Source: an optimization exercise on an open RTL-to-GDS flow (aim: small area and a short achievable clock period). Production flows keep margins and buffers that such runs may drop. Only simulation tests tie the RTL to the original design; equivalence was not proved. Some runs may be left out. An edit can pass the tests and still lose a function that they never use. Power figures rest on the tool's default switching activity, not on a simulated workload.

==> flow/design.v <==
`timescale 1ns / 1ps
module RAM_B(input clka,input wea,input [5:0]addra,input [31:0]dina,
output [31:0]douta);
reg [31:0]mem[0:63];
assign douta=mem[addra];
always@(posedge clka)
  if(wea)
    mem[addra]<=dina;
endmodule
`timescale 1ns / 1ps
module ALU(A,B,F,ALU_OP,ZF,OF);
input [31:0]A,B;
input [2:0]ALU_OP;
output reg ZF,OF;
output reg[31:0]F;
reg C32;
always@(*)
begin
 OF=1'b0;
 C32=1'b0;
 case(ALU_OP)
 3'b000:F=A&B;
 3'b001:F=A|B;
 3'b010:F=A^B;
 3'b011:F=~(A^B);
 3'b100:begin {C32,F}=A+B;OF=A[31]^B[31]^F[31]^C32;end
 3'b101:begin {C32,F}=A-B;OF=A[31]^B[31]^F[31]^C32;end
 3'b110:
 if(A<B)
   F=1;
 else
   F=0;
 3'b111:F=B<<A;
 endcase
 if(F==0)
  ZF=1;
 else
  ZF=0;
 end
 endmodule
`timescale 1ns / 1ps
module Register_file(R_Addr_A,R_Addr_B,W_Addr,Write_Reg,W_Data,Clk,Reset,R_Data_A,R_Data_B);
input [4:0]R_Addr_A;
input [4:0]R_Addr_B;
input [4:0]W_Addr;
input Write_Reg;
input [31:0]W_Data;
input Clk;
input Reset;
output [31:0]R_Data_A;
output [31:0]R_Data_B;
reg [31:0]REG_Files[0:31];
integer i;
assign R_Data_A=REG_Files[R_Addr_A];
assign R_Data_B=REG_Files[R_Addr_B];
always@(posedge Clk or posedge Reset)
begin
 if(Reset)
  for(i=0;i<=31;i=i+1)
  REG_Files[i]<=0;
  else 
  if(Write_Reg&&W_Addr!=0)
  REG_Files[W_Addr]<=W_Data;
  end
  endmodule
`timescale 1ns / 1ps
module OP_YIMA(inst,ALU_OP,rs,rt,rd,Write_Reg,
imm,imm_s,rt_imm_s,Mem_Write,address,w_r_s,wr_data_s,PC_s,ZF);
input [31:0]inst;
output reg[2:0]ALU_OP;
output reg[4:0]rs;
output reg[4:0]rt;
output reg[4:0]rd;
output reg Write_Reg;
output reg[15:0]imm;
output reg imm_s;
output reg rt_imm_s;
output reg Mem_Write;
output reg [25:0]address;
output reg[1:0] w_r_s;
output reg[1:0] wr_data_s;
output reg[1:0] PC_s;
input ZF;
always@(*)
begin
 rd=inst[15:11];
 rt=inst[20:16];
 rs=inst[25:21];
 imm=inst[15:0];
 address=inst[25:0];
 ALU_OP=3'b100;
 Write_Reg=0;
 imm_s=0;
 rt_imm_s=0;
 Mem_Write=0;
 w_r_s=2'b00;
 wr_data_s=2'b00;
 PC_s=2'b00;
if(inst[31:26]==6'b000000)
begin
case(inst[5:0])
6'b100000:begin ALU_OP=3'b100;Write_Reg=1;PC_s=2'b00;end
6'b100010:begin ALU_OP=3'b101;Write_Reg=1;PC_s=2'b00;end
6'b100100:begin ALU_OP=3'b000;Write_Reg=1;PC_s=2'b00;end
6'b100101:begin ALU_OP=3'b001;Write_Reg=1;PC_s=2'b00;end
6'b100110:begin ALU_OP=3'b010;Write_Reg=1;PC_s=2'b00;end
6'b100111:begin ALU_OP=3'b011;Write_Reg=1;PC_s=2'b00;end
6'b101011:begin ALU_OP=3'b110;Write_Reg=1;PC_s=2'b00;end
6'b000100:begin ALU_OP=3'b111;Write_Reg=1;PC_s=2'b00;end
6'b001000:begin ALU_OP=3'b100;Write_Reg=0;PC_s=2'b01;end
default:;
endcase
end
if(inst[31:29]==3'b001)
begin
rt_imm_s=1;
w_r_s=2'b01;
wr_data_s=2'b00;
case(inst[31:26])
6'b001000:begin imm_s=1;ALU_OP=3'b100;Write_Reg=1;end
6'b001100:begin imm_s=0;ALU_OP=3'b000;Write_Reg=1;end
6'b001110:begin imm_s=0;ALU_OP=3'b010;Write_Reg=1;end
6'b001011:begin imm_s=0;ALU_OP=3'b110;Write_Reg=1;end
default:;
endcase
end
if((inst[31:30]==2'b10)&&(inst[28:26]==3'b011))
begin
rt_imm_s=1;
imm_s=1;
w_r_s=2'b01;
wr_data_s=2'b01;
PC_s=2'b00;
case(inst[31:26])
6'b100011:begin Mem_Write=0; Write_Reg=1;ALU_OP=3'b100;end
6'b101011:begin Mem_Write=1; Write_Reg=0;ALU_OP=3'b100;end
default:;
endcase
end
if(inst[31:27]==5'b00010)
begin
 imm_s=1;
 case(inst[31:26])
 6'b000100:begin rt_imm_s=0;ALU_OP=3'b101;Write_Reg=0;Mem_Write=0;
 PC_s=(ZF?2'b10:2'b00);end
 6'b000101:begin rt_imm_s=0;ALU_OP=3'b101;Write_Reg=0;Mem_Write=0;
 PC_s=(ZF?2'b00:2'b10);end
 default:;
 endcase
 end
 if(inst[31:27]==5'b00001)
 begin
 case(inst[31:26])
 6'b000010:begin w_r_s=2'b00;Write_Reg=0;Mem_Write=0;PC_s=2'b11;end
 6'b000011:begin w_r_s=2'b10;wr_data_s=2'b10;Write_Reg=1;Mem_Write=0;PC_s=2'b11;end
 default:;
 endcase
 end
 end
endmodule
`timescale 1ns / 1ps
module pc(input clk,input rst,input [1:0]PC_s,input [31:0]R_Data_A,
input [31:0]imm_data,input [25:0]address,output reg [31:0]PC);
wire[31:0]PC_new;
assign PC_new=PC+4;
always@(posedge clk or posedge rst)
begin
  if(rst)
     PC<=32'h00000000;
  else 
   begin
	case(PC_s)
	2'b00:PC<=PC_new;
	2'b01:PC<=R_Data_A;
	2'b10:PC<=PC_new+(imm_data<<2);
	2'b11:PC<={PC_new[31:28],address,2'b00};
	endcase
end
end
endmodule
`timescale 1ns / 1ps
module TOP_RIJ_CPU(input rst,input clk,input [31:0]Inst_code,output ZF,
output OF,output [31:0]F,output [31:0]M_R_Data,output [31:0]PC);
wire Write_Reg;
wire [4:0]rs;
wire [4:0]rt;
wire [4:0]rd;
wire [31:0]imm_data; 
wire [15:0]imm;
wire [1:0]w_r_s;
wire imm_s; 
wire rt_imm_s; 
wire Mem_Write;
wire [1:0]wr_data_s;
wire [4:0]W_Addr;
wire [31:0]W_Data;
wire [31:0]R_Data_A;
wire [31:0]R_Data_B;
wire [31:0]ALU_B; 
wire [2:0]ALU_OP;
wire [1:0]PC_s;
wire [31:0]PC_new;
wire [25:0]address;
pc pc_connect(clk,rst,PC_s,R_Data_A,imm_data,address,PC);
OP_YIMA op(Inst_code,ALU_OP,rs,rt,rd,Write_Reg,imm,imm_s,
rt_imm_s,Mem_Write,address,w_r_s,wr_data_s,PC_s,ZF);
assign PC_new=PC+4;
assign W_Addr=(w_r_s[1])?5'b11111:((w_r_s[0])?rt:rd);
assign imm_data=(imm_s)?{{16{imm[15]}},imm}:{{16{1'b0}},imm};
Register_file R_connect(rs,rt,W_Addr,Write_Reg,W_Data,clk,rst,R_Data_A,R_Data_B);
assign ALU_B=(rt_imm_s)?imm_data:R_Data_B;
ALU ALU_connect(R_Data_A,ALU_B,F,ALU_OP,ZF,OF);
RAM_B Data_Mem (
  .clka(clk),  
  .wea(Mem_Write),  
  .addra(F[5:0]),  
  .dina(R_Data_B),  
  .douta(M_R_Data)  
);
  assign W_Data=(wr_data_s[1])?PC_new:((wr_data_s[0])?M_R_Data:F);
endmodule
==> flow/run.sh <==
#!/bin/bash
# synth_recipe.tcl (not shown) runs the flow's synth.tcl, then flattens the netlist and writes it again
# the make line also repeats each setting of config.mk as NAME=value (left out here)
make -C /OpenROAD-flow-scripts/flow DESIGN_CONFIG=/design/flow/config.mk WORK_HOME=/design/flow/orfs CLKGATE_MAP_FILE= SYNTH_SCRIPT=/design/flow/synth_recipe.tcl finish
==> flow/config.mk <==
export PLATFORM = sky130hd
export DESIGN_NAME = TOP_RIJ_CPU
export DESIGN_NICKNAME = TOP_RIJ_CPU
export VERILOG_FILES = /design/flow/design.v
export SDC_FILE = /design/flow/constraint.sdc
export NUM_CORES = 4
export LEC_CHECK = 0
export CAP_MARGIN = 20
export CORE_MARGIN = 2
export CORE_UTILIZATION = 40
export SETUP_SLACK_MARGIN = 1.0
export SLEW_MARGIN = 20
==> flow/constraint.sdc <==
create_clock -name core_clock -period 14.0 [get_ports {clk}]
set_input_delay 2.8000 -clock core_clock [delete_from_list [all_inputs] [get_ports {clk}]]
set_output_delay 2.8000 -clock core_clock [all_outputs]
set_load 0.01 [all_outputs]
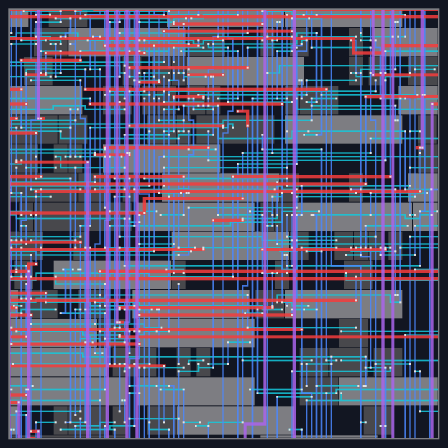
*Zoomed window, run 1*
Window x 283 to 323, y 405 to 445 µm. Cells in gray, sequential cells in the stronger gray; small squares are vias.
Purple is met4. Red is met3. Blue is met2. Cyan is met1.
Netlist names of flops here include Data_Mem.mem (22). Most frequent: edfxtp_1 (22), nand2_1 (19), buf_4 (10). Sequential cells in the window: 22. 87 logic cells have their middle in the window.

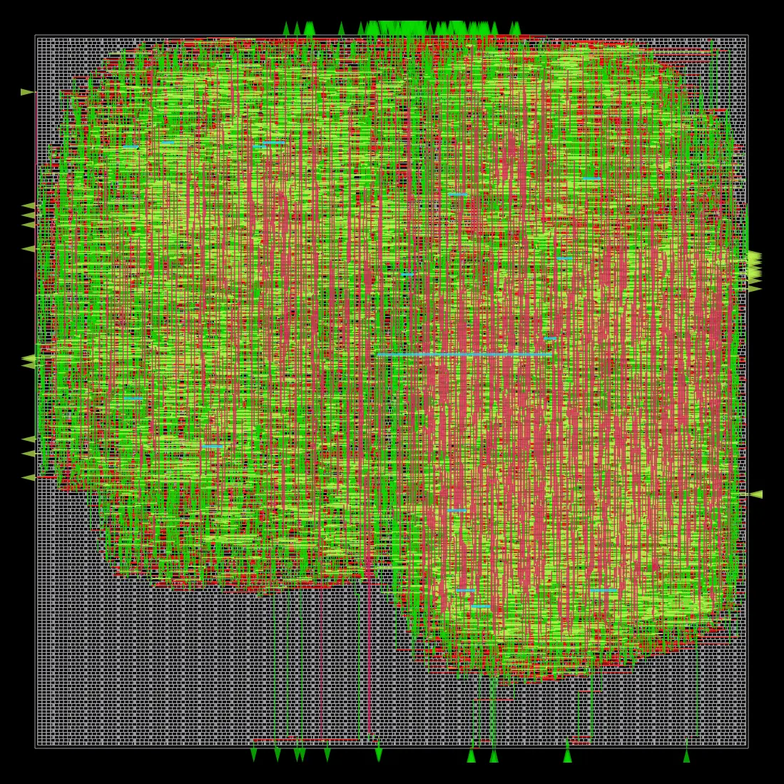
*Signal routing as the flow saved it, run 1*
detailed-routed wire length on met2: 308000 µm
GRT Resource Usage Total: 0.401
routed vias: 131123
topmost layer with routed signal wires: met5

==> implementation parameters, run 1 <==
Parameter                              Value

Status
  Run status    complete, no violations

Placement
  Worst Setup Slack post-DPL    -0.633 ns

STA
  Clock Skew    0.0714 ns
  Final count of hold timing violations    0
  Setup tns final    0 ns
  Hold slack final    0.407 ns
  Final worst path period share    0.930

Die
  Die width    607 µm

Pwr
  Leakage Power    69.7 nW

Routing
  Post-route DRC    0
  Met3 routed WL    106000 µm
  Wire length per cell after detailed routing    39.2 µm
  Post-Route M1 WL    262000 µm

Synth
  Dominant cell type by area after synthesis    sky130_fd_sc_hd__edfxtp_1
  Post-Syn Area    145000 µm²
  Synthesized area per cell    about 11 µm²
  Share of flip-flops with an asynchronous set or reset    0.340
  Top area cells in the synthesized netlist    sky130_fd_sc_hd__edfxtp_1 (42%), sky130_fd_sc_hd__dfrtp_1 (18%), sky130_fd_sc_hd__nand2_1 (5.4%)
  Dominant synthesized flop cell    sky130_fd_sc_hd__edfxtp_1

Global routing
  First-pass GRT wire length    1020000 µm
  Global route overflow    0
  Antenna violations before repair    73

Setup path
  Kind of critical path    in2out
  Largest driver fanout on the critical path    15
  Depth of the worst register-to-register path    34
  Peak per-stage delay on the critical path    0.58 ns

Clock tree
  Total clock sinks    3104
  Cell at the root of the clock tree    sky130_fd_sc_hd__clkbuf_16
  Clock latency reported for the late side of the worst-skew pair    1.03 ns
  Clock tree buffer depth    4

Layout
  Layout Cell Area excl Fill    177000 µm²
  Share of post-route cells with drive strength above 1    0.196
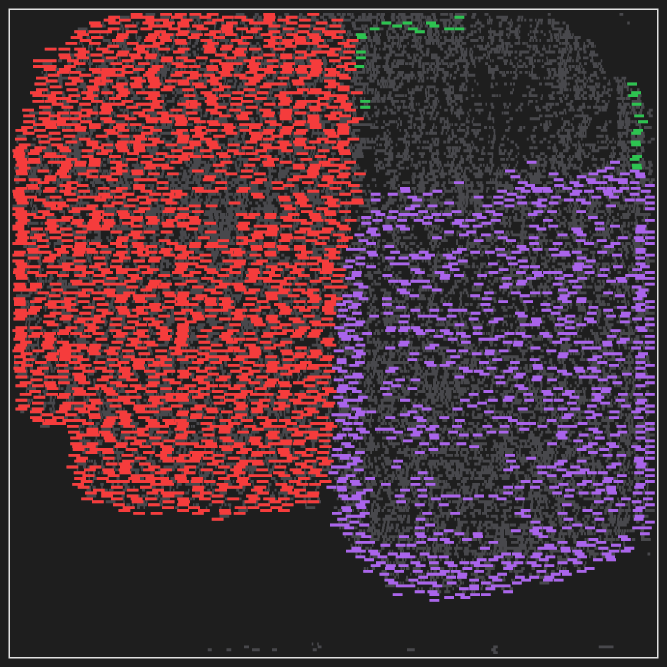
*Register map, names as in the netlist, run 1*
Other cells in gray.
Purple is R_connect.REG_Files, sequential cells 1024. Green is pc_connect.PC, sequential cells 32. Red is Data_Mem.mem, sequential cells 2048.
Core Util, Final: 0.488
sequential cell area in the final layout: 87900 µm²

[run 1: sequential cells by signal (all words and copies together) (netlist names)]
register	cells
pc_connect.PC	32
R_connect.REG_Files	1024
Data_Mem.mem	2048
[run 1: what timing repair did]
action / CTS / global route
hold buffers: 0 / 0
cloned: 10 / 6
resized for setup: 238 / 219
pin swaps: 36 / 81
setup buffers: 42 / 54
endpoints found under the setup margin: 37 / 35
[run 1: cell families after synthesis]
kind of cell	share of synthesized area
flops	0.605
xor+xnor	0.00440
simple gates	0.164
buf+inv	0.0418
mux	0.0268
fa+ha+maj	0.0113
compound gates	0.146
[run 1: worst paths after layout]
kind	start	to	slack, ns
max in group asynchronous	rst	R_connect.REG_Files[10][18]	9.13
hold / removal	R_connect.REG_Files[0][28]	R_connect.REG_Files[0][28]	0.41
setup / recovery	Inst_code[22]	M_R_Data[9]	0.99
setup reg to reg	R_connect.REG_Files[18][7]	R_connect.REG_Files[23][5]	5.61
hold reg to reg	R_connect.REG_Files[0][28]	R_connect.REG_Files[0][28]	0.41
min in group asynchronous	rst	R_connect.REG_Files[28][15]	2.40
[run 1: worst max-delay path, delay by kind of cell]
family,cells,cell delay (ns)
and+or+nand+nor,8,1.72
adders and majority gates,1,0.24
AOI/OAI and AO/OA,11,2.51
buffers and inverters,15,2.82
[run 1: stage by stage]
stage / total power, mW / utilization / instances
3_3_place_gp: 15.5 / 0.449 / 18488
5_1_grt: 25.2 / 0.487 / 19214
6_report: 24.7 / 0.488 / 19285
3_5_place_dp: 15.5 / 0.449 / 18492
2_1_floorplan: 12.6 / - / 13196
4_1_cts: 24.3 / 0.483 / 19150
[run 1: cells in the final DEF (no fill, tap or decap), types with 235 or more instances in the layout]
| master | n |
|---|---|
| sky130_fd_sc_hd__nand2_1 | 2077 |
| sky130_fd_sc_hd__edfxtp_1 | 2048 |
| sky130_fd_sc_hd__buf_4 | 1358 |
| sky130_fd_sc_hd__o21ai_0 | 1126 |
| sky130_fd_sc_hd__dfrtp_1 | 1056 |
| sky130_fd_sc_hd__nand3_1 | 966 |
| sky130_fd_sc_hd__and3_1 | 596 |
| sky130_fd_sc_hd__a21oi_1 | 362 |
| sky130_fd_sc_hd__nor2_1 | 359 |
| sky130_fd_sc_hd__a22oi_1 | 347 |
| sky130_fd_sc_hd__clkbuf_16 | 346 |
| sky130_fd_sc_hd__nand4_1 | 235 |
[run 1: where the power goes]
group | switching, mW | internal [mW]
registers | 0.245 | 10.0
clock network | 3.95 | 4.94
logic | 3.69 | 1.90
[run 1: area by class of cell]
class,count,area (µm²),share of cell area
Sequential cell,3104,87900,0.498
Multi-Input combinational cell,8774,54100,0.307
Timing Repair Buffer,1781,17000,0.0965
Clock buffer,435,9050,0.0513
Tap cell,4794,6000,0.0340
Clock inverter,171,1610,0.00909
Inverter,153,622,0.00352
Antenna cell,73,183,0.00103
[run 1: routing by layer]
| layer | GRT usage | vias to the layer above |
|---|---|---|
| met5 | 0.00274 | - |
| met4 | 0.330 | 32 |
| met3 | 0.140 | 3432 |
| met2 | 0.564 | 11905 |
| met1 | 0.494 | 64155 |
| li1 | - | 51599 |
## Run 2: files that changed since run 1, shown whole
==> flow/design.v <==
`timescale 1ns / 1ps
module RAM_B(input clka,input wea,input [5:0]addra,input [31:0]dina,
output [31:0]douta);
wire [31:0] q [0:63];
genvar g;
generate
  for (g = 0; g < 64; g = g + 1) begin : w
    reg [31:0] d;
    always @(posedge clka)
      if (wea && addra == g)
        d <= dina;
    assign q[g] = d;
  end
endgenerate
reg [31:0] even, odd;
integer i;
always @(*) begin
  even = 32'd0;
  odd = 32'd0;
  for (i = 0; i < 32; i = i + 1) begin
    even = even | ({32{addra[5:1] == i}} & q[2*i]);
    odd  = odd  | ({32{addra[5:1] == i}} & q[2*i+1]);
  end
end
assign douta = addra[0] ? odd : even;
endmodule
`timescale 1ns / 1ps
module ALU(
  input  [31:0] A, B,
  input  op_add, op_sub, op_and, op_or, op_xor, op_xnor, op_sltu, op_shl,
  output [31:0] F,
  output ZF, OF,
  output eq            
);
wire sub = op_sub | op_sltu;
wire [31:0] Bx = B ^ {32{sub}};
wire [33:0] s33 = {1'b0, A, 1'b1} + {1'b0, Bx, sub};
wire [31:0] S = s33[32:1];
wire c32 = s33[33];
wire lt = ~c32;
wire ovf = (A[31] == Bx[31]) & (S[31] != A[31]);
wire [31:0] x = A ^ B;
wire [31:0] o = A | B;
wire [31:0] a = A & B;
wire big = |A[31:5];
wire [31:0] sh = big ? 32'd0 : (B << A[4:0]);
assign F = ({32{op_add | op_sub}} & S) |
           ({32{op_and}} & a) |
           ({32{op_or}}  & o) |
           ({32{op_xor}} & x) |
           ({32{op_xnor}} & ~x) |
           ({32{op_shl}} & sh) |
           {31'd0, op_sltu & lt};
assign eq = (A == B);
wire z_add = (x == {o[30:0], 1'b0});
wire z_and = ~|a;
wire z_or  = ~|o;
wire z_xor = eq;
wire z_xnor = &x;
wire z_shl = ~|sh;
assign ZF = (op_add & z_add) | (op_sub & eq) | (op_and & z_and) | (op_or & z_or) |
            (op_xor & z_xor) | (op_xnor & z_xnor) | (op_sltu & ~lt) | (op_shl & z_shl);
assign OF = (op_add | op_sub) & ovf;
endmodule
`timescale 1ns / 1ps
module Register_file(
  input  [4:0]  R_Addr_A,
  input  [4:0]  R_Addr_B,
  input  [4:0]  W_Addr,
  input         Write_Reg,
  input  [31:0] W_Data,
  input         Clk,
  input         Reset,
  output reg [31:0] R_Data_A,
  output reg [31:0] R_Data_B
);
reg [31:1] valid;
wire [31:0] q [0:31];
assign q[0] = 32'd0;
genvar g;
generate
  for (g = 1; g < 32; g = g + 1) begin : r
    wire we = Write_Reg & (W_Addr == g);
    reg [31:0] d;
    always @(posedge Clk)
      if (we)
        d <= W_Data;
    always @(posedge Clk or posedge Reset)
      if (Reset)
        valid[g] <= 1'b0;
      else if (we)
        valid[g] <= 1'b1;
    assign q[g] = d;
  end
endgenerate
integer i;
always @(*) begin
  R_Data_A = 32'd0;
  R_Data_B = 32'd0;
  for (i = 1; i < 32; i = i + 1) begin
    R_Data_A = R_Data_A | ({32{(R_Addr_A == i) & valid[i]}} & q[i]);
    R_Data_B = R_Data_B | ({32{(R_Addr_B == i) & valid[i]}} & q[i]);
  end
end
endmodule
`timescale 1ns / 1ps
module OP_YIMA(
  input  [31:0] inst,
  output op_add, op_sub, op_and, op_or, op_xor, op_xnor, op_sltu, op_shl,
  output use_imm,      
  output imm_sext,     
  output Write_Reg,
  output w_rt,         
  output w_31,         
  output wd_mem,       
  output wd_pc4,       
  output Mem_Write,
  output is_jr, is_beq, is_bne, is_jmp
);
wire [5:0] op = inst[31:26];
wire [5:0] fn = inst[5:0];
wire rtype  = (op == 6'b000000);
wire r_add  = rtype & (fn == 6'b100000);
wire r_sub  = rtype & (fn == 6'b100010);
wire r_and  = rtype & (fn == 6'b100100);
wire r_or   = rtype & (fn == 6'b100101);
wire r_xor  = rtype & (fn == 6'b100110);
wire r_xnor = rtype & (fn == 6'b100111);
wire r_sltu = rtype & (fn == 6'b101011);
wire r_sllv = rtype & (fn == 6'b000100);
wire r_jr   = rtype & (fn == 6'b001000);
wire i_grp  = (op[5:3] == 3'b001);
wire i_addi = (op == 6'b001000);
wire i_andi = (op == 6'b001100);
wire i_xori = (op == 6'b001110);
wire i_sltiu= (op == 6'b001011);
wire lw     = (op == 6'b100011);
wire sw     = (op == 6'b101011);
wire beq    = (op == 6'b000100);
wire bne    = (op == 6'b000101);
wire jal    = (op == 6'b000011);
wire jmp    = (op[5:1] == 5'b00001);
assign op_sub  = r_sub | beq | bne;
assign op_and  = r_and | i_andi;
assign op_or   = r_or;
assign op_xor  = r_xor | i_xori;
assign op_xnor = r_xnor;
assign op_sltu = r_sltu | i_sltiu;
assign op_shl  = r_sllv;
assign op_add  = ~(op_sub | op_and | op_or | op_xor | op_xnor | op_sltu | op_shl);
assign use_imm = i_grp | lw | sw;
assign imm_sext = i_addi | lw | sw;
assign Write_Reg = r_add | r_sub | r_and | r_or | r_xor | r_xnor | r_sltu | r_sllv |
                   i_addi | i_andi | i_xori | i_sltiu | lw | jal;
assign w_rt = ~rtype;
assign w_31 = jal;
assign wd_mem = lw;
assign wd_pc4 = jal;
assign Mem_Write = sw;
assign is_jr = r_jr;
assign is_beq = beq;
assign is_bne = bne;
assign is_jmp = jmp;
endmodule
`timescale 1ns / 1ps
module pc(input clk,input rst,input is_jr,input take_br,input is_jmp,
input [31:0]R_Data_A,input [15:0]imm,input [25:0]address,
output [31:0]PC_new,output reg [31:0]PC);
assign PC_new = {PC[31:2] + 30'd1, PC[1:0]};
wire [31:0] br = {PC_new[31:2] + {{14{imm[15]}}, imm}, PC[1:0]};
always@(posedge clk or posedge rst)
begin
  if(rst)
     PC<=32'h00000000;
  else if(is_jr)
     PC<=R_Data_A;
  else if(take_br)
     PC<=br;
  else if(is_jmp)
     PC<={PC_new[31:28],address,2'b00};
  else
     PC<=PC_new;
end
endmodule
`timescale 1ns / 1ps
module TOP_RIJ_CPU(input rst,input clk,input [31:0]Inst_code,output ZF,
output OF,output [31:0]F,output [31:0]M_R_Data,output [31:0]PC);
wire op_add, op_sub, op_and, op_or, op_xor, op_xnor, op_sltu, op_shl;
wire use_imm, imm_sext, Write_Reg, w_rt, w_31, wd_mem, wd_pc4, Mem_Write;
wire is_jr, is_beq, is_bne, is_jmp;
wire [4:0] rs = Inst_code[25:21];
wire [4:0] rt = Inst_code[20:16];
wire [4:0] rd = Inst_code[15:11];
wire [15:0] imm = Inst_code[15:0];
wire [31:0] R_Data_A, R_Data_B, PC_new;
wire eq;
OP_YIMA op(.inst(Inst_code), .op_add(op_add), .op_sub(op_sub), .op_and(op_and),
  .op_or(op_or), .op_xor(op_xor), .op_xnor(op_xnor), .op_sltu(op_sltu), .op_shl(op_shl),
  .use_imm(use_imm), .imm_sext(imm_sext), .Write_Reg(Write_Reg), .w_rt(w_rt), .w_31(w_31),
  .wd_mem(wd_mem), .wd_pc4(wd_pc4), .Mem_Write(Mem_Write),
  .is_jr(is_jr), .is_beq(is_beq), .is_bne(is_bne), .is_jmp(is_jmp));
wire [4:0] W_Addr = w_31 ? 5'd31 : (w_rt ? rt : rd);
wire [31:0] W_Data = wd_pc4 ? PC_new : (wd_mem ? M_R_Data : F);
Register_file R_connect(rs, rt, W_Addr, Write_Reg, W_Data, clk, rst, R_Data_A, R_Data_B);
wire [31:0] ALU_B = use_imm ? {{16{imm_sext & imm[15]}}, imm} : R_Data_B;
ALU ALU_connect(.A(R_Data_A), .B(ALU_B), .op_add(op_add), .op_sub(op_sub), .op_and(op_and),
  .op_or(op_or), .op_xor(op_xor), .op_xnor(op_xnor), .op_sltu(op_sltu), .op_shl(op_shl),
  .F(F), .ZF(ZF), .OF(OF), .eq(eq));
wire take_br = (is_beq & eq) | (is_bne & ~eq);
pc pc_connect(.clk(clk), .rst(rst), .is_jr(is_jr), .take_br(take_br), .is_jmp(is_jmp),
  .R_Data_A(R_Data_A), .imm(imm), .address(Inst_code[25:0]), .PC_new(PC_new), .PC(PC));
RAM_B Data_Mem(.clka(clk), .wea(Mem_Write), .addra(F[5:0]), .dina(R_Data_B), .douta(M_R_Data));
endmodule
==> implementation parameters, run 2 <==
Parameter                              Value

Status
  Run status    complete, but fails checks
  Reasons for failing layout checks    antenna rules

Routing
  Post-Route M1 WL    274000 µm (+4.8%)
  Number of nets still failing antenna checks after routing    2
  Routed vias    108987 (-17%)
  Topmost layer with routed signal wires    met5
  Post-route DRC    0 (unchanged)
  Wire length per cell after detailed routing    47.7 µm (+22%)

Layout
  Layout Nets    10597
  Most common cell after layout, fill and taps aside    sky130_fd_sc_hd__edfxtp_1
  Registers with the most flip-flops    Data_Mem.w.d (2048), R_connect.r.d (992), pc_connect.PC (32)
  Flip-flop count of the largest register, all copies and words added    2048 (unchanged)
  Share of post-route cells with drive strength above 1    0.227 (+0.0317)
  Layout Cells excl Fill    15150 (-21%)
  Area taken by multi-input logic gates    38400 µm² (-29%)
  Leading cell types in the layout, fill and taps excluded    sky130_fd_sc_hd__edfxtp_1 (3040), sky130_fd_sc_hd__buf_4 (1258), sky130_fd_sc_hd__a22oi_1 (714)
  Layout Cell Area excl Fill    163000 µm² (-7.5%)
  Register bank with the most flops    Data_Mem.w.d

Clock tree
  TritonCTS clock tree    yes
  Total clock sinks    3103 (-0.032%)
  Clock tree buffer depth    4 (unchanged)
  Cts hold-fix bufs    0 (unchanged)
  Cell at the root of the clock tree    sky130_fd_sc_hd__clkbuf_16
  Clock latency reported for the late side of the worst-skew pair    0.99 ns (-0.04 ns)

Synth
  Dominant cell type by area after synthesis    sky130_fd_sc_hd__edfxtp_1
  Dominant synthesized flop cell    sky130_fd_sc_hd__edfxtp_1
  Share of flip-flops with an asynchronous set or reset    0.0203 (-0.320)

Pwr
  Combinational share of power    0.207 (-0.019)
  Leakage Power    58.1 nW (-17%)
  Fraction of power consumed by the clock network    0.361 (+0.002)
  Internal power consumption    17.3 mW (+2.4%)
  Fraction of power consumed by sequential logic    0.433 (+0.018)
  Switching Share    0.299 (-0.0194)

Setup path
  Peak per-stage delay on the critical path    0.63 ns (+0.05 ns)
  Kind of critical path    in2out
  Largest driver fanout on the critical path    16 (+1)

Global routing
  First-pass GRT wire length    937000 µm (-8.1%)
  Antenna violations before repair    98 (+34%)
  Global route overflow    0 (unchanged)
  GRT Resource Usage Total    0.420 (+0.0198)

Die
  Die width    579 µm (-4.6%)

STA
  Clock Skew    0.125 ns (+0.0531 ns)
  Final count of hold timing violations    0 (unchanged)
  Final worst path period share    0.945 (+0.0155)
  Setup tns final    0 ns (unchanged)

Placement
  Placed cell count    14398 (-22%)
## run 2: changes by cell type in the layout (fill, tap and decap cells not counted), moves of 119 or more
cell and change:
sky130_fd_sc_hd__a21oi_1 -217, sky130_fd_sc_hd__a222oi_1 +170, sky130_fd_sc_hd__a22oi_1 +367, sky130_fd_sc_hd__a31oi_1 -119, sky130_fd_sc_hd__dfrtp_1 -994, sky130_fd_sc_hd__edfxtp_1 +992
sky130_fd_sc_hd__mux2i_1 -149, sky130_fd_sc_hd__nand2_1 -1585, sky130_fd_sc_hd__nand3_1 -560, sky130_fd_sc_hd__nand4_1 +279, sky130_fd_sc_hd__nor2_1 -176, sky130_fd_sc_hd__o21ai_0 -1010
## run 2: final timing paths
| check | from | to | slack, ns | cells past startpoint |
|---|---|---|---|---|
| worst min register to register | R_connect.valid[2] | R_connect.valid[2] | 0.56 | 1 |
| worst max-delay path | Inst_code[24] | M_R_Data[8] | 0.77 | 27 |
| worst max register to register | R_connect.valid[24] | R_connect.r[4].d[11] | 5.06 | 27 |
| max in group asynchronous | rst | pc_connect.PC[4] | 10.97 | 4 |
| worst min-delay path | R_connect.valid[2] | R_connect.valid[2] | 0.56 | 1 |
| min in group asynchronous | rst | R_connect.valid[27] | 2.07 | 2 |
## run 2: per-layer routing
metal	vias up	global-route usage
li1	40434	-
met1	55344	0.581
met2	10891	0.568
met3	2259	0.168
met4	59	0.207
met5	-	0.00822
## run 2: area by class of cell
class | instances | share of cell area
antenna | 95 | 0.00146
clock buffer | 401 | 0.0529
clock inverter | 205 | 0.0128
inverter | 128 | 0.00311
multi-input combinational | 5262 | 0.235
sequential | 3103 | 0.568
tap | 4346 | 0.0333
timing repair buffer | 1610 | 0.0926
## run 2: power by group through the flow
stage / clock network, mW / registers (mW) / logic [mW]
CTS: 8.87 / 10.6 / 4.80
finish: 8.88 / 10.7 / 5.09
detailed placement: 0 / 10.8 / 4.67
global placement: 0 / 10.8 / 4.66
global route: 9.21 / 10.7 / 5.15
floorplan: 0 / 10.8 / 1.81
## run 2: timing repair
item                       4_1_cts  5_1_grt
setup buffers                   30       18
resized for setup              204      146
setup endpoints to repair       35       33
gates cloned                     1        0
pin swaps                       43       67
## run 2: stage by stage
| stage | hold slack [ns] | power (mW) | setup slack (ns) | util |
|---|---|---|---|---|
| 6_report | 0.558 | 24.6 | 0.768 | 0.498 |
| 5_1_grt | 0.566 | 25.0 | 0.809 | 0.498 |
| 4_1_cts | 0.542 | 24.3 | 0.950 | 0.495 |
| 3_5_place_dp | 0.530 | 15.5 | -0.583 | 0.459 |
| 3_3_place_gp | 0.542 | 15.5 | -1.25 | 0.459 |
| 2_1_floorplan | 0.448 | 12.6 | 1.51 | - |
## run 2: critical path: cells and delay by family
family | cells | cell delay [ns]
AOI/OAI and AO/OA | 3 | 1.09
buffers and inverters | 12 | 3.00
and+or+nand+nor | 12 | 3.42
## run 2: kinds of logic after synthesis
logic type	Yosys count	synth area share
fa+ha+maj	128	0.0122
buf+inv	799	0.0252
compound gates	2032	0.121
mux	94	0.00725
flops	3103	0.703
xor+xnor	141	0.00935
simple gates	2867	0.122
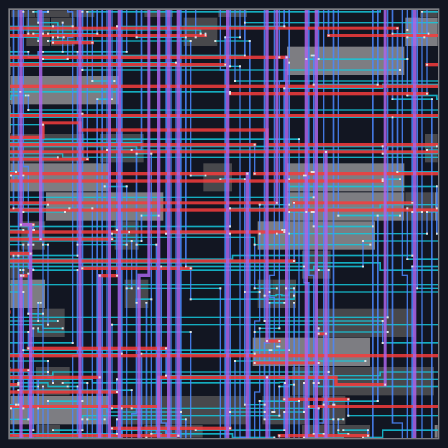
*Zoomed window, run 2*
Window x 269 to 309, y 385 to 425 µm. Cells in gray, sequential cells in the stronger gray; small squares are vias.
Blue is met2. Purple is met4. Red is met3. Cyan is met1.
Sequential cells in the window: 9. Most frequent: edfxtp_1 (9), and3_1 (7), buf_4 (3). 31 logic cells have their middle in the window. Netlist names of flops here include R_connect.r.d (9).

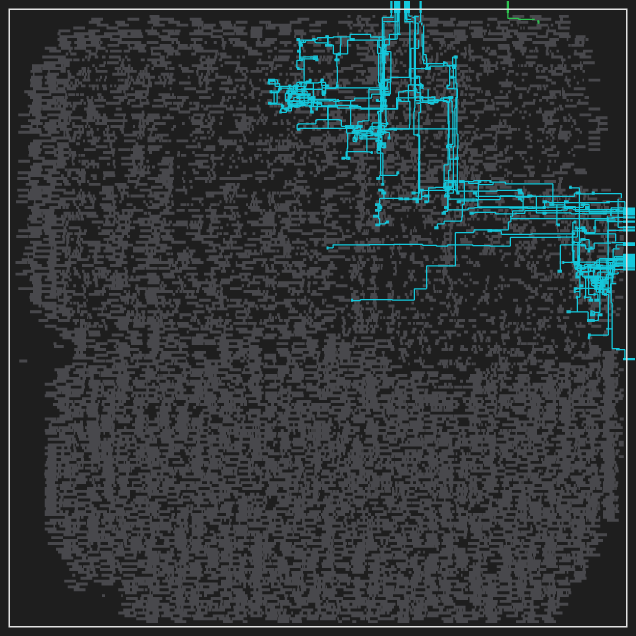
*I/O nets highlighted, run 2*
Cyan is Inst_code, bits 32, direction input, end cells 233, buffers 68, wire 9070 µm. Green is rst, bits 1, direction input, end cells 1, buffers 1, wire 35.7 µm.
number of buffer cells added on primary ports: 131
top-level port count: 132

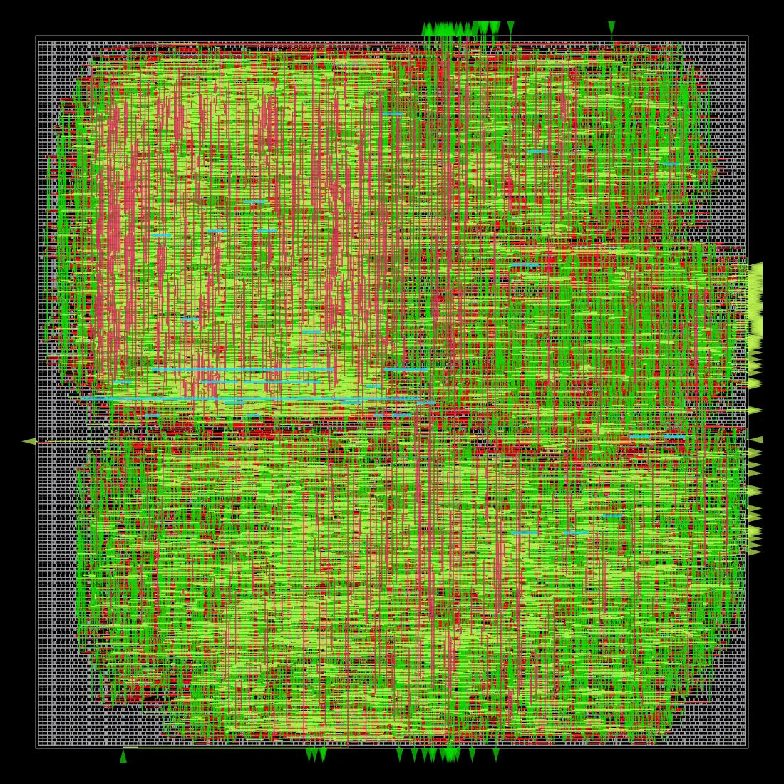
*Signal routing as the flow saved it, run 2*
detailed-routed wire length on met2: 287000 µm
met3 routed WL: 117000 µm
final routed wirelength across all metal layers: 723000 µm

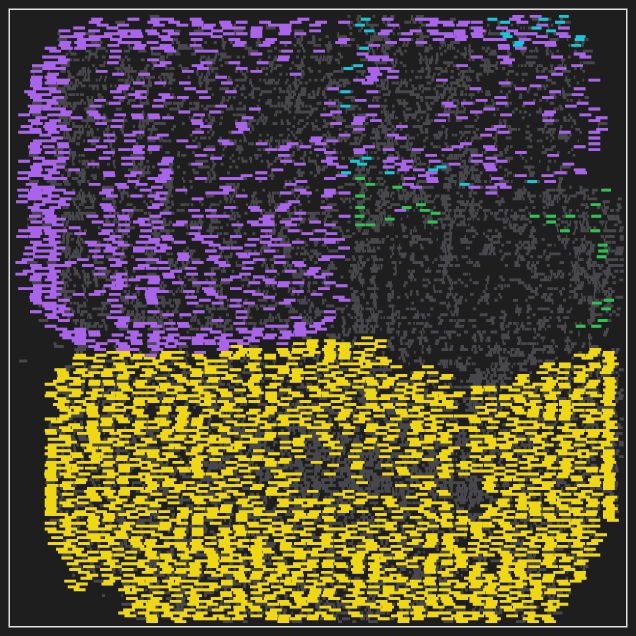
*Register map, names as in the netlist, run 2*
Other cells in gray.
Cyan is R_connect.valid, sequential cells 31. Yellow is Data_Mem.w.d, sequential cells 2048. Green is pc_connect.PC, sequential cells 32. Purple is R_connect.r.d, sequential cells 992.
share of cell area taken by flip-flops and latches: 0.568
Core Util, Final: 0.498
sequential cell area in the final layout: 92900 µm²
sequential group power: 10.7 mW

==> run 3, diff against run 2 <==
--- a/flow/design.v
+++ b/flow/design.v
@@ -1,3 +1,3 @@
 `timescale 1ns / 1ps
-module RAM_B(input clka,input wea,input [5:0]addra,input [31:0]dina,
+module RAM_B(input clka,input wea,input [31:0]line,input a0,input [31:0]dina,
 output [31:0]douta);
@@ -9,3 +9,3 @@
     always @(posedge clka)
-      if (wea && addra == g)
+      if (wea && line[g/2] && (a0 == g%2))
         d <= dina;
@@ -14,13 +14,16 @@
 endgenerate
-reg [31:0] even, odd;
-integer i;
-always @(*) begin
-  even = 32'd0;
-  odd = 32'd0;
-  for (i = 0; i < 32; i = i + 1) begin
-    even = even | ({32{addra[5:1] == i}} & q[2*i]);
-    odd  = odd  | ({32{addra[5:1] == i}} & q[2*i+1]);
-  end
-end
-assign douta = addra[0] ? odd : even;
+genvar b, j;
+generate
+  for (b = 0; b < 32; b = b + 1) begin : rb
+    wire [31:0] ce, co;
+    for (j = 0; j < 32; j = j + 1) begin : c
+      assign ce[j] = q[2*j][b];
+      assign co[j] = q[2*j+1][b];
+    end
+    MEM_MUX64 m(.s(line), .de(ce), .dod(co), .a0(a0), .y(douta[b]));
+  end
+endgenerate
+endmodule
+module MEM_MUX64(input [31:0] s, input [31:0] de, input [31:0] dod, input a0, output y);
+assign y = a0 ? |(s & dod) : |(s & de);
 endmodule
@@ -32,3 +35,5 @@
   output ZF, OF,
-  output eq            
+  output eq,           
+  output [31:0] mline,   
+  output ma0             
 );
@@ -54,2 +59,23 @@
 assign eq = (A == B);
+wire arith = op_add | op_sub;
+wire [5:0] dx = A[5:0] ^ Bx[5:0];
+wire [5:0] dg = A[5:0] & Bx[5:0];
+wire [5:0] dp = A[5:0] | Bx[5:0];
+wire c1 = dg[0] | (dp[0] & sub);
+wire [5:0] Fn = ({6{op_and}} & a[5:0]) | ({6{op_or}} & o[5:0]) |
+                ({6{op_xor}} & x[5:0]) | ({6{op_xnor}} & ~x[5:0]) |
+                ({6{op_shl}} & sh[5:0]) | {5'd0, op_sltu & lt};
+genvar k;
+generate
+  for (k = 0; k < 32; k = k + 1) begin : ml
+    wire [5:1] kb = k;
+    wire t1 = (dx[1] ^ kb[1]) == c1;
+    wire t2 = (kb[1] ? dg[1] : dp[1]) == (dx[2] ^ kb[2]);
+    wire t3 = (kb[2] ? dg[2] : dp[2]) == (dx[3] ^ kb[3]);
+    wire t4 = (kb[3] ? dg[3] : dp[3]) == (dx[4] ^ kb[4]);
+    wire t5 = (kb[4] ? dg[4] : dp[4]) == (dx[5] ^ kb[5]);
+    assign mline[k] = arith ? (t1 & t2 & t3 & t4 & t5) : (Fn[5:1] == k);
+  end
+endgenerate
+assign ma0 = arith ? (dx[0] ^ sub) : Fn[0];
 wire z_add = (x == {o[30:0], 1'b0});
@@ -73,4 +99,4 @@
   input         Reset,
-  output reg [31:0] R_Data_A,
-  output reg [31:0] R_Data_B
+  output [31:0] R_Data_A,
+  output [31:0] R_Data_B
 );
@@ -95,11 +121,26 @@
 endgenerate
-integer i;
-always @(*) begin
-  R_Data_A = 32'd0;
-  R_Data_B = 32'd0;
-  for (i = 1; i < 32; i = i + 1) begin
-    R_Data_A = R_Data_A | ({32{(R_Addr_A == i) & valid[i]}} & q[i]);
-    R_Data_B = R_Data_B | ({32{(R_Addr_B == i) & valid[i]}} & q[i]);
-  end
-end
+wire [31:1] sa, sb;
+generate
+  for (g = 1; g < 32; g = g + 1) begin : s
+    assign sa[g] = (R_Addr_A == g) & valid[g];
+    assign sb[g] = (R_Addr_B == g) & valid[g];
+  end
+endgenerate
+genvar b, j;
+generate
+  for (b = 0; b < 32; b = b + 1) begin : rb
+    wire [30:0] col;
+    for (j = 1; j < 32; j = j + 1) begin : c
+      assign col[j-1] = q[j][b];
+    end
+    wire ya, yb;
+    RF_MUX31 ma(.s(sa), .d(col), .y(ya));
+    RF_MUX31 mb(.s(sb), .d(col), .y(yb));
+    assign R_Data_A[b] = ya;
+    assign R_Data_B[b] = yb;
+  end
+endgenerate
+endmodule
+module RF_MUX31(input [30:0] s, input [30:0] d, output y);
+assign y = |(s & d);
 endmodule
@@ -196,2 +237,4 @@
 wire eq;
+wire [31:0] mline;
+wire ma0;
 OP_YIMA op(.inst(Inst_code), .op_add(op_add), .op_sub(op_sub), .op_and(op_and),
@@ -207,3 +250,3 @@
   .op_or(op_or), .op_xor(op_xor), .op_xnor(op_xnor), .op_sltu(op_sltu), .op_shl(op_shl),
-  .F(F), .ZF(ZF), .OF(OF), .eq(eq));
+  .F(F), .ZF(ZF), .OF(OF), .eq(eq), .mline(mline), .ma0(ma0));
 wire take_br = (is_beq & eq) | (is_bne & ~eq);
@@ -211,3 +254,3 @@
   .R_Data_A(R_Data_A), .imm(imm), .address(Inst_code[25:0]), .PC_new(PC_new), .PC(PC));
-RAM_B Data_Mem(.clka(clk), .wea(Mem_Write), .addra(F[5:0]), .dina(R_Data_B), .douta(M_R_Data));
-endmodule
+RAM_B Data_Mem(.clka(clk), .wea(Mem_Write), .line(mline), .a0(ma0), .dina(R_Data_B), .douta(M_R_Data));
+endmodule
==> flow/flow/run.sh (new file) <==
#!/bin/bash
set -euo pipefail
export BUFFER_PORTS_ARGS="-buffer_cell sky130_fd_sc_hd__buf_4"
export CTS_ARGS="-sink_clustering_enable -repair_clock_nets -dont_use_dummy_load -sink_clustering_size 25 -sink_clustering_max_diameter 80"
export MAX_REPAIR_ANTENNAS_ITER_DRT=8
bash standard.sh > standard.log 2>&1
==> flow/standard.sh (new file) <==
#!/bin/bash
# synth_recipe.tcl (not shown) runs the flow's synth.tcl, then flattens the netlist and writes it again
# the make line also repeats each setting of config.mk as NAME=value (left out here)
make -C /OpenROAD-flow-scripts/flow DESIGN_CONFIG=/design/flow/config.mk WORK_HOME=/design/flow/orfs CLKGATE_MAP_FILE= SYNTH_SCRIPT=/design/flow/synth_recipe.tcl "${@:-finish}"
--- a/flow/config.mk
+++ b/flow/config.mk
@@ -10,3 +10,7 @@
 export CORE_UTILIZATION = 40
-export SETUP_SLACK_MARGIN = 1.0
+export PLACE_DENSITY = 0.5
+export SETUP_SLACK_MARGIN = 3.0
 export SLEW_MARGIN = 20
+export SYNTH_HIERARCHICAL = 1
+export SYNTH_MINIMUM_KEEP_SIZE = 0
+export TNS_END_PERCENT = 10
removed: flow/run.sh
==> implementation parameters, run 3 <==
Parameter                              Value

STA
  Clock Skew    0.123 ns (-0.00149 ns)

Setup path
  Kind of critical path    in2out
  Reg-to-reg endpoint    R_connect.r[22].d[11]
  Largest driver fanout on the critical path    21 (+5)
  Depth of the worst register-to-register path    25 (-7.4%)

Layout
  Share of post-route cells with drive strength above 1    0.243 (+0.0155)
  Layout Cells excl Fill    12969 (-14%)
  Most common cell after layout, fill and taps aside    sky130_fd_sc_hd__edfxtp_1
  Layout Nets    8956 (-15%)
  Register bank with the most flops    Data_Mem.w.d

Min path
  Beginning of the worst hold path    R_connect.valid[8]
  Capture endpoint of the worst hold path    R_connect.valid[8]

Pwr
  Leakage Power    49.0 nW (-16%)

Status
  Run status    complete, no violations

Clock tree
  TritonCTS clock tree    yes
  Cell at the root of the clock tree    sky130_fd_sc_hd__clkbuf_16
  Clock latency reported for the late side of the worst-skew pair    0.93 ns (-0.06 ns)
  Clock tree buffer depth    4 (unchanged)

Synth
  Dominant synthesized flop cell    sky130_fd_sc_hd__edfxtp_1
  Dominant cell type by area after synthesis    sky130_fd_sc_hd__edfxtp_1

Placement
  Placed cell count    12410 (-14%)

Routing
  Routed vias    87761 (-19%)
  Post-route DRC    0 (unchanged)
  Number of nets still failing antenna checks after routing    0 (-2)

Global routing
  Antenna violations before repair    41 (-58%)
run 3: logic make-up after synthesis:
logic type	count (synthesis)	share of synthesized area
flip-flops	3103	0.727
AO/OA/AOI/OAI	2459	0.156
AND/OR/NAND/NOR	1354	0.0605
buffers and inverters	334	0.0133
multiplexers	185	0.0180
adder cells (fa/ha/maj)	149	0.0149
XOR/XNOR	148	0.0101
run 3: cell type report:
cell class                 instances  area, µm²
fill                           27311     168000
sequential                      3103      92900
multi-input combinational       4332      37700
timing repair buffer            1016       9720
tap                             4180       5230
clock buffer                     165       4130
inverter                         155        589
antenna                           18       45.0
run 3: repair_timing:
| item | CTS | global route |
|---|---|---|
| pin swaps | 249 | 31 |
| gates resized for setup | 619 | 47 |
| buffers inserted | 290 | 31 |
| setup endpoints to repair | 634 | 54 |
| hold buffers | 0 | 0 |
| cloned | 50 | 2 |
run 3: layer usage:
layer	routed length, µm	global-route usage	part of all wire	vias up
met5	83	0	0.00015	-
met4	44000	0.207	0.080	12
met3	53400	0.0704	0.097	1207
met2	244000	0.508	0.44	5508
met1	209000	0.434	0.38	45732
li1	-	-	-	35302
run 3: how the worst max path moves through the flow:
stage               cells after the start     startpoint            to
floorplan                              18  Inst_code[17]   M_R_Data[0]
global placement                       24  Inst_code[19]  M_R_Data[31]
detailed placement                     26  Inst_code[19]  M_R_Data[26]
CTS                                    26  Inst_code[19]  M_R_Data[18]
global route                           25  Inst_code[19]   M_R_Data[6]
finish                                 24  Inst_code[24]  M_R_Data[21]
run 3: critical path: stages:
cell                      delay [ns]
sky130_fd_sc_hd__buf_12         0.13
sky130_fd_sc_hd__nor3b_4        0.15
sky130_fd_sc_hd__and3_4         0.25
sky130_fd_sc_hd__buf_4          0.16
sky130_fd_sc_hd__buf_6          0.15
sky130_fd_sc_hd__a22oi_1        0.20
sky130_fd_sc_hd__nand4_1        0.63
sky130_fd_sc_hd__or4_4          0.73
sky130_fd_sc_hd__buf_16         0.21
sky130_fd_sc_hd__mux2_2         0.27
sky130_fd_sc_hd__mux2i_1        0.12
sky130_fd_sc_hd__mux2_4         0.32
sky130_fd_sc_hd__o311a_4        0.34
sky130_fd_sc_hd__and2_4         0.24
sky130_fd_sc_hd__nand2_8        0.11
sky130_fd_sc_hd__o22ai_4        0.23
sky130_fd_sc_hd__buf_12         0.25
sky130_fd_sc_hd__buf_4          0.17
sky130_fd_sc_hd__a22oi_2        0.20
sky130_fd_sc_hd__nand4_1        0.48
sky130_fd_sc_hd__nor4_4         0.62
sky130_fd_sc_hd__buf_4          0.22
sky130_fd_sc_hd__a21oi_4        0.07
sky130_fd_sc_hd__buf_4          0.17
run 3: through the flow:
stage | util | total power, mW | cell area, µm² | worst slack [ns]
detailed placement | 0.438 | 16.0 | 139000 | -0.0613
global route | 0.472 | 22.0 | 150000 | 1.94
floorplan | - | 12.9 | 129000 | 2.88
CTS | 0.470 | 21.5 | 150000 | 2.21
global placement | 0.437 | 15.9 | 139000 | -0.474
finish | 0.472 | 21.6 | 150000 | 1.90
run 3: report_power, final:
| part | internal, mW | total, mW | switching (mW) | leakage [nW] |
|---|---|---|---|---|
| Sequential | 10.6 | 10.7 | 0.113 | 28.9 |
| Clock | 2.11 | 5.04 | 2.93 | 2.03 |
| Combinational | 1.96 | 5.89 | 3.94 | 18.1 |
run 3: Yosys stat by module, one instance, submodules excluded, a selection:
module / times used / cells inside
MEM_MUX64: 32 / 42
pc: 1 / 491
ALU: 1 / 991
TOP_RIJ_CPU: 1 / 173
OP_YIMA: 1 / 58
RAM_B: 1 / 2125
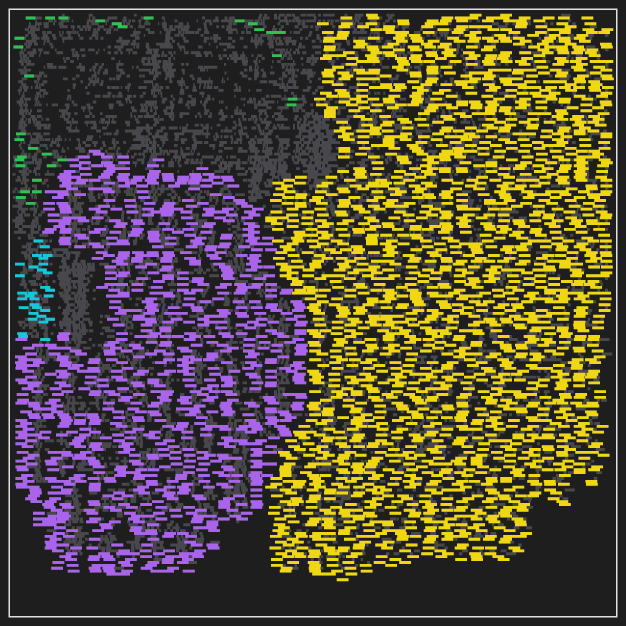
*Register map, names as in the netlist, run 3*
Other cells in gray.
Yellow is Data_Mem.w.d, sequential cells 2048. Cyan is R_connect.valid, sequential cells 31, where left middle. Purple is R_connect.r.d, sequential cells 992. Green is pc_connect.PC, sequential cells 32.
Core Util, Final: 0.472
sequential cell area in the final layout: 92900 µm²
share of cell area taken by flip-flops and latches: 0.618

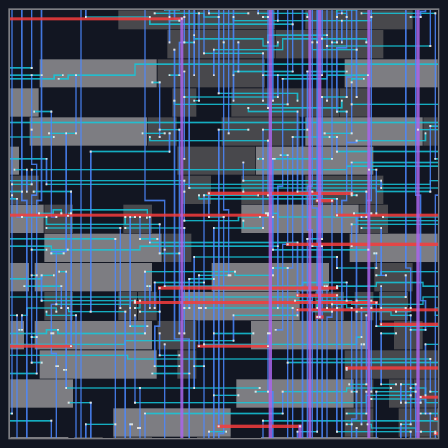
*Zoomed window, run 3*
Window x 265 to 305, y 378 to 418 µm. Cells in gray, sequential cells in the stronger gray; small squares are vias.
Purple is met4. Blue is met2. Cyan is met1. Red is met3.
Sequential cells in the window: 17. Netlist names of flops here include Data_Mem.w.d (17). Most frequent: edfxtp_1 (17), a22oi_1 (8), buf_4 (8). 54 logic cells have their middle in the window.

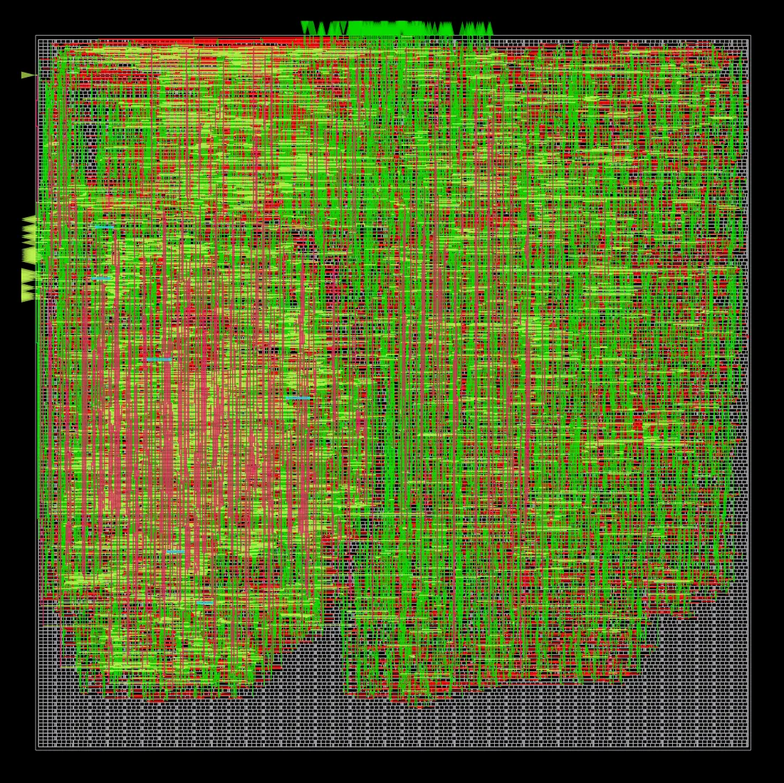
*Signal routing as the flow saved it, run 3*
final routed wirelength across all metal layers: 550000 µm
Post-Route M1 WL: 209000 µm
GRT Resource Usage Total: 0.333
wire length per cell after detailed routing: 42.4 µm

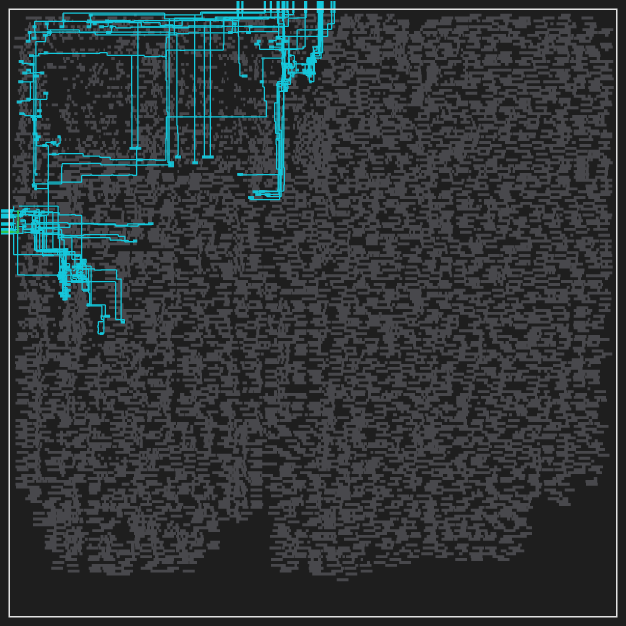
*I/O nets highlighted, run 3*
Cyan is Inst_code, bits 32, direction input, end cells 175, buffers 46, wire 9150 µm. Green is rst, bits 1, direction input, end cells 2, buffers 1, wire 24.7 µm.

==> run 4, diff against run 3 <==
--- a/flow/design.v
+++ b/flow/design.v
@@ -27,3 +27,11 @@
 module MEM_MUX64(input [31:0] s, input [31:0] de, input [31:0] dod, input a0, output y);
-assign y = a0 ? |(s & dod) : |(s & de);
+wire [3:0] en, on;
+genvar k;
+generate
+  for (k = 0; k < 4; k = k + 1) begin : g
+    MUX8N ge(.s(s[8*k+7:8*k]), .d(de[8*k+7:8*k]), .yn(en[k]));
+    MUX8N go(.s(s[8*k+7:8*k]), .d(dod[8*k+7:8*k]), .yn(on[k]));
+  end
+endgenerate
+assign y = a0 ? ~&on : ~&en;
 endmodule
@@ -31,3 +39,5 @@
 module ALU(
-  input  [31:0] A, B,
+  input  [31:0] A, B,    
+  input  [31:0] Br,
+  input  use_imm,
   input  op_add, op_sub, op_and, op_or, op_xor, op_xnor, op_sltu, op_shl,
@@ -39,8 +49,10 @@
 );
-wire sub = op_sub | op_sltu;
+wire sub = op_sub;
 wire [31:0] Bx = B ^ {32{sub}};
-wire [33:0] s33 = {1'b0, A, 1'b1} + {1'b0, Bx, sub};
-wire [31:0] S = s33[32:1];
-wire c32 = s33[33];
-wire lt = ~c32;
+wire [31:0] S;
+ALU_ADD add_u(.A(A), .B(Bx), .ci(sub), .S(S));
+wire lt_r, lt_i, lt;
+ALU_LTU lt_u(.A(A), .B(Br), .lt(lt_r));
+ALU_LTI lti_u(.A(A), .imm(B[15:0]), .lt(lt_i));
+ALU_SEL2 lt_s(.s(use_imm), .a(lt_i), .b(lt_r), .y(lt));
 wire ovf = (A[31] == Bx[31]) & (S[31] != A[31]);
@@ -49,4 +61,4 @@
 wire [31:0] a = A & B;
-wire big = |A[31:5];
-wire [31:0] sh = big ? 32'd0 : (B << A[4:0]);
+wire [31:0] sh;
+ALU_SHL sh_u(.A(A), .B(Br), .sh(sh));
 assign F = ({32{op_add | op_sub}} & S) |
@@ -58,3 +70,3 @@
            {31'd0, op_sltu & lt};
-assign eq = (A == B);
+assign eq = (A == Br);
 wire arith = op_add | op_sub;
@@ -63,6 +75,8 @@
 wire [5:0] dp = A[5:0] | Bx[5:0];
-wire c1 = dg[0] | (dp[0] & sub);
+wire c1 = sub ? (A[0] | ~B[0]) : (A[0] & B[0]);
+wire [5:0] B_lo = Br[5:0];
+wire [5:0] sh_lo = ~|A[31:3] ? (B_lo << A[2:0]) : 6'd0;
 wire [5:0] Fn = ({6{op_and}} & a[5:0]) | ({6{op_or}} & o[5:0]) |
                 ({6{op_xor}} & x[5:0]) | ({6{op_xnor}} & ~x[5:0]) |
-                ({6{op_shl}} & sh[5:0]) | {5'd0, op_sltu & lt};
+                ({6{op_shl}} & sh_lo);
 genvar k;
@@ -79,3 +93,4 @@
 endgenerate
-assign ma0 = arith ? (dx[0] ^ sub) : Fn[0];
+wire ma0_o = arith ? x[0] : Fn[0];
+MA0_SEL ma0_s(.op_sltu(op_sltu), .use_imm(use_imm), .lt_r(lt_r), .lt_i(lt_i), .o(ma0_o), .ma0(ma0));
 wire z_add = (x == {o[30:0], 1'b0});
@@ -83,3 +98,3 @@
 wire z_or  = ~|o;
-wire z_xor = eq;
+wire z_xor = ~|x;
 wire z_xnor = &x;
@@ -89,2 +104,47 @@
 assign OF = (op_add | op_sub) & ovf;
+endmodule
+module ALU_ADD(input [31:0] A, input [31:0] B, input ci, output [31:0] S);
+wire [32:0] s33 = {A, 1'b1} + {B, ci};
+assign S = s33[32:1];
+endmodule
+module ALU_LTU(input [31:0] A, input [31:0] B, output lt);
+wire [31:0] l0 = ~A & B;
+wire [31:0] e0 = ~(A ^ B);
+wire [15:0] l1, e1;
+wire [7:0] l2, e2;
+wire [3:0] l3, e3;
+wire [1:0] l4, e4;
+genvar i;
+generate
+  for (i = 0; i < 16; i = i + 1) begin : t1
+    assign l1[i] = l0[2*i+1] | (e0[2*i+1] & l0[2*i]);
+    assign e1[i] = e0[2*i+1] & e0[2*i];
+  end
+  for (i = 0; i < 8; i = i + 1) begin : t2
+    assign l2[i] = l1[2*i+1] | (e1[2*i+1] & l1[2*i]);
+    assign e2[i] = e1[2*i+1] & e1[2*i];
+  end
+  for (i = 0; i < 4; i = i + 1) begin : t3
+    assign l3[i] = l2[2*i+1] | (e2[2*i+1] & l2[2*i]);
+    assign e3[i] = e2[2*i+1] & e2[2*i];
+  end
+  for (i = 0; i < 2; i = i + 1) begin : t4
+    assign l4[i] = l3[2*i+1] | (e3[2*i+1] & l3[2*i]);
+    assign e4[i] = e3[2*i+1] & e3[2*i];
+  end
+endgenerate
+assign lt = l4[1] | (e4[1] & l4[0]);
+endmodule
+module ALU_SHL(input [31:0] A, input [31:0] B, output [31:0] sh);
+wire big = |A[31:5];
+assign sh = big ? 32'd0 : (B << A[4:0]);
+endmodule
+module ALU_LTI(input [31:0] A, input [15:0] imm, output lt);
+assign lt = ~|A[31:16] & (A[15:0] < imm);
+endmodule
+module ALU_SEL2(input s, input a, input b, output y);
+assign y = s ? a : b;
+endmodule
+module MA0_SEL(input op_sltu, input use_imm, input lt_r, input lt_i, input o, output ma0);
+assign ma0 = op_sltu ? (use_imm ? lt_i : lt_r) : o;
 endmodule
@@ -144,3 +204,14 @@
 module RF_MUX31(input [30:0] s, input [30:0] d, output y);
-assign y = |(s & d);
+wire [3:0] yn;
+MUX8N g0(.s(s[7:0]),   .d(d[7:0]),   .yn(yn[0]));
+MUX8N g1(.s(s[15:8]),  .d(d[15:8]),  .yn(yn[1]));
+MUX8N g2(.s(s[23:16]), .d(d[23:16]), .yn(yn[2]));
+MUX7N g3(.s(s[30:24]), .d(d[30:24]), .yn(yn[3]));
+assign y = ~&yn;
+endmodule
+module MUX8N(input [7:0] s, input [7:0] d, output yn);
+assign yn = ~|(s & d);
+endmodule
+module MUX7N(input [6:0] s, input [6:0] d, output yn);
+assign yn = ~|(s & d);
 endmodule
@@ -248,3 +319,3 @@
 wire [31:0] ALU_B = use_imm ? {{16{imm_sext & imm[15]}}, imm} : R_Data_B;
-ALU ALU_connect(.A(R_Data_A), .B(ALU_B), .op_add(op_add), .op_sub(op_sub), .op_and(op_and),
+ALU ALU_connect(.A(R_Data_A), .B(ALU_B), .Br(R_Data_B), .use_imm(use_imm), .op_add(op_add), .op_sub(op_sub), .op_and(op_and),
   .op_or(op_or), .op_xor(op_xor), .op_xnor(op_xnor), .op_sltu(op_sltu), .op_shl(op_shl),
==> implementation parameters, run 4 <==
Parameter                              Value

Status
  Run status    complete, no violations

Routing
  Routed vias    91947 (+4.8%)
  Number of nets still failing antenna checks after routing    0 (unchanged)
  Final routed wirelength across all metal layers    585000 µm (+6.3%)
  Wire length per cell after detailed routing    43.6 µm (+2.7%)
  Post-route DRC    0 (unchanged)

Layout
  Share of post-route cells with drive strength above 1    0.205 (-0.0383)
  Most common cell after layout, fill and taps aside    sky130_fd_sc_hd__edfxtp_1
  Layout Cell Area excl Fill    152000 µm² (+1.5%)
  Register bank with the most flops    Data_Mem.w.d

Global routing
  GRT Resource Usage Total    0.341 (+0.00866)
  Pin count of the biggest net entering global routing    72
  Antenna violations before repair    67 (+63%)

Synth
  Dominant cell type by area after synthesis    sky130_fd_sc_hd__edfxtp_1
  Compound-Gate Fraction of Synth Area    0.149 (-0.00760)
  Synth Area in Simple Gates    0.0761 (+0.0156)
  XOR/XNOR Fraction of Synth Area    0.0126 (+0.00246)
  Share of synthesized cell area in full adder, half adder and majority cells    0.0182 (+0.00334)
  Share of cell area taken by muxes after synthesis    0.0141 (-0.00396)

Min path
  Beginning of the worst hold path    R_connect.valid[13]

Setup path
  Depth of the worst register-to-register path    24 (-4.0%)
  List of cells traversed by the critical path    buf_12 -> and3b_2 -> buf_4 -> and3_2 -> a222oi_1 -> and3_1 -> nand4_1 -> inv_1 -> o21ai_0 -> xor2_1 -> ha_1 -> a21o_1 -> a21o_1 -> a21oi_1 -> o21ai_0 -> a221oi_1 -> o21ai_1 -> xnor2_1 -> and3_1 -> a21oi_1 -> nor2_1 -> buf_4
  CP max stage cell    sky130_fd_sc_hd__nand4_1
  Kind of critical path    in2out
  Largest driver fanout on the critical path    10 (-52%)
  Crit. Startpoint    Inst_code[19]

Clock tree
  Number of levels the H-tree was split into    4
  Cts hold-fix bufs    0 (unchanged)
  Clock latency reported for the late side of the worst-skew pair    0.95 ns (+0.02 ns)
  TritonCTS clock tree    yes
  Cell at the root of the clock tree    sky130_fd_sc_hd__clkbuf_16
  Clock tree buffer depth    4 (unchanged)

STA
  Final count of hold timing violations    0
  Clock Skew    0.103 ns (-0.0202 ns)

Placement
  Cell area after placement    140000 µm² (+0.47%)

Pwr
  Leakage Power    47.5 nW (-3.1%)
-- run 4: per-layer routing --
| layer | vias to the layer above | global-route usage | share of wire |
|---|---|---|---|
| li1 | 36451 | - | - |
| met1 | 47777 | 0.425 | 0.36 |
| met2 | 6169 | 0.536 | 0.45 |
| met3 | 1512 | 0.0719 | 0.10 |
| met4 | 38 | 0.233 | 0.085 |
| met5 | - | 0 | 0.00043 |
-- run 4: worst paths after layout --
kind / endpoint / slack [ns]
hold / removal: R_connect.valid[13] / 0.53
min in group asynchronous: R_connect.valid[14] / 2.01
setup / recovery: OF / 2.75
setup reg to reg: R_connect.r[25].d[25] / 6.27
max in group asynchronous: pc_connect.PC[4] / 11.44
hold reg to reg: R_connect.valid[13] / 0.53
-- run 4: stage by stage --
stage	total power [mW]	std cells	setup slack, ns
final	21.4	13426	2.75
after global routing	21.8	13405	2.75
after CTS	21.1	13297	2.91
after detailed placement	15.7	12674	1.09
after global placement	15.7	12669	1.12
after floorplan	13.0	8078	3.00
-- run 4: what timing repair did --
action,in CTS,in global routing
gates resized for setup,479,146
pin swaps,200,87
buffers inserted,380,70
gates cloned,81,19
endpoints found under the hold margin,0,0
endpoints found under the setup margin,60,50
-- run 4: final cells by class --
| cell class | count | area, µm² |
|---|---|---|
| Antenna cell | 28 | 70.1 |
| Clock buffer | 162 | 4050 |
| Fill cell | 27864 | 171000 |
| Inverter | 213 | 802 |
| Multi-Input combinational cell | 4596 | 38100 |
| Sequential cell | 3103 | 92900 |
| Tap cell | 4325 | 5410 |
| Timing Repair Buffer | 999 | 11200 |
-- run 4: cells by family after synthesis --
kind of cell,count (synthesis)
xor+xnor,187
buf+inv,413
mux,164
simple gates,1456
fa+ha+maj,188
flops,3103
compound gates,2567
-- run 4: power breakdown --
group	leakage, nW	switching [mW]	total [mW]	internal (mW)
sequential	29.0	0.107	10.6	10.5
combinational	16.5	3.82	5.72	1.90
clock	2.00	2.92	4.99	2.07
total	47.5	6.85	21.4	14.5
-- run 4: critical path, delay by kind of cell --
family | cells | cell delay, ns
AO/OA/AOI/OAI | 9 | 1.88
XOR/XNOR | 2 | 0.55
AND/OR/NAND/NOR | 6 | 2.12
buffers and inverters | 4 | 0.65
adder cells (fa/ha/maj) | 1 | 0.40
-- run 4: modules after synthesis (local to each module, per instance), a selection --
module / flops+latches / area, µm² / cells / copies in the design
RAM_B: 2048 / 62100 / 2125 / 1
pc: 32 / 3890 / 491 / 1
ALU_LTI: 0 / 413 / 57 / 1
OP_YIMA: 0 / 345 / 58 / 1
Register_file: 1023 / 32200 / 1270 / 1
ALU_LTU: 0 / 781 / 106 / 1
RF_MUX31: 0 / 6.26 / 1 / 64
ALU_ADD: 0 / 1680 / 223 / 1
MEM_MUX64: 0 / 32.5 / 3 / 32
MA0_SEL: 0 / 18.8 / 3 / 1
ALU: 0 / 4800 / 670 / 1
MUX7N: 0 / 31.3 / 4 / 64
ALU_SHL: 0 / 1650 / 245 / 1
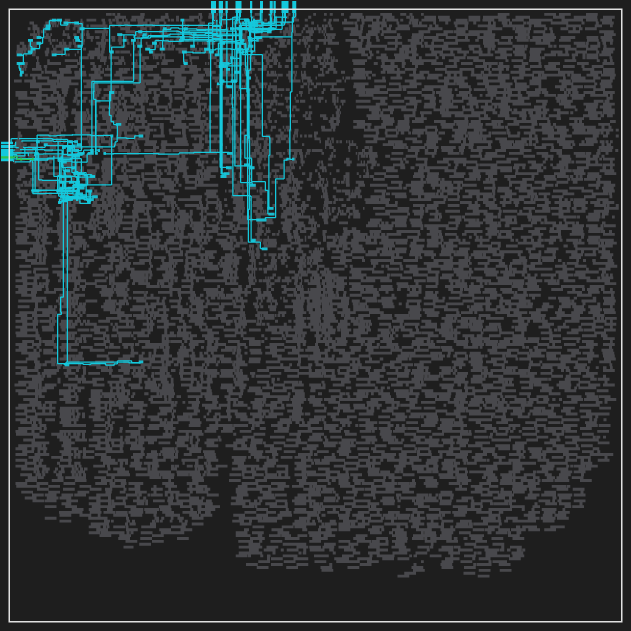
*I/O nets highlighted, run 4*
Cyan is Inst_code, bits 32, direction input, end cells 175, buffers 34, wire 7770 µm. Green is rst, bits 1, direction input, end cells 2, buffers 1, wire 24.0 µm.

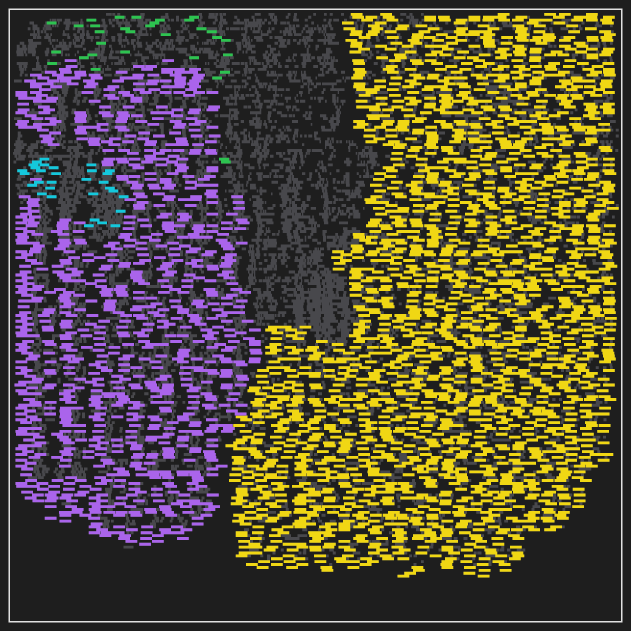
*Register map, names as in the netlist, run 4*
Other cells in gray.
Purple is R_connect.r.d, sequential cells 992. Yellow is Data_Mem.w.d, sequential cells 2048. Green is pc_connect.PC, sequential cells 32, where top left. Cyan is R_connect.valid, sequential cells 31, where top left.
Core Util, Final: 0.471
sequential group power: 10.6 mW
share of cell area taken by flip-flops and latches: 0.609

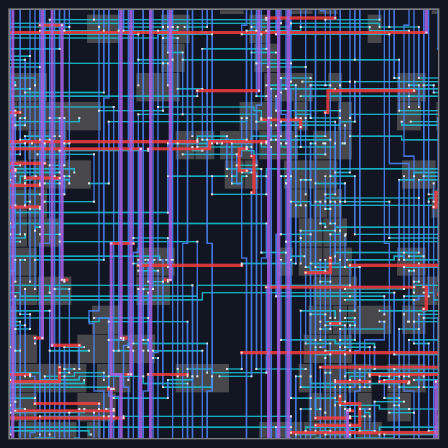
*Zoomed window, run 4*
Window x 267 to 307, y 382 to 422 µm. Cells in gray, sequential cells in the stronger gray; small squares are vias.
Cyan is met1. Blue is met2. Purple is met4. Red is met3.
84 logic cells have their middle in the window. Most frequent: o22ai_1 (14), nor2_1 (12). Sequential cells in the window: 0.

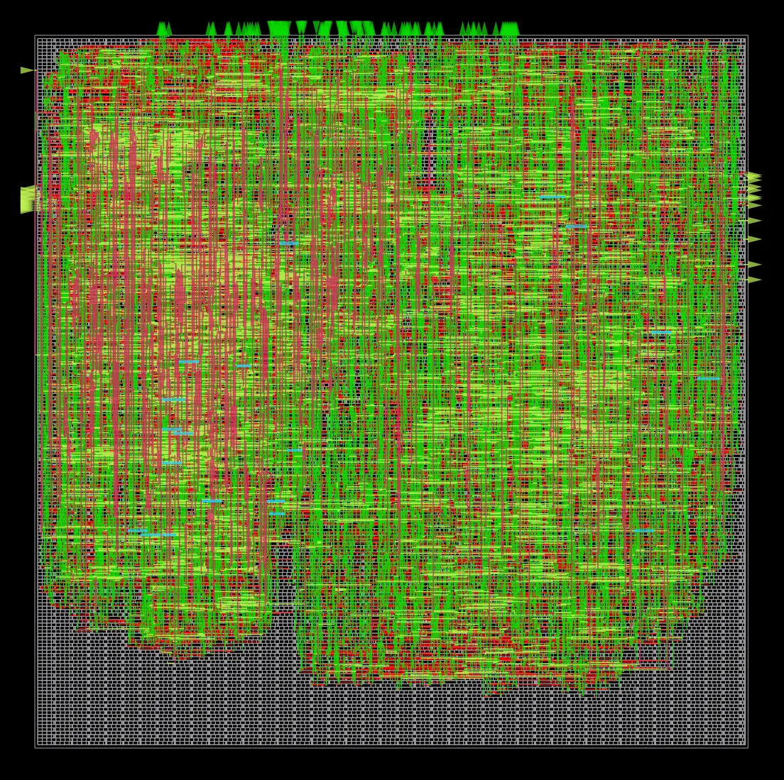
*Signal routing as the flow saved it, run 4*
detailed-routed wire length on met2: 265000 µm
Post-Route M1 WL: 210000 µm

==> run 5, diff against run 4 <==
--- a/flow/design.v
+++ b/flow/design.v
@@ -35,3 +35,12 @@
 endgenerate
-assign y = a0 ? ~&on : ~&en;
+wire ye, yo;
+MEM_NAND4 ne(.a(en), .y(ye));
+MEM_NAND4 no(.a(on), .y(yo));
+MEM_MUX2 m(.s(a0), .a(yo), .b(ye), .y(y));
+endmodule
+module MEM_NAND4(input [3:0] a, output y);
+assign y = ~&a;
+endmodule
+module MEM_MUX2(input s, input a, input b, output y);
+assign y = s ? a : b;
 endmodule
@@ -212,6 +221,21 @@
 module MUX8N(input [7:0] s, input [7:0] d, output yn);
-assign yn = ~|(s & d);
+wire [1:0] u;
+RF_AO4 g0(.s(s[3:0]), .d(d[3:0]), .y(u[0]));
+RF_AO4 g1(.s(s[7:4]), .d(d[7:4]), .y(u[1]));
+RF_NOR2 o0(.a(u[0]), .b(u[1]), .y(yn));
 endmodule
 module MUX7N(input [6:0] s, input [6:0] d, output yn);
-assign yn = ~|(s & d);
+wire [1:0] u;
+RF_AO4 g0(.s(s[3:0]), .d(d[3:0]), .y(u[0]));
+RF_AO3 g1(.s(s[6:4]), .d(d[6:4]), .y(u[1]));
+RF_NOR2 o0(.a(u[0]), .b(u[1]), .y(yn));
+endmodule
+module RF_AO4(input [3:0] s, input [3:0] d, output y);
+assign y = (s[0] & d[0]) | (s[1] & d[1]) | (s[2] & d[2]) | (s[3] & d[3]);
+endmodule
+module RF_AO3(input [2:0] s, input [2:0] d, output y);
+assign y = (s[0] & d[0]) | (s[1] & d[1]) | (s[2] & d[2]);
+endmodule
+module RF_NOR2(input a, input b, output y);
+assign y = ~(a | b);
 endmodule
@@ -280,4 +304,37 @@
 output [31:0]PC_new,output reg [31:0]PC);
-assign PC_new = {PC[31:2] + 30'd1, PC[1:0]};
-wire [31:0] br = {PC_new[31:2] + {{14{imm[15]}}, imm}, PC[1:0]};
+wire [32:2] ic;
+assign ic[2] = 1'b1;
+genvar i;
+generate
+  for (i = 2; i < 32; i = i + 1) begin : inc
+    assign PC_new[i] = PC[i] ^ ic[i];
+    assign ic[i+1] = PC[i] & ic[i];
+  end
+endgenerate
+assign PC_new[1:0] = PC[1:0];
+wire [18:2] bc;
+wire [17:2] bl;
+assign bc[2] = 1'b1;
+generate
+  for (i = 2; i < 18; i = i + 1) begin : lo
+    wire a = PC[i];
+    wire b = imm[i-2];
+    assign bl[i] = a ^ b ^ bc[i];
+    assign bc[i+1] = (a & b) | (bc[i] & (a ^ b));
+  end
+endgenerate
+wire [32:18] pc1, mc1;
+wire [31:18] hp, hm;
+assign pc1[18] = 1'b1;
+assign mc1[18] = 1'b1;
+generate
+  for (i = 18; i < 32; i = i + 1) begin : hi
+    assign hp[i] = PC[i] ^ pc1[i];
+    assign pc1[i+1] = PC[i] & pc1[i];
+    assign hm[i] = PC[i] ^ mc1[i];
+    assign mc1[i+1] = ~PC[i] & mc1[i];
+  end
+endgenerate
+wire [31:18] bh = (imm[15] == bc[18]) ? PC[31:18] : (bc[18] ? hp : hm);
+wire [31:0] br = {bh, bl, PC[1:0]};
 always@(posedge clk or posedge rst)
--- a/flow/config.mk
+++ b/flow/config.mk
@@ -9,4 +9,4 @@
 export CORE_MARGIN = 2
-export CORE_UTILIZATION = 40
-export PLACE_DENSITY = 0.5
+export CORE_UTILIZATION = 55
+export PLACE_DENSITY = 0.62
 export SETUP_SLACK_MARGIN = 3.0
==> implementation parameters, run 5 <==
Parameter                              Value

Routing
  Number of nets still failing antenna checks after routing    0 (unchanged)
  Routed vias    91625 (-0.35%)
  Final routed wirelength across all metal layers    503000 µm (-14%)
  Post-route DRC    0 (unchanged)

Clock tree
  Clock tree buffer depth    3 (-1)
  Cts hold-fix bufs    0 (unchanged)
  Clock latency reported for the late side of the worst-skew pair    0.87 ns (-0.08 ns)
  Number of levels the H-tree was split into    4 (unchanged)
  TritonCTS clock tree    yes
  CTS clk-pin slew, worst paths    approximately 0.060 ns
  CTS Buf Count    151
  Cell at the root of the clock tree    sky130_fd_sc_hd__clkbuf_16

Synth
  Sequential area share after synthesis    0.712
  Post-Syn Area    approximately 130000 µm²
  Dominant cell type by area after synthesis    sky130_fd_sc_hd__edfxtp_1

Setup path
  Reg-to-reg endpoint    pc_connect.PC[27]
  List of cells traversed by the critical path    buf_4 -> and3_1 -> and3_2 -> buf_4 -> a222oi_1 -> inv_1 -> nor2_1 -> nand4_1 -> buf_6 -> nor4_1 -> and3_4 -> nand4_2 -> o211ai_1 -> buf_4 -> buf_4 -> o31ai_4 -> buf_12 -> a22oi_1 -> nand2_1 -> nor2_2 -> nand4_1 -> mux2_4 -> buf_4
  Capturing element of the worst setup path    M_R_Data[11]
  Crit. Startpoint    Inst_code[25]
  Depth of the worst register-to-register path    26 (+8.3%)
  Setup slack of the most critical reg-to-reg path    4.92 ns (-1.35 ns)
  CP max stage cell    sky130_fd_sc_hd__nand4_1
  Number of buffer and inverter instances along the worst setup path    8 (+4)
  Kind of critical path    in2out
  Largest driver fanout on the critical path    53 (+43)
  Critical path depth in cells    23 (+4.5%)

STA
  Final count of hold timing violations    0 (unchanged)
  Setup repair after global routing missed its margin    true
  Clock Skew    0.107 ns (+0.00426 ns)

Status
  Run status    complete, no violations

Placement
  Cell area after placement    139000 µm² (-0.57%)
  Placed cell count    12501 (-1.4%)

Global routing
  Vias in the first global route    84388
  Antenna violations before repair    45 (-33%)
  Global route overflow    0
  Pin count of the biggest net entering global routing    70 (-2.8%)
  GRT Resource Usage Total    0.409 (+0.0680)

Min path
  Hold/Removal Path Class    reg2reg

Layout
  Register bank with the most flops    Data_Mem.w.d
  Layout Cells excl Fill    12772 (-4.9%)
  Share of post-route cells with drive strength above 1    0.142 (-0.0625)
  Filler cell count    17865 (-36%)
  Most common cell after layout, fill and taps aside    sky130_fd_sc_hd__edfxtp_1

Pwr
  Leakage Power    51.9 nW (+9.2%)
  Tot Pwr    20.4 mW (-4.6%)
run 5: cell types whose count changed in the layout (fill, tap and decap cells not counted), sizes merged, moves of 28 or more:
| cell | before | now |
|---|---|---|
| inv | 213 | 259 |
| a22oi | 1962 | 1933 |
| mux2 | 53 | 81 |
| clkbuf | 181 | 152 |
| nor2 | 157 | 672 |
| and3 | 199 | 108 |
| and4b | 39 | 4 |
| buf | 961 | 677 |
| xnor2 | 85 | 49 |
| nand2 | 155 | 1134 |
| a21oi | 114 | 80 |
| nand4 | 124 | 185 |
| and4 | 492 | 9 |
run 5: how the worst min path moves through the flow:
stage                        startpoint             endpoint  slack, ns
finish              R_connect.valid[16]  R_connect.valid[16]       0.49
detailed placement  R_connect.valid[18]  R_connect.valid[18]       0.48
global placement    R_connect.valid[16]  R_connect.valid[16]       0.47
global route        R_connect.valid[16]  R_connect.valid[16]       0.52
CTS                 R_connect.valid[16]  R_connect.valid[16]       0.49
floorplan           R_connect.valid[16]  R_connect.valid[16]       0.45
run 5: final cells by class:
| cell class | count | area [µm²] | area share |
|---|---|---|---|
| inverters | 259 | 972 | 0.00667 |
| diodes | 9 | 22.5 | 0.000155 |
| clock buffers | 151 | 3780 | 0.0259 |
| multi-input cells | 5404 | 37300 | 0.256 |
| repair buffers | 696 | 6750 | 0.0463 |
| flip-flops and latches | 3103 | 92900 | 0.638 |
| well taps | 3150 | 3940 | 0.0271 |
run 5: per-layer routing:
layer	GRT usage	vias up	wire [µm]
met5	0	-	154
met4	0.184	24	28300
met3	0.133	1049	78900
met2	0.587	7143	213000
met1	0.573	46300	182000
li1	-	37109	-
run 5: cell families (layout without fill, tap and decap cells):
| kind of cell | after synthesis | in the layout | synth area share |
|---|---|---|---|
| buffers and inverters | 475 | 1106 | 0.0176 |
| AOI/OAI and AO/OA | 2477 | 2477 | 0.142 |
| other | 0 | 9 | 0 |
| adders and majority gates | 195 | 195 | 0.0196 |
| DFF | 3103 | 3103 | 0.712 |
| xor gates and xnor gates | 142 | 142 | 0.00964 |
| muxes | 188 | 188 | 0.0174 |
| and+or+nand+nor | 2400 | 2402 | 0.0821 |
run 5: stage by stage:
| step | setup slack (ns) | util |
|---|---|---|
| 5_1_grt | 2.72 | 0.618 |
| 4_1_cts | 2.96 | 0.618 |
| 3_5_place_dp | 1.14 | 0.590 |
| 6_report | 2.67 | 0.618 |
| 3_3_place_gp | 1.16 | 0.590 |
| 2_1_floorplan | 3.01 | - |
run 5: repair_timing:
item / CTS / global route
buffers inserted: 89 / 1
gates cloned: 20 / 1
pin swaps: 69 / 3
setup endpoints to repair: 60 / 50
gates resized for setup: 367 / 27
run 5: modules after synthesis (local to each module, per instance), excerpt:
module | area, µm² | cells inside
RAM_B | 62100 | 2125
MA0_SEL | 18.8 | 3
MEM_NAND4 | 6.26 | 1
ALU_SHL | 1650 | 245
RF_AO3 | 13.8 | 2
OP_YIMA | 345 | 58
ALU_LTI | 413 | 57
TOP_RIJ_CPU | 1230 | 173
RF_AO4 | 18.8 | 3
ALU_LTU | 781 | 106
ALU | 4810 | 667
pc | 3150 | 360
run 5: power breakdown:
group / switching, mW / internal [mW] / total (mW)
combinational: 3.54 / 1.48 / 5.02
sequential: 0.127 / 10.5 / 10.7
clock: 2.78 / 1.93 / 4.71
total: 6.45 / 13.9 / 20.4
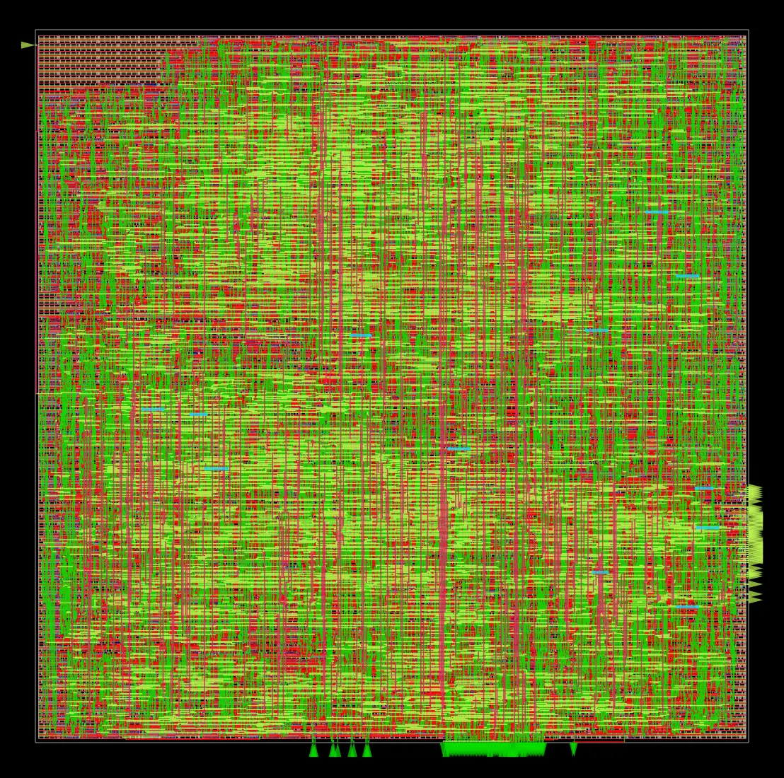
*Signal routing as the flow saved it, run 5*
met3 routed WL: 78900 µm
detailed-routed wire length on met2: 213000 µm

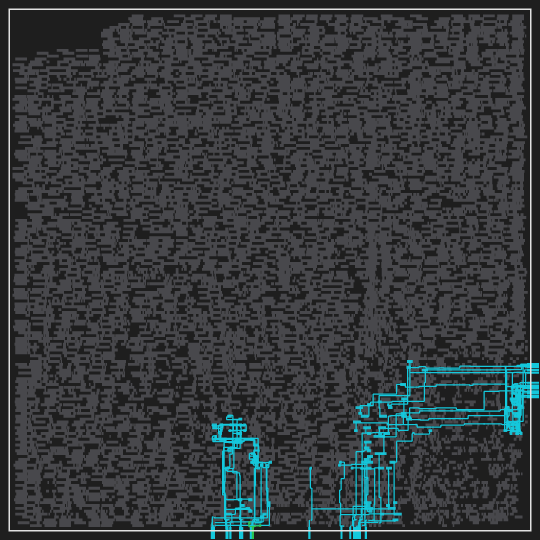
*I/O nets highlighted, run 5*
Cyan is Inst_code, bits 32, direction input, end cells 145, buffers 32, wire 5150 µm. Green is rst, bits 1, direction input, end cells 2, buffers 1, wire 18.9 µm.

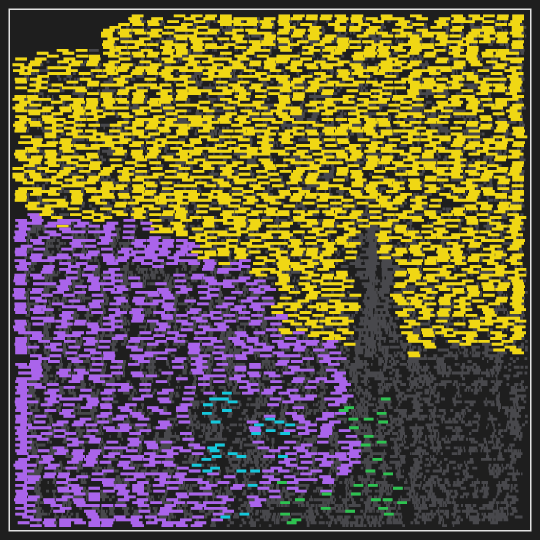
*Register map, names as in the netlist, run 5*
Other cells in gray.
Cyan is R_connect.valid, sequential cells 31, where bottom middle. Yellow is Data_Mem.w.d, sequential cells 2048. Green is pc_connect.PC, sequential cells 32. Purple is R_connect.r.d, sequential cells 992.
Core Util, Final: 0.618
sequential group power: 10.7 mW

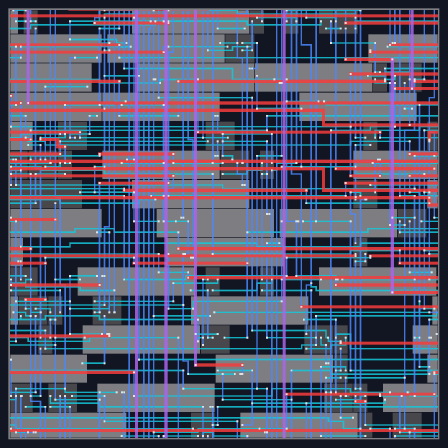
*Zoomed window, run 5*
Window x 226 to 266, y 324 to 364 µm. Cells in gray, sequential cells in the stronger gray; small squares are vias.
Purple is met4. Cyan is met1. Red is met3. Blue is met2.
63 logic cells have their middle in the window. Most frequent: edfxtp_1 (26), a22oi_1 (14), nand2_1 (10). Sequential cells in the window: 26. Netlist names of flops here include Data_Mem.w.d (26).

==> run 6, diff against run 5 <==
--- a/flow/config.mk
+++ b/flow/config.mk
@@ -9,4 +9,4 @@
 export CORE_MARGIN = 2
-export CORE_UTILIZATION = 55
-export PLACE_DENSITY = 0.62
+export CORE_UTILIZATION = 65
+export PLACE_DENSITY = 0.7
 export SETUP_SLACK_MARGIN = 3.0
==> implementation parameters, run 6 <==
Parameter                              Value

Synth
  Number of distinct library cells after synthesis    110
  Dominant cell type by area after synthesis    sky130_fd_sc_hd__edfxtp_1
  Post-Syn Area    130000 µm² (unchanged)

Global routing
  Vias in the first global route    86057 (+2.0%)
  Antenna violations before repair    30 (-33%)
  Pin count of the biggest net entering global routing    72 (+2.9%)

Layout
  Register bank with the most flops    Data_Mem.w.d
  Filler cell count    12475 (-30%)
  Share of post-route cells with drive strength above 1    0.155 (+0.0128)
  Sequential cell area in the final layout    92900 µm² (unchanged)
  Area taken by multi-input logic gates    37900 µm² (+1.4%)

STA
  PnR worst setup slack    2.71 ns (+0.0364 ns)
  Setup repair after global routing missed its margin    true
  Clock Skew    0.160 ns (+0.0528 ns)

Setup path
  Largest driver fanout on the critical path    67 (+26%)
  List of cells traversed by the critical path    buf_4 -> and3b_1 -> and3_1 -> buf_4 -> buf_4 -> a22oi_1 -> nand2_1 -> nor2_1 -> nand4_1 -> buf_4 -> buf_4 -> mux2_2 -> or2_2 -> a311oi_1 -> o22ai_1 -> nor4_1 -> nand4_1 -> or3_1 -> o2111ai_1 -> a211o_1 -> buf_4
  Element type at the critical path start    primary input
  CP max stage cell    sky130_fd_sc_hd__a311oi_1

Placement
  Worst Setup Slack post-DPL    1.08 ns (-0.0590 ns)

Status
  Run status    complete, no violations

Clock tree
  CTS Buf Count    150 (-0.66%)
  Cts hold-fix bufs    0 (unchanged)
  Clock tree buffer depth    3 (unchanged)
  Cell at the root of the clock tree    sky130_fd_sc_hd__clkbuf_16
  Clock latency reported for the late side of the worst-skew pair    0.89 ns (+0.02 ns)

Pwr
  Tot Pwr    20.4 mW (-0.12%)
  Leakage Power    52.2 nW (+0.58%)
  Power Density    140 nW/µm²

Routing
  Number of nets still failing antenna checks after routing    0 (unchanged)
  Post-route DRC    0 (unchanged)

Min path
  Hold/Removal Path Class    reg2reg
## run 6: cell types whose count changed in the layout (fill, tap and decap cells not counted), moves of 18 or more
| cell | previous run | this run |
|---|---|---|
| sky130_fd_sc_hd__and3_1 | 46 | 28 |
| sky130_fd_sc_hd__buf_4 | 551 | 596 |
| sky130_fd_sc_hd__nor2_4 | 65 | 95 |
| sky130_fd_sc_hd__nor2_1 | 519 | 477 |
| sky130_fd_sc_hd__and3_4 | 21 | 39 |
| sky130_fd_sc_hd__buf_12 | 51 | 74 |
## run 6: worst paths after layout
check	slack [ns]	from	depth (start not counted)	end
min in group asynchronous	2.03	rst	3	R_connect.valid[11]
max reg2reg	5.51	pc_connect.PC[2]	25	pc_connect.PC[31]
max in group asynchronous	11.33	rst	3	pc_connect.PC[10]
min reg2reg	0.51	R_connect.valid[24]	1	R_connect.valid[24]
max	2.71	Inst_code[19]	21	ZF
min	0.51	R_connect.valid[24]	1	R_connect.valid[24]
## run 6: area by class of cell
cell class | instances | share of cell area
Sequential cell | 3103 | 0.636
Inverter | 259 | 0.00669
Antenna cell | 9 | 0.000154
Multi-Input combinational cell | 5407 | 0.260
Tap cell | 2656 | 0.0228
Clock buffer | 150 | 0.0257
Timing Repair Buffer | 742 | 0.0488
## run 6: cells by family after synthesis
family	Yosys count	share of synthesized area
adder cells (fa/ha/maj)	195	0.0196
flip-flops	3103	0.712
AND/OR/NAND/NOR	2400	0.0821
XOR/XNOR	142	0.00964
multiplexers	188	0.0174
AO/OA/AOI/OAI	2477	0.142
buffers and inverters	475	0.0176
## run 6: power by group
group          switching [mW]  leakage, nW  internal [mW]
sequential              0.109         28.9           10.5
clock                    2.76         1.85           1.92
combinational            3.56         21.5           1.49
total                    6.43         52.2           13.9
## run 6: metal layers
metal	track usage	vias up	wire length (µm)
li1	-	37194	-
met3	0.190	1491	87200
met5	0.00956	-	706
met1	0.625	45689	161000
met2	0.632	8407	196000
met4	0.248	36	34100
## run 6: metrics by stage
step	instance area (µm²)	instances
after floorplan	131000	8980
after global placement	138000	11961
after detailed placement	138000	11966
after CTS	144000	12250
after global routing	146000	12319
final	146000	12326
## run 6: per-module statistics from Yosys, one instance, submodules excluded, a selection
module	flip-flops and latches	cells	area, µm²	copies in the design
MA0_SEL	0	3	18.8	1
RF_MUX31	0	1	6.26	64
ALU	0	667	4810	1
Register_file	1023	1270	32200	1
ALU_LTU	0	106	781	1
RF_AO4	0	3	18.8	960
ALU_ADD	0	235	1670	1
ALU_LTI	0	57	413	1
ALU_SHL	0	245	1650	1
ALU_SEL2	0	1	15.0	1
RAM_B	2048	2125	62100	1
MEM_MUX2	0	1	15.0	32
OP_YIMA	0	58	345	1
MEM_NAND4	0	1	6.26	64
RF_NOR2	0	1	3.75	512
## run 6: timing repair
| action | in CTS | in global routing |
|---|---|---|
| setup buffers | 124 | 49 |
| resized for setup | 339 | 180 |
| endpoints found under the setup margin | 63 | 52 |
| gates cloned | 10 | 13 |
| pin swaps | 87 | 33 |
## run 6: worst max-delay path, delay by kind of cell
kind / cells / cell delay, ns
AND/OR/NAND/NOR: 9 / 2.43
buffers and inverters: 6 / 1.42
AO/OA/AOI/OAI: 5 / 1.29
multiplexers: 1 / 0.46
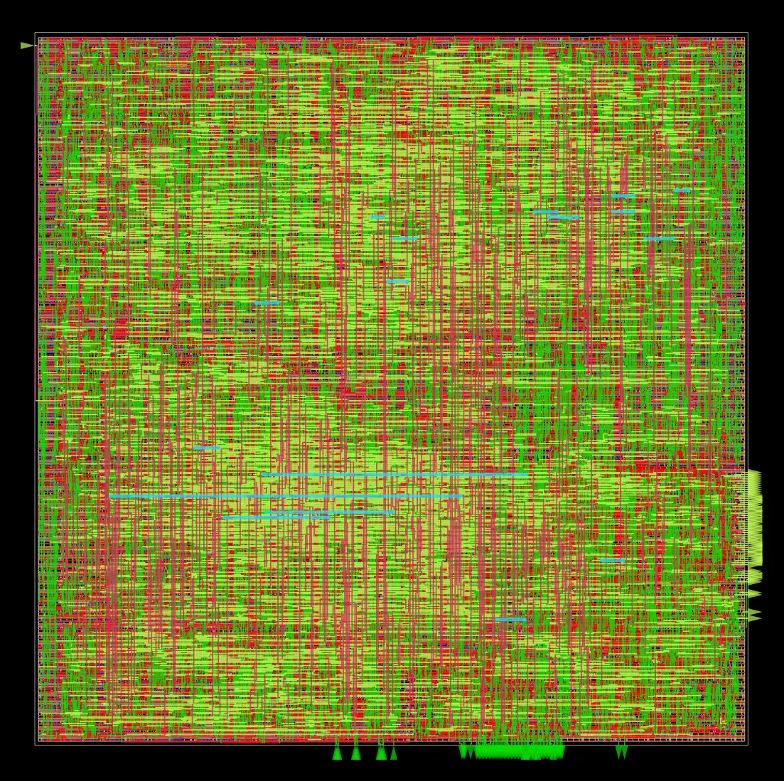
*Signal routing as the flow saved it, run 6*
final routed wirelength across all metal layers: 479000 µm
detailed-routed wire length on met2: 196000 µm

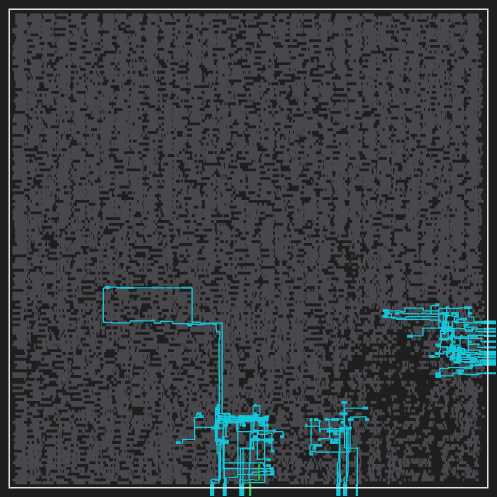
*I/O nets highlighted, run 6*
Cyan is Inst_code, bits 32, direction input, end cells 148, buffers 32, wire 4350 µm. Green is rst, bits 1, direction input, end cells 2, buffers 1, wire 27.5 µm.

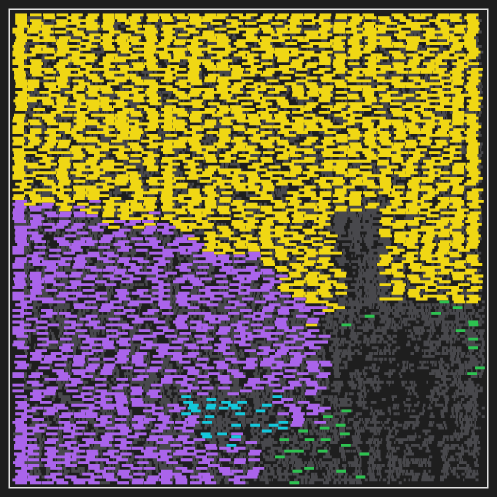
*Register map, names as in the netlist, run 6*
Other cells in gray.
Purple is R_connect.r.d, sequential cells 992. Cyan is R_connect.valid, sequential cells 31, where bottom middle. Yellow is Data_Mem.w.d, sequential cells 2048. Green is pc_connect.PC, sequential cells 32.
sequential group power: 10.6 mW
Core Util, Final: 0.731

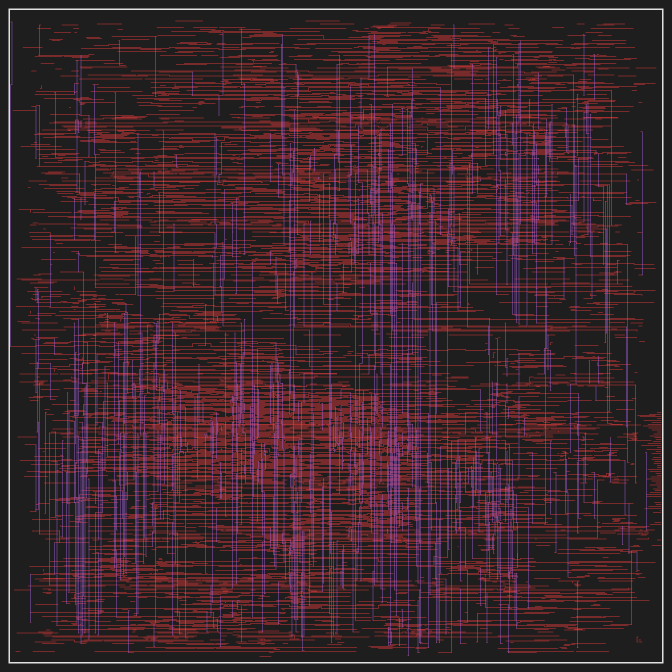
*Signal wires by layer, run 6*
Only two layers are drawn.
Red is met3, wire length 87.2 mm. Purple is met4, wire length 34.1 mm.
routed vias: 92817
GRT Resource Usage Total: 0.459
wire length per cell after detailed routing: 38.9 µm

==> run 7, diff against run 6 <==
--- a/flow/design.v
+++ b/flow/design.v
@@ -191,8 +191,4 @@
 wire [31:1] sa, sb;
-generate
-  for (g = 1; g < 32; g = g + 1) begin : s
-    assign sa[g] = (R_Addr_A == g) & valid[g];
-    assign sb[g] = (R_Addr_B == g) & valid[g];
-  end
-endgenerate
+RF_DEC dec_a(.addr(R_Addr_A), .valid(valid), .s(sa));
+RF_DEC dec_b(.addr(R_Addr_B), .valid(valid), .s(sb));
 genvar b, j;
@@ -241,2 +237,22 @@
 endmodule
+module RF_DEC(input [4:0] addr, input [31:1] valid, output [31:1] s);
+wire [4:0] na = ~addr;
+wire [7:0] hn;
+wire [31:1] ln;
+genvar h, g;
+generate
+  for (h = 0; h < 8; h = h + 1) begin : hi
+    RF_NAND3 n(.a(h[2] ? addr[4] : na[4]), .b(h[1] ? addr[3] : na[3]),
+               .c(h[0] ? addr[2] : na[2]), .y(hn[h]));
+  end
+  for (g = 1; g < 32; g = g + 1) begin : lo
+    RF_NAND3 n(.a(g[1] ? addr[1] : na[1]), .b(g[0] ? addr[0] : na[0]),
+               .c(valid[g]), .y(ln[g]));
+    RF_NOR2 o(.a(hn[g/4]), .b(ln[g]), .y(s[g]));
+  end
+endgenerate
+endmodule
+module RF_NAND3(input a, input b, input c, output y);
+assign y = ~(a & b & c);
+endmodule
 `timescale 1ns / 1ps
--- a/flow/config.mk
+++ b/flow/config.mk
@@ -9,4 +9,4 @@
 export CORE_MARGIN = 2
-export CORE_UTILIZATION = 65
-export PLACE_DENSITY = 0.7
+export CORE_UTILIZATION = 60
+export PLACE_DENSITY = 0.66
 export SETUP_SLACK_MARGIN = 3.0
==> implementation parameters, run 7 <==
Parameter                              Value

Pwr
  Tot Pwr    20.6 mW (+0.93%)
  Leakage Power    52.5 nW (+0.69%)
  Power Density    139 nW/µm² (-0.56%)

Synth
  Most instantiated library cell after synthesis    sky130_fd_sc_hd__edfxtp_1
  Number of distinct library cells after synthesis    105 (-4.5%)
  Synth Area in Simple Gates    0.0814 (-0.000669)
  Synthesis Warnings    9
  Compound-Gate Fraction of Synth Area    0.142 (+0.000224)
  Top area cells in the synthesized netlist    sky130_fd_sc_hd__edfxtp_1 (70%), sky130_fd_sc_hd__a22oi_1 (11%), sky130_fd_sc_hd__nand2_1 (3.2%)
  Share of flip-flops with an asynchronous set or reset    0.0203
  Synthesized area per cell    14.5 µm²
  Dominant cell type by area after synthesis    sky130_fd_sc_hd__edfxtp_1
  XOR/XNOR Fraction of Synth Area    0.00981 (+0.000173)
  Share of cell area taken by muxes after synthesis    0.0168 (-0.000569)
  Combinational family with the most area after synthesis    compound AO/OA/AOI/OAI gates
  Post-synthesis cell count    9008
  Share of synthesized cell area in full adder, half adder and majority cells    0.0196 (about the same)

Placement
  Number of buffer cells added on primary ports    131
  Worst Setup Slack post-DPL    0.861 ns (-0.217 ns)
  Placed cell count    12165 (+1.7%)
  Final HPWL DP    ~330000 µm

Clock tree
  Cell at the root of the clock tree    sky130_fd_sc_hd__clkbuf_16
  Cts hold-fix bufs    0 (unchanged)
  Clock latency reported for the late side of the worst-skew pair    0.90 ns (about the same)
  CTS Buf Count    151 (+0.67%)
  Clock tree buffer depth    3 (unchanged)

Global routing
  Pin count of the biggest net entering global routing    69 (-4.2%)
  Antenna violations before repair    54 (+80%)
  Vias in the first global route    85587 (-0.55%)

Routing
  Number of nets still failing antenna checks after routing    0 (unchanged)
  Initial detailed-routing violation count    18621
  Via-to-Cell Ratio    7.34
  Post-route DRC    0 (unchanged)

Layout
  Register bank with the most flops    Data_Mem.w.d
  Filler cell count    14756 (+18%)
  Sequential cell area in the final layout    92900 µm² (unchanged)
  Share of post-route cells with drive strength above 1    0.176 (+0.0215)
  Area taken by multi-input logic gates    38800 µm² (+2.5%)
  Layout Cells excl Fill    12672 (+2.8%)

Setup path
  Setup slack of the most critical reg-to-reg path    5.77 ns (+0.26 ns)
  CP max stage cell    sky130_fd_sc_hd__a222oi_1
  Largest driver fanout on the critical path    66 (-1.5%)
  Kind of cell adding the most delay to the critical path    simple AND/OR/NAND/NOR gates
  Element type at the critical path start    primary input
  Number of buffer and inverter instances along the worst setup path    8 (+2)

Status
  Run status    complete, no violations

Die
  Die width    470 µm
  Starting density of the core    0.602

STA
  Clock Skew    0.130 ns (-0.0296 ns)
  Setup repair after global routing missed its margin    true
  Final-report setup violation count    0
  Setup tns final    0 ns
  Final count of hold timing violations    0
  PnR worst setup slack    2.54 ns (-0.166 ns)

Min path
  Hold/Removal Path Class    reg2reg
[run 7: cell count changes after synthesis, moves of 9 or more]
cell,change
sky130_fd_sc_hd__inv_1,+12
sky130_fd_sc_hd__o31ai_1,-10
sky130_fd_sc_hd__nand3_1,+74
sky130_fd_sc_hd__nand2_1,-12
sky130_fd_sc_hd__and2_1,-9
sky130_fd_sc_hd__and3_1,-63
sky130_fd_sc_hd__nor2_1,+45
[run 7: routing by layer]
metal,track usage,wire [µm],share of wire,up-vias
li1,-,-,-,37490
met1,0.611,174000,0.34,46181
met2,0.621,209000,0.41,7943
met3,0.183,87100,0.17,1393
met4,0.243,35300,0.070,40
met5,0.00844,512,0.0010,-
[run 7: layout make-up]
| cell class | count | area share |
|---|---|---|
| antenna | 25 | 0.000422 |
| timing repair buffer | 833 | 0.0537 |
| inverter | 271 | 0.00714 |
| clock buffer | 151 | 0.0255 |
| sequential | 3103 | 0.627 |
| tap | 2854 | 0.0241 |
| multi-input combinational | 5435 | 0.262 |
[run 7: kinds of logic (layout without fill, tap and decap cells)]
logic type,Yosys count,count (layout)
AOI/OAI and AO/OA,2485,2487
xor gates and xnor gates,146,146
adders and majority gates,195,195
buffers and inverters,482,1255
DFF,3103,3103
muxes,183,183
other,0,25
and+or+nand+nor,2414,2424
[run 7: modules after synthesis (local to each module, per instance), excerpt]
module       area (µm²)  cells
TOP_RIJ_CPU        1230    173
MEM_MUX2           15.0      1
RF_NAND3           5.00      1
MEM_NAND4          6.26      1
RF_NOR2            3.75      1
RF_DEC             18.8      5
ALU_SHL            1650    245
ALU_LTU             781    106
pc                 3110    350
RAM_B             62100   2125
ALU                4670    647
RF_AO3             13.8      2
ALU_ADD            1670    235
RF_AO4             18.8      3
[run 7: power breakdown]
group          total, mW  internal [mW]  switching [mW]  leakage, nW
clock               4.70           1.93            2.77         1.86
combinational       5.21           1.46            3.75         21.8
sequential          10.6           10.5           0.116         28.9
total               20.6           13.9            6.63         52.5
[run 7: path summary, 6_finish.rpt]
check	depth (start not counted)	start	endpoint
max in group asynchronous	2	rst	pc_connect.PC[28]
min in group asynchronous	3	rst	R_connect.valid[23]
hold / removal	1	R_connect.valid[28]	R_connect.valid[28]
setup / recovery	25	Inst_code[17]	M_R_Data[15]
hold reg to reg	1	R_connect.valid[28]	R_connect.valid[28]
setup reg to reg	25	pc_connect.PC[2]	pc_connect.PC[28]
[run 7: what timing repair did]
action	in CTS	in global routing
cloned	33	2
buffers inserted	275	19
setup endpoints to repair	66	52
gates resized for setup	606	79
pin swaps	182	48
[run 7: per-stage QoR]
stage	area, µm²	hold WS [ns]
after global placement	138000	0.485
after detailed placement	138000	0.486
after CTS	147000	0.511
after floorplan	131000	0.467
after global routing	148000	0.526
final	148000	0.513
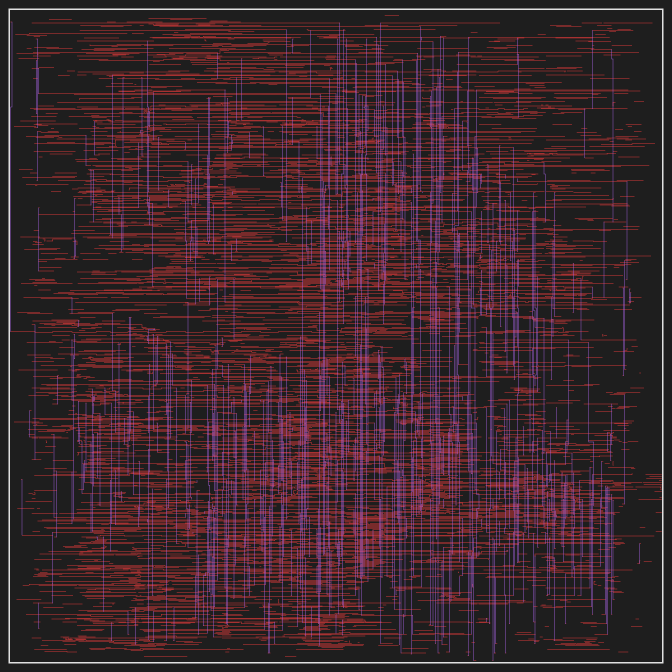
*Signal wires by layer, run 7*
Only two layers are drawn.
Red is met3, wire length 87.1 mm. Purple is met4, wire length 35.3 mm.
GRT Resource Usage Total: 0.450
wire length per cell after detailed routing: 39.9 µm
final routed wirelength across all metal layers: 506000 µm
routed vias: 93047

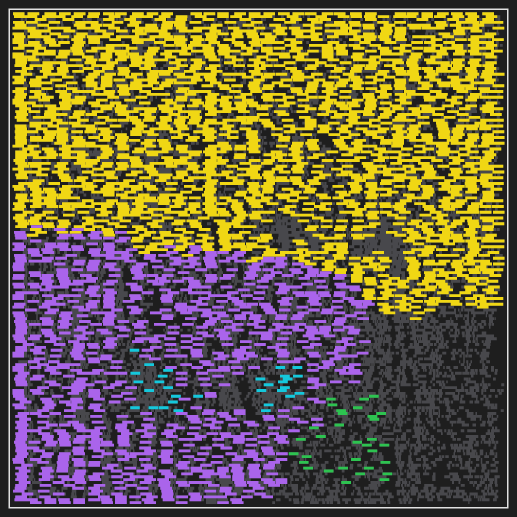
*Register map, names as in the netlist, run 7*
Other cells in gray.
Green is pc_connect.PC, sequential cells 32. Purple is R_connect.r.d, sequential cells 992. Cyan is R_connect.valid, sequential cells 31. Yellow is Data_Mem.w.d, sequential cells 2048.
share of cell area taken by flip-flops and latches: 0.627
Core Util, Final: 0.684

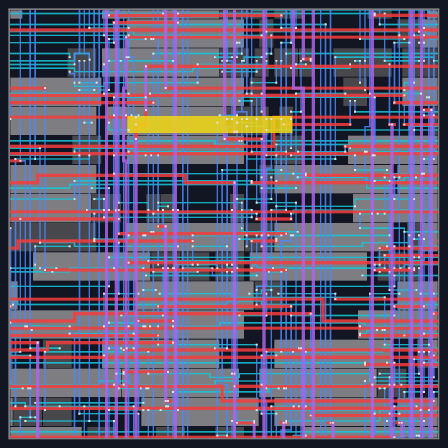
*Zoomed window, run 7*
Window x 215 to 255, y 309 to 349 µm. Cells in gray, sequential cells in the stronger gray; small squares are vias.
Purple is met4. Cyan is met1. Red is met3. Blue is met2. Yellow is met5.
62 logic cells have their middle in the window. Sequential cells in the window: 27. Most frequent: edfxtp_1 (27), a22oi_1 (11), nand2_1 (7). Netlist names of flops here include Data_Mem.w.d (27).

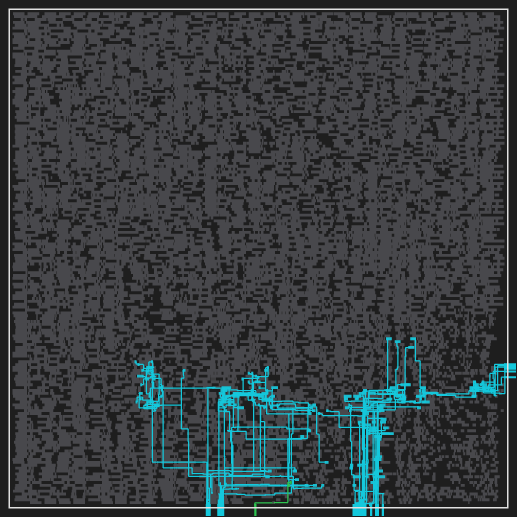
*I/O nets highlighted, run 7*
Green is rst, bits 1, direction input, end cells 2, buffers 1, wire 55.9 µm. Cyan is Inst_code, bits 32, direction input, end cells 185, buffers 47, wire 6870 µm.

==> run 8, diff against run 7 <==
--- a/flow/config.mk
+++ b/flow/config.mk
@@ -9,4 +9,4 @@
 export CORE_MARGIN = 2
-export CORE_UTILIZATION = 60
-export PLACE_DENSITY = 0.66
+export CORE_UTILIZATION = 65
+export PLACE_DENSITY = 0.7
 export SETUP_SLACK_MARGIN = 3.0
==> implementation parameters, run 8 <==
Parameter                              Value

STA
  PnR worst setup slack    2.53 ns (-0.00922 ns)
  Final worst path period share    0.819
  Final-report setup violation count    0 (unchanged)
  Setup tns final    0 ns (unchanged)
  Hold slack final    0.536 ns (+0.0229 ns)
  Clock Skew    0.115 ns (-0.0154 ns)
  Final count of hold timing violations    0 (unchanged)
  Setup repair after global routing missed its margin    true

Synth
  Synthesis Warnings    9 (unchanged)
  Number of distinct library cells after synthesis    105 (unchanged)
  Top area cells in the synthesized netlist    sky130_fd_sc_hd__edfxtp_1 (70%), sky130_fd_sc_hd__a22oi_1 (11%), sky130_fd_sc_hd__nand2_1 (3.2%)
  Dominant cell type by area after synthesis    sky130_fd_sc_hd__edfxtp_1
  Share of flip-flops with an asynchronous set or reset    0.0203 (unchanged)
  Post-synthesis cell count    9008 (unchanged)
  Most instantiated library cell after synthesis    sky130_fd_sc_hd__edfxtp_1
  Synthesized area per cell    14.5 µm² (unchanged)

Layout
  Core Util, Final    0.747 (+0.0626)
  Area growth from synthesis to final layout    14.3%
  Share of post-route cells with drive strength above 1    0.182 (+0.00561)
  Register bank with the most flops    Data_Mem.w.d

Clock tree
  Cell at the root of the clock tree    sky130_fd_sc_hd__clkbuf_16
  Clock latency reported for the late side of the worst-skew pair    0.87 ns (-0.03 ns)
  Cts hold-fix bufs    0 (unchanged)
  Clock tree buffer depth    3 (unchanged)
  CTS Buf Count    151 (unchanged)

Setup path
  Kind of critical path    in2out
  Depth of the worst register-to-register path    26 (+4.0%)
  Setup slack of the most critical reg-to-reg path    5.66 ns (-0.11 ns)
  Largest driver fanout on the critical path    66 (unchanged)
  Element type at the critical path start    primary input
  Launch point of the worst reg-to-reg path    pc_connect.PC[2]
  CP max stage cell    sky130_fd_sc_hd__or4b_4
  Reg-to-reg endpoint    pc_connect.PC[29]

Min path
  Beginning of the worst hold path    R_connect.valid[27]
  Capture endpoint of the worst hold path    R_connect.valid[27]
  Hold/Removal Path Class    reg2reg
  Number of cells on the worst hold path    1 (unchanged)

Placement
  Number of buffer cells added on primary ports    131 (unchanged)
  Final HPWL DP    311000 µm (-4.2%)
  Worst Setup Slack post-DPL    0.529 ns (-0.331 ns)

Pwr
  Power Density    138 nW/µm² (-0.49%)
  Max rail drop VDD    130 µV
  Leakage Power    52.8 nW (+0.45%)

Die
  Standard cell core area    199000 µm²
  Die width    452 µm (-3.9%)
  Starting density of the core    0.653 (+0.0515)

Global routing
  Pin count of the biggest net entering global routing    73 (+5.8%)
  Vias in the first global route    87074 (+1.7%)
  Antenna violations before repair    55 (+1.9%)

Routing
  Via-to-Cell Ratio    7.69 (+4.7%)
  Post-route DRC    0 (unchanged)
  Routed vias    95938 (+3.1%)
  Number of nets still failing antenna checks after routing    0 (unchanged)
  Initial detailed-routing violation count    20777 (+12%)

Status
  Run status    complete, no violations
run 8: cell counts after synthesis:
Identical to the previous run, type by type.
run 8: per-module statistics from Yosys (local to each module, per instance), a selection:
module     area, µm²  cells inside  flip-flops and latches
MEM_NAND4       6.26             1                       0
OP_YIMA          345            58                       0
pc              3110           350                      32
RF_NOR2         3.75             1                       0
RF_MUX31        6.26             1                       0
MEM_MUX2        15.0             1                       0
run 8: how the worst max path moves through the flow:
stage / from / end / slack (ns) / cells after the start
2_1_floorplan: Inst_code[17] / M_R_Data[0] / 3.02 / 21
3_3_place_gp: Inst_code[17] / M_R_Data[27] / 0.63 / 23
3_5_place_dp: Inst_code[17] / M_R_Data[27] / 0.53 / 23
4_1_cts: Inst_code[17] / F[28] / 2.83 / 25
5_1_grt: Inst_code[24] / M_R_Data[14] / 2.57 / 25
6_report: Inst_code[25] / M_R_Data[4] / 2.53 / 25
run 8: cells by family (layout without fill, tap and decap cells):
kind of cell	after synthesis	count (layout)	synth area share
flip-flops	3103	3103	0.712
XOR/XNOR	146	146	0.00981
AND/OR/NAND/NOR	2414	2428	0.0814
adder cells (fa/ha/maj)	195	195	0.0196
other	0	28	0
multiplexers	183	183	0.0168
buffers and inverters	482	1256	0.0177
AO/OA/AOI/OAI	2485	2488	0.142
run 8: cell type report:
| type | instances | area [µm²] |
|---|---|---|
| Multi-Input combinational cell | 5440 | 39100 |
| Fill cell | 12034 | 50500 |
| Sequential cell | 3103 | 92900 |
| Timing Repair inverter | 1 | 7.51 |
| Inverter | 271 | 1050 |
| Antenna cell | 28 | 70.1 |
| Tap cell | 2656 | 3320 |
| Clock buffer | 151 | 3780 |
| Timing Repair Buffer | 833 | 8720 |
run 8: through the flow:
step	instances	total power, mW	cell area (µm²)
floorplan	9008	12.9	131000
global placement	11945	15.2	138000
detailed placement	11947	15.3	138000
CTS	12345	19.9	146000
global route	12460	20.7	149000
finish	12483	20.6	149000
run 8: power breakdown:
group          total, mW  internal (mW)  switching, mW
combinational       5.23           1.50           3.73
sequential          10.6           10.5          0.108
clock               4.70           1.93           2.77
run 8: repair_timing:
action	4_1_cts	5_1_grt
hold endpoints to repair	0	0
pin swaps	108	150
setup buffers	210	81
setup endpoints to repair	63	59
cloned	37	24
gates resized for setup	444	360
run 8: routing by layer:
layer  track usage  wire length, µm  up-vias
li1              -                -    37545
met1         0.639           164000    47046
met2         0.659           208000     9423
met3         0.216            96700     1868
met4         0.266            38200       56
met5       0.00816              701        -
run 8: critical path: cells and delay by family:
kind | cells | cell delay, ns
buffers and inverters | 8 | 1.44
AND/OR/NAND/NOR | 12 | 2.91
multiplexers | 1 | 0.47
AO/OA/AOI/OAI | 4 | 0.88
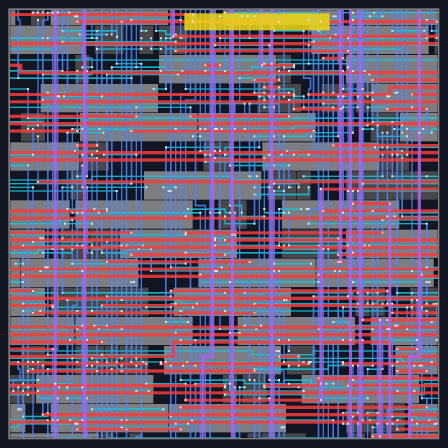
*Zoomed window, run 8*
Window x 206 to 246, y 296 to 336 µm. Cells in gray, sequential cells in the stronger gray; small squares are vias.
Blue is met2. Red is met3. Yellow is met5. Cyan is met1. Purple is met4.
70 logic cells have their middle in the window. Netlist names of flops here include Data_Mem.w.d (32). Most frequent: edfxtp_1 (32), a22oi_1 (17), nand2_1 (9). Sequential cells in the window: 32.

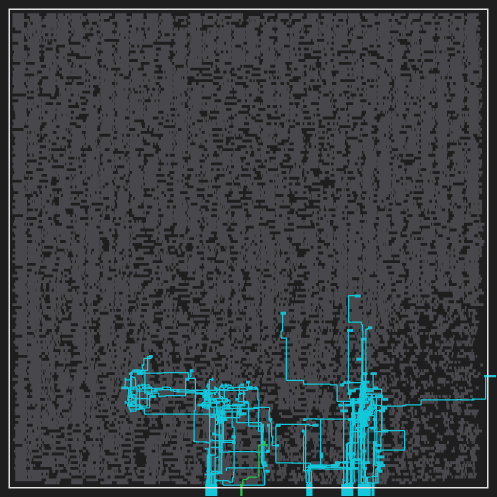
*I/O nets highlighted, run 8*
Cyan is Inst_code, bits 32, direction input, end cells 186, buffers 42, wire 6180 µm. Green is rst, bits 1, direction input, end cells 2, buffers 1, wire 63.6 µm.

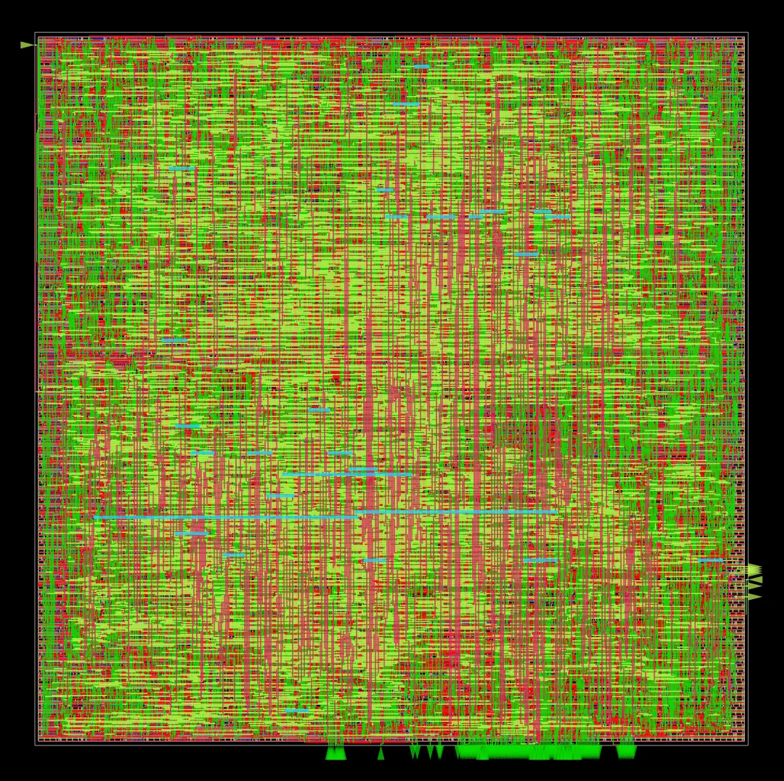
*Signal routing as the flow saved it, run 8*
wire length per cell after detailed routing: 40.6 µm
Post-Route M1 WL: 164000 µm

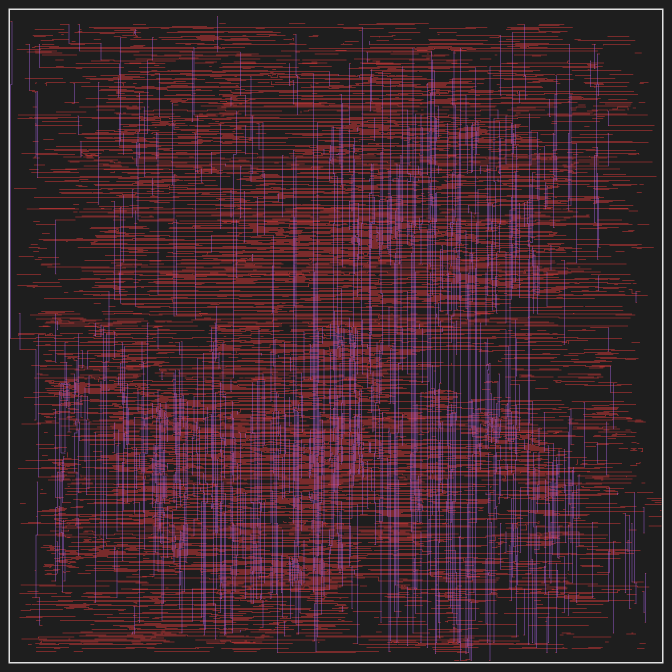
*Signal wires by layer, run 8*
Only two layers are drawn.
Purple is met4, wire length 38.2 mm. Red is met3, wire length 96.7 mm.
final routed wirelength across all metal layers: 507000 µm
GRT Resource Usage Total: 0.480

## static timing again, ports no longer ideal
How much do the figures lean on ideal ports? The routed layouts below were timed once more, with nothing changed but the port constraints. Step 1 sets driving cells, clkbuf_16 on the clock port and buf_2 on the other inputs (assumed; they add their load-dependent delay and slew). Step 2 moves the port delays by t, midway between the first and last clock arrival at a register: inputs arrive t later, outputs are due t later. That takes back most of the time a late clock gives input paths. a / b / c = ideal ports / drivers / drivers and shift; a / b = the first two.
run	t (ns)	slack for setup (ns)	slew at the worst register clock pin (ns)
run 1	1.106	0.985 / 0.894 / 0.894	0.08 / 0.08
run 2	1.026	0.768 / 0.737 / 0.737	0.07 / 0.07
run 3	0.978	1.904 / 1.787 / 1.787	0.11 / 0.11
run 4	1.006	2.749 / 2.690 / 2.690	0.11 / 0.11
run 5	0.913	2.674 / 2.652 / 2.547	0.11 / 0.11
run 6	0.909	2.710 / 2.683 / 2.683	0.11 / 0.11
run 7	0.925	2.544 / 2.455 / 2.455	0.11 / 0.11
run 8	0.922	2.534 / 2.441 / 2.441	0.10 / 0.10
For run 5, which loses most, drivers alone change the setup slack by -0.022 ns; drivers and shift together by -0.127 ns.
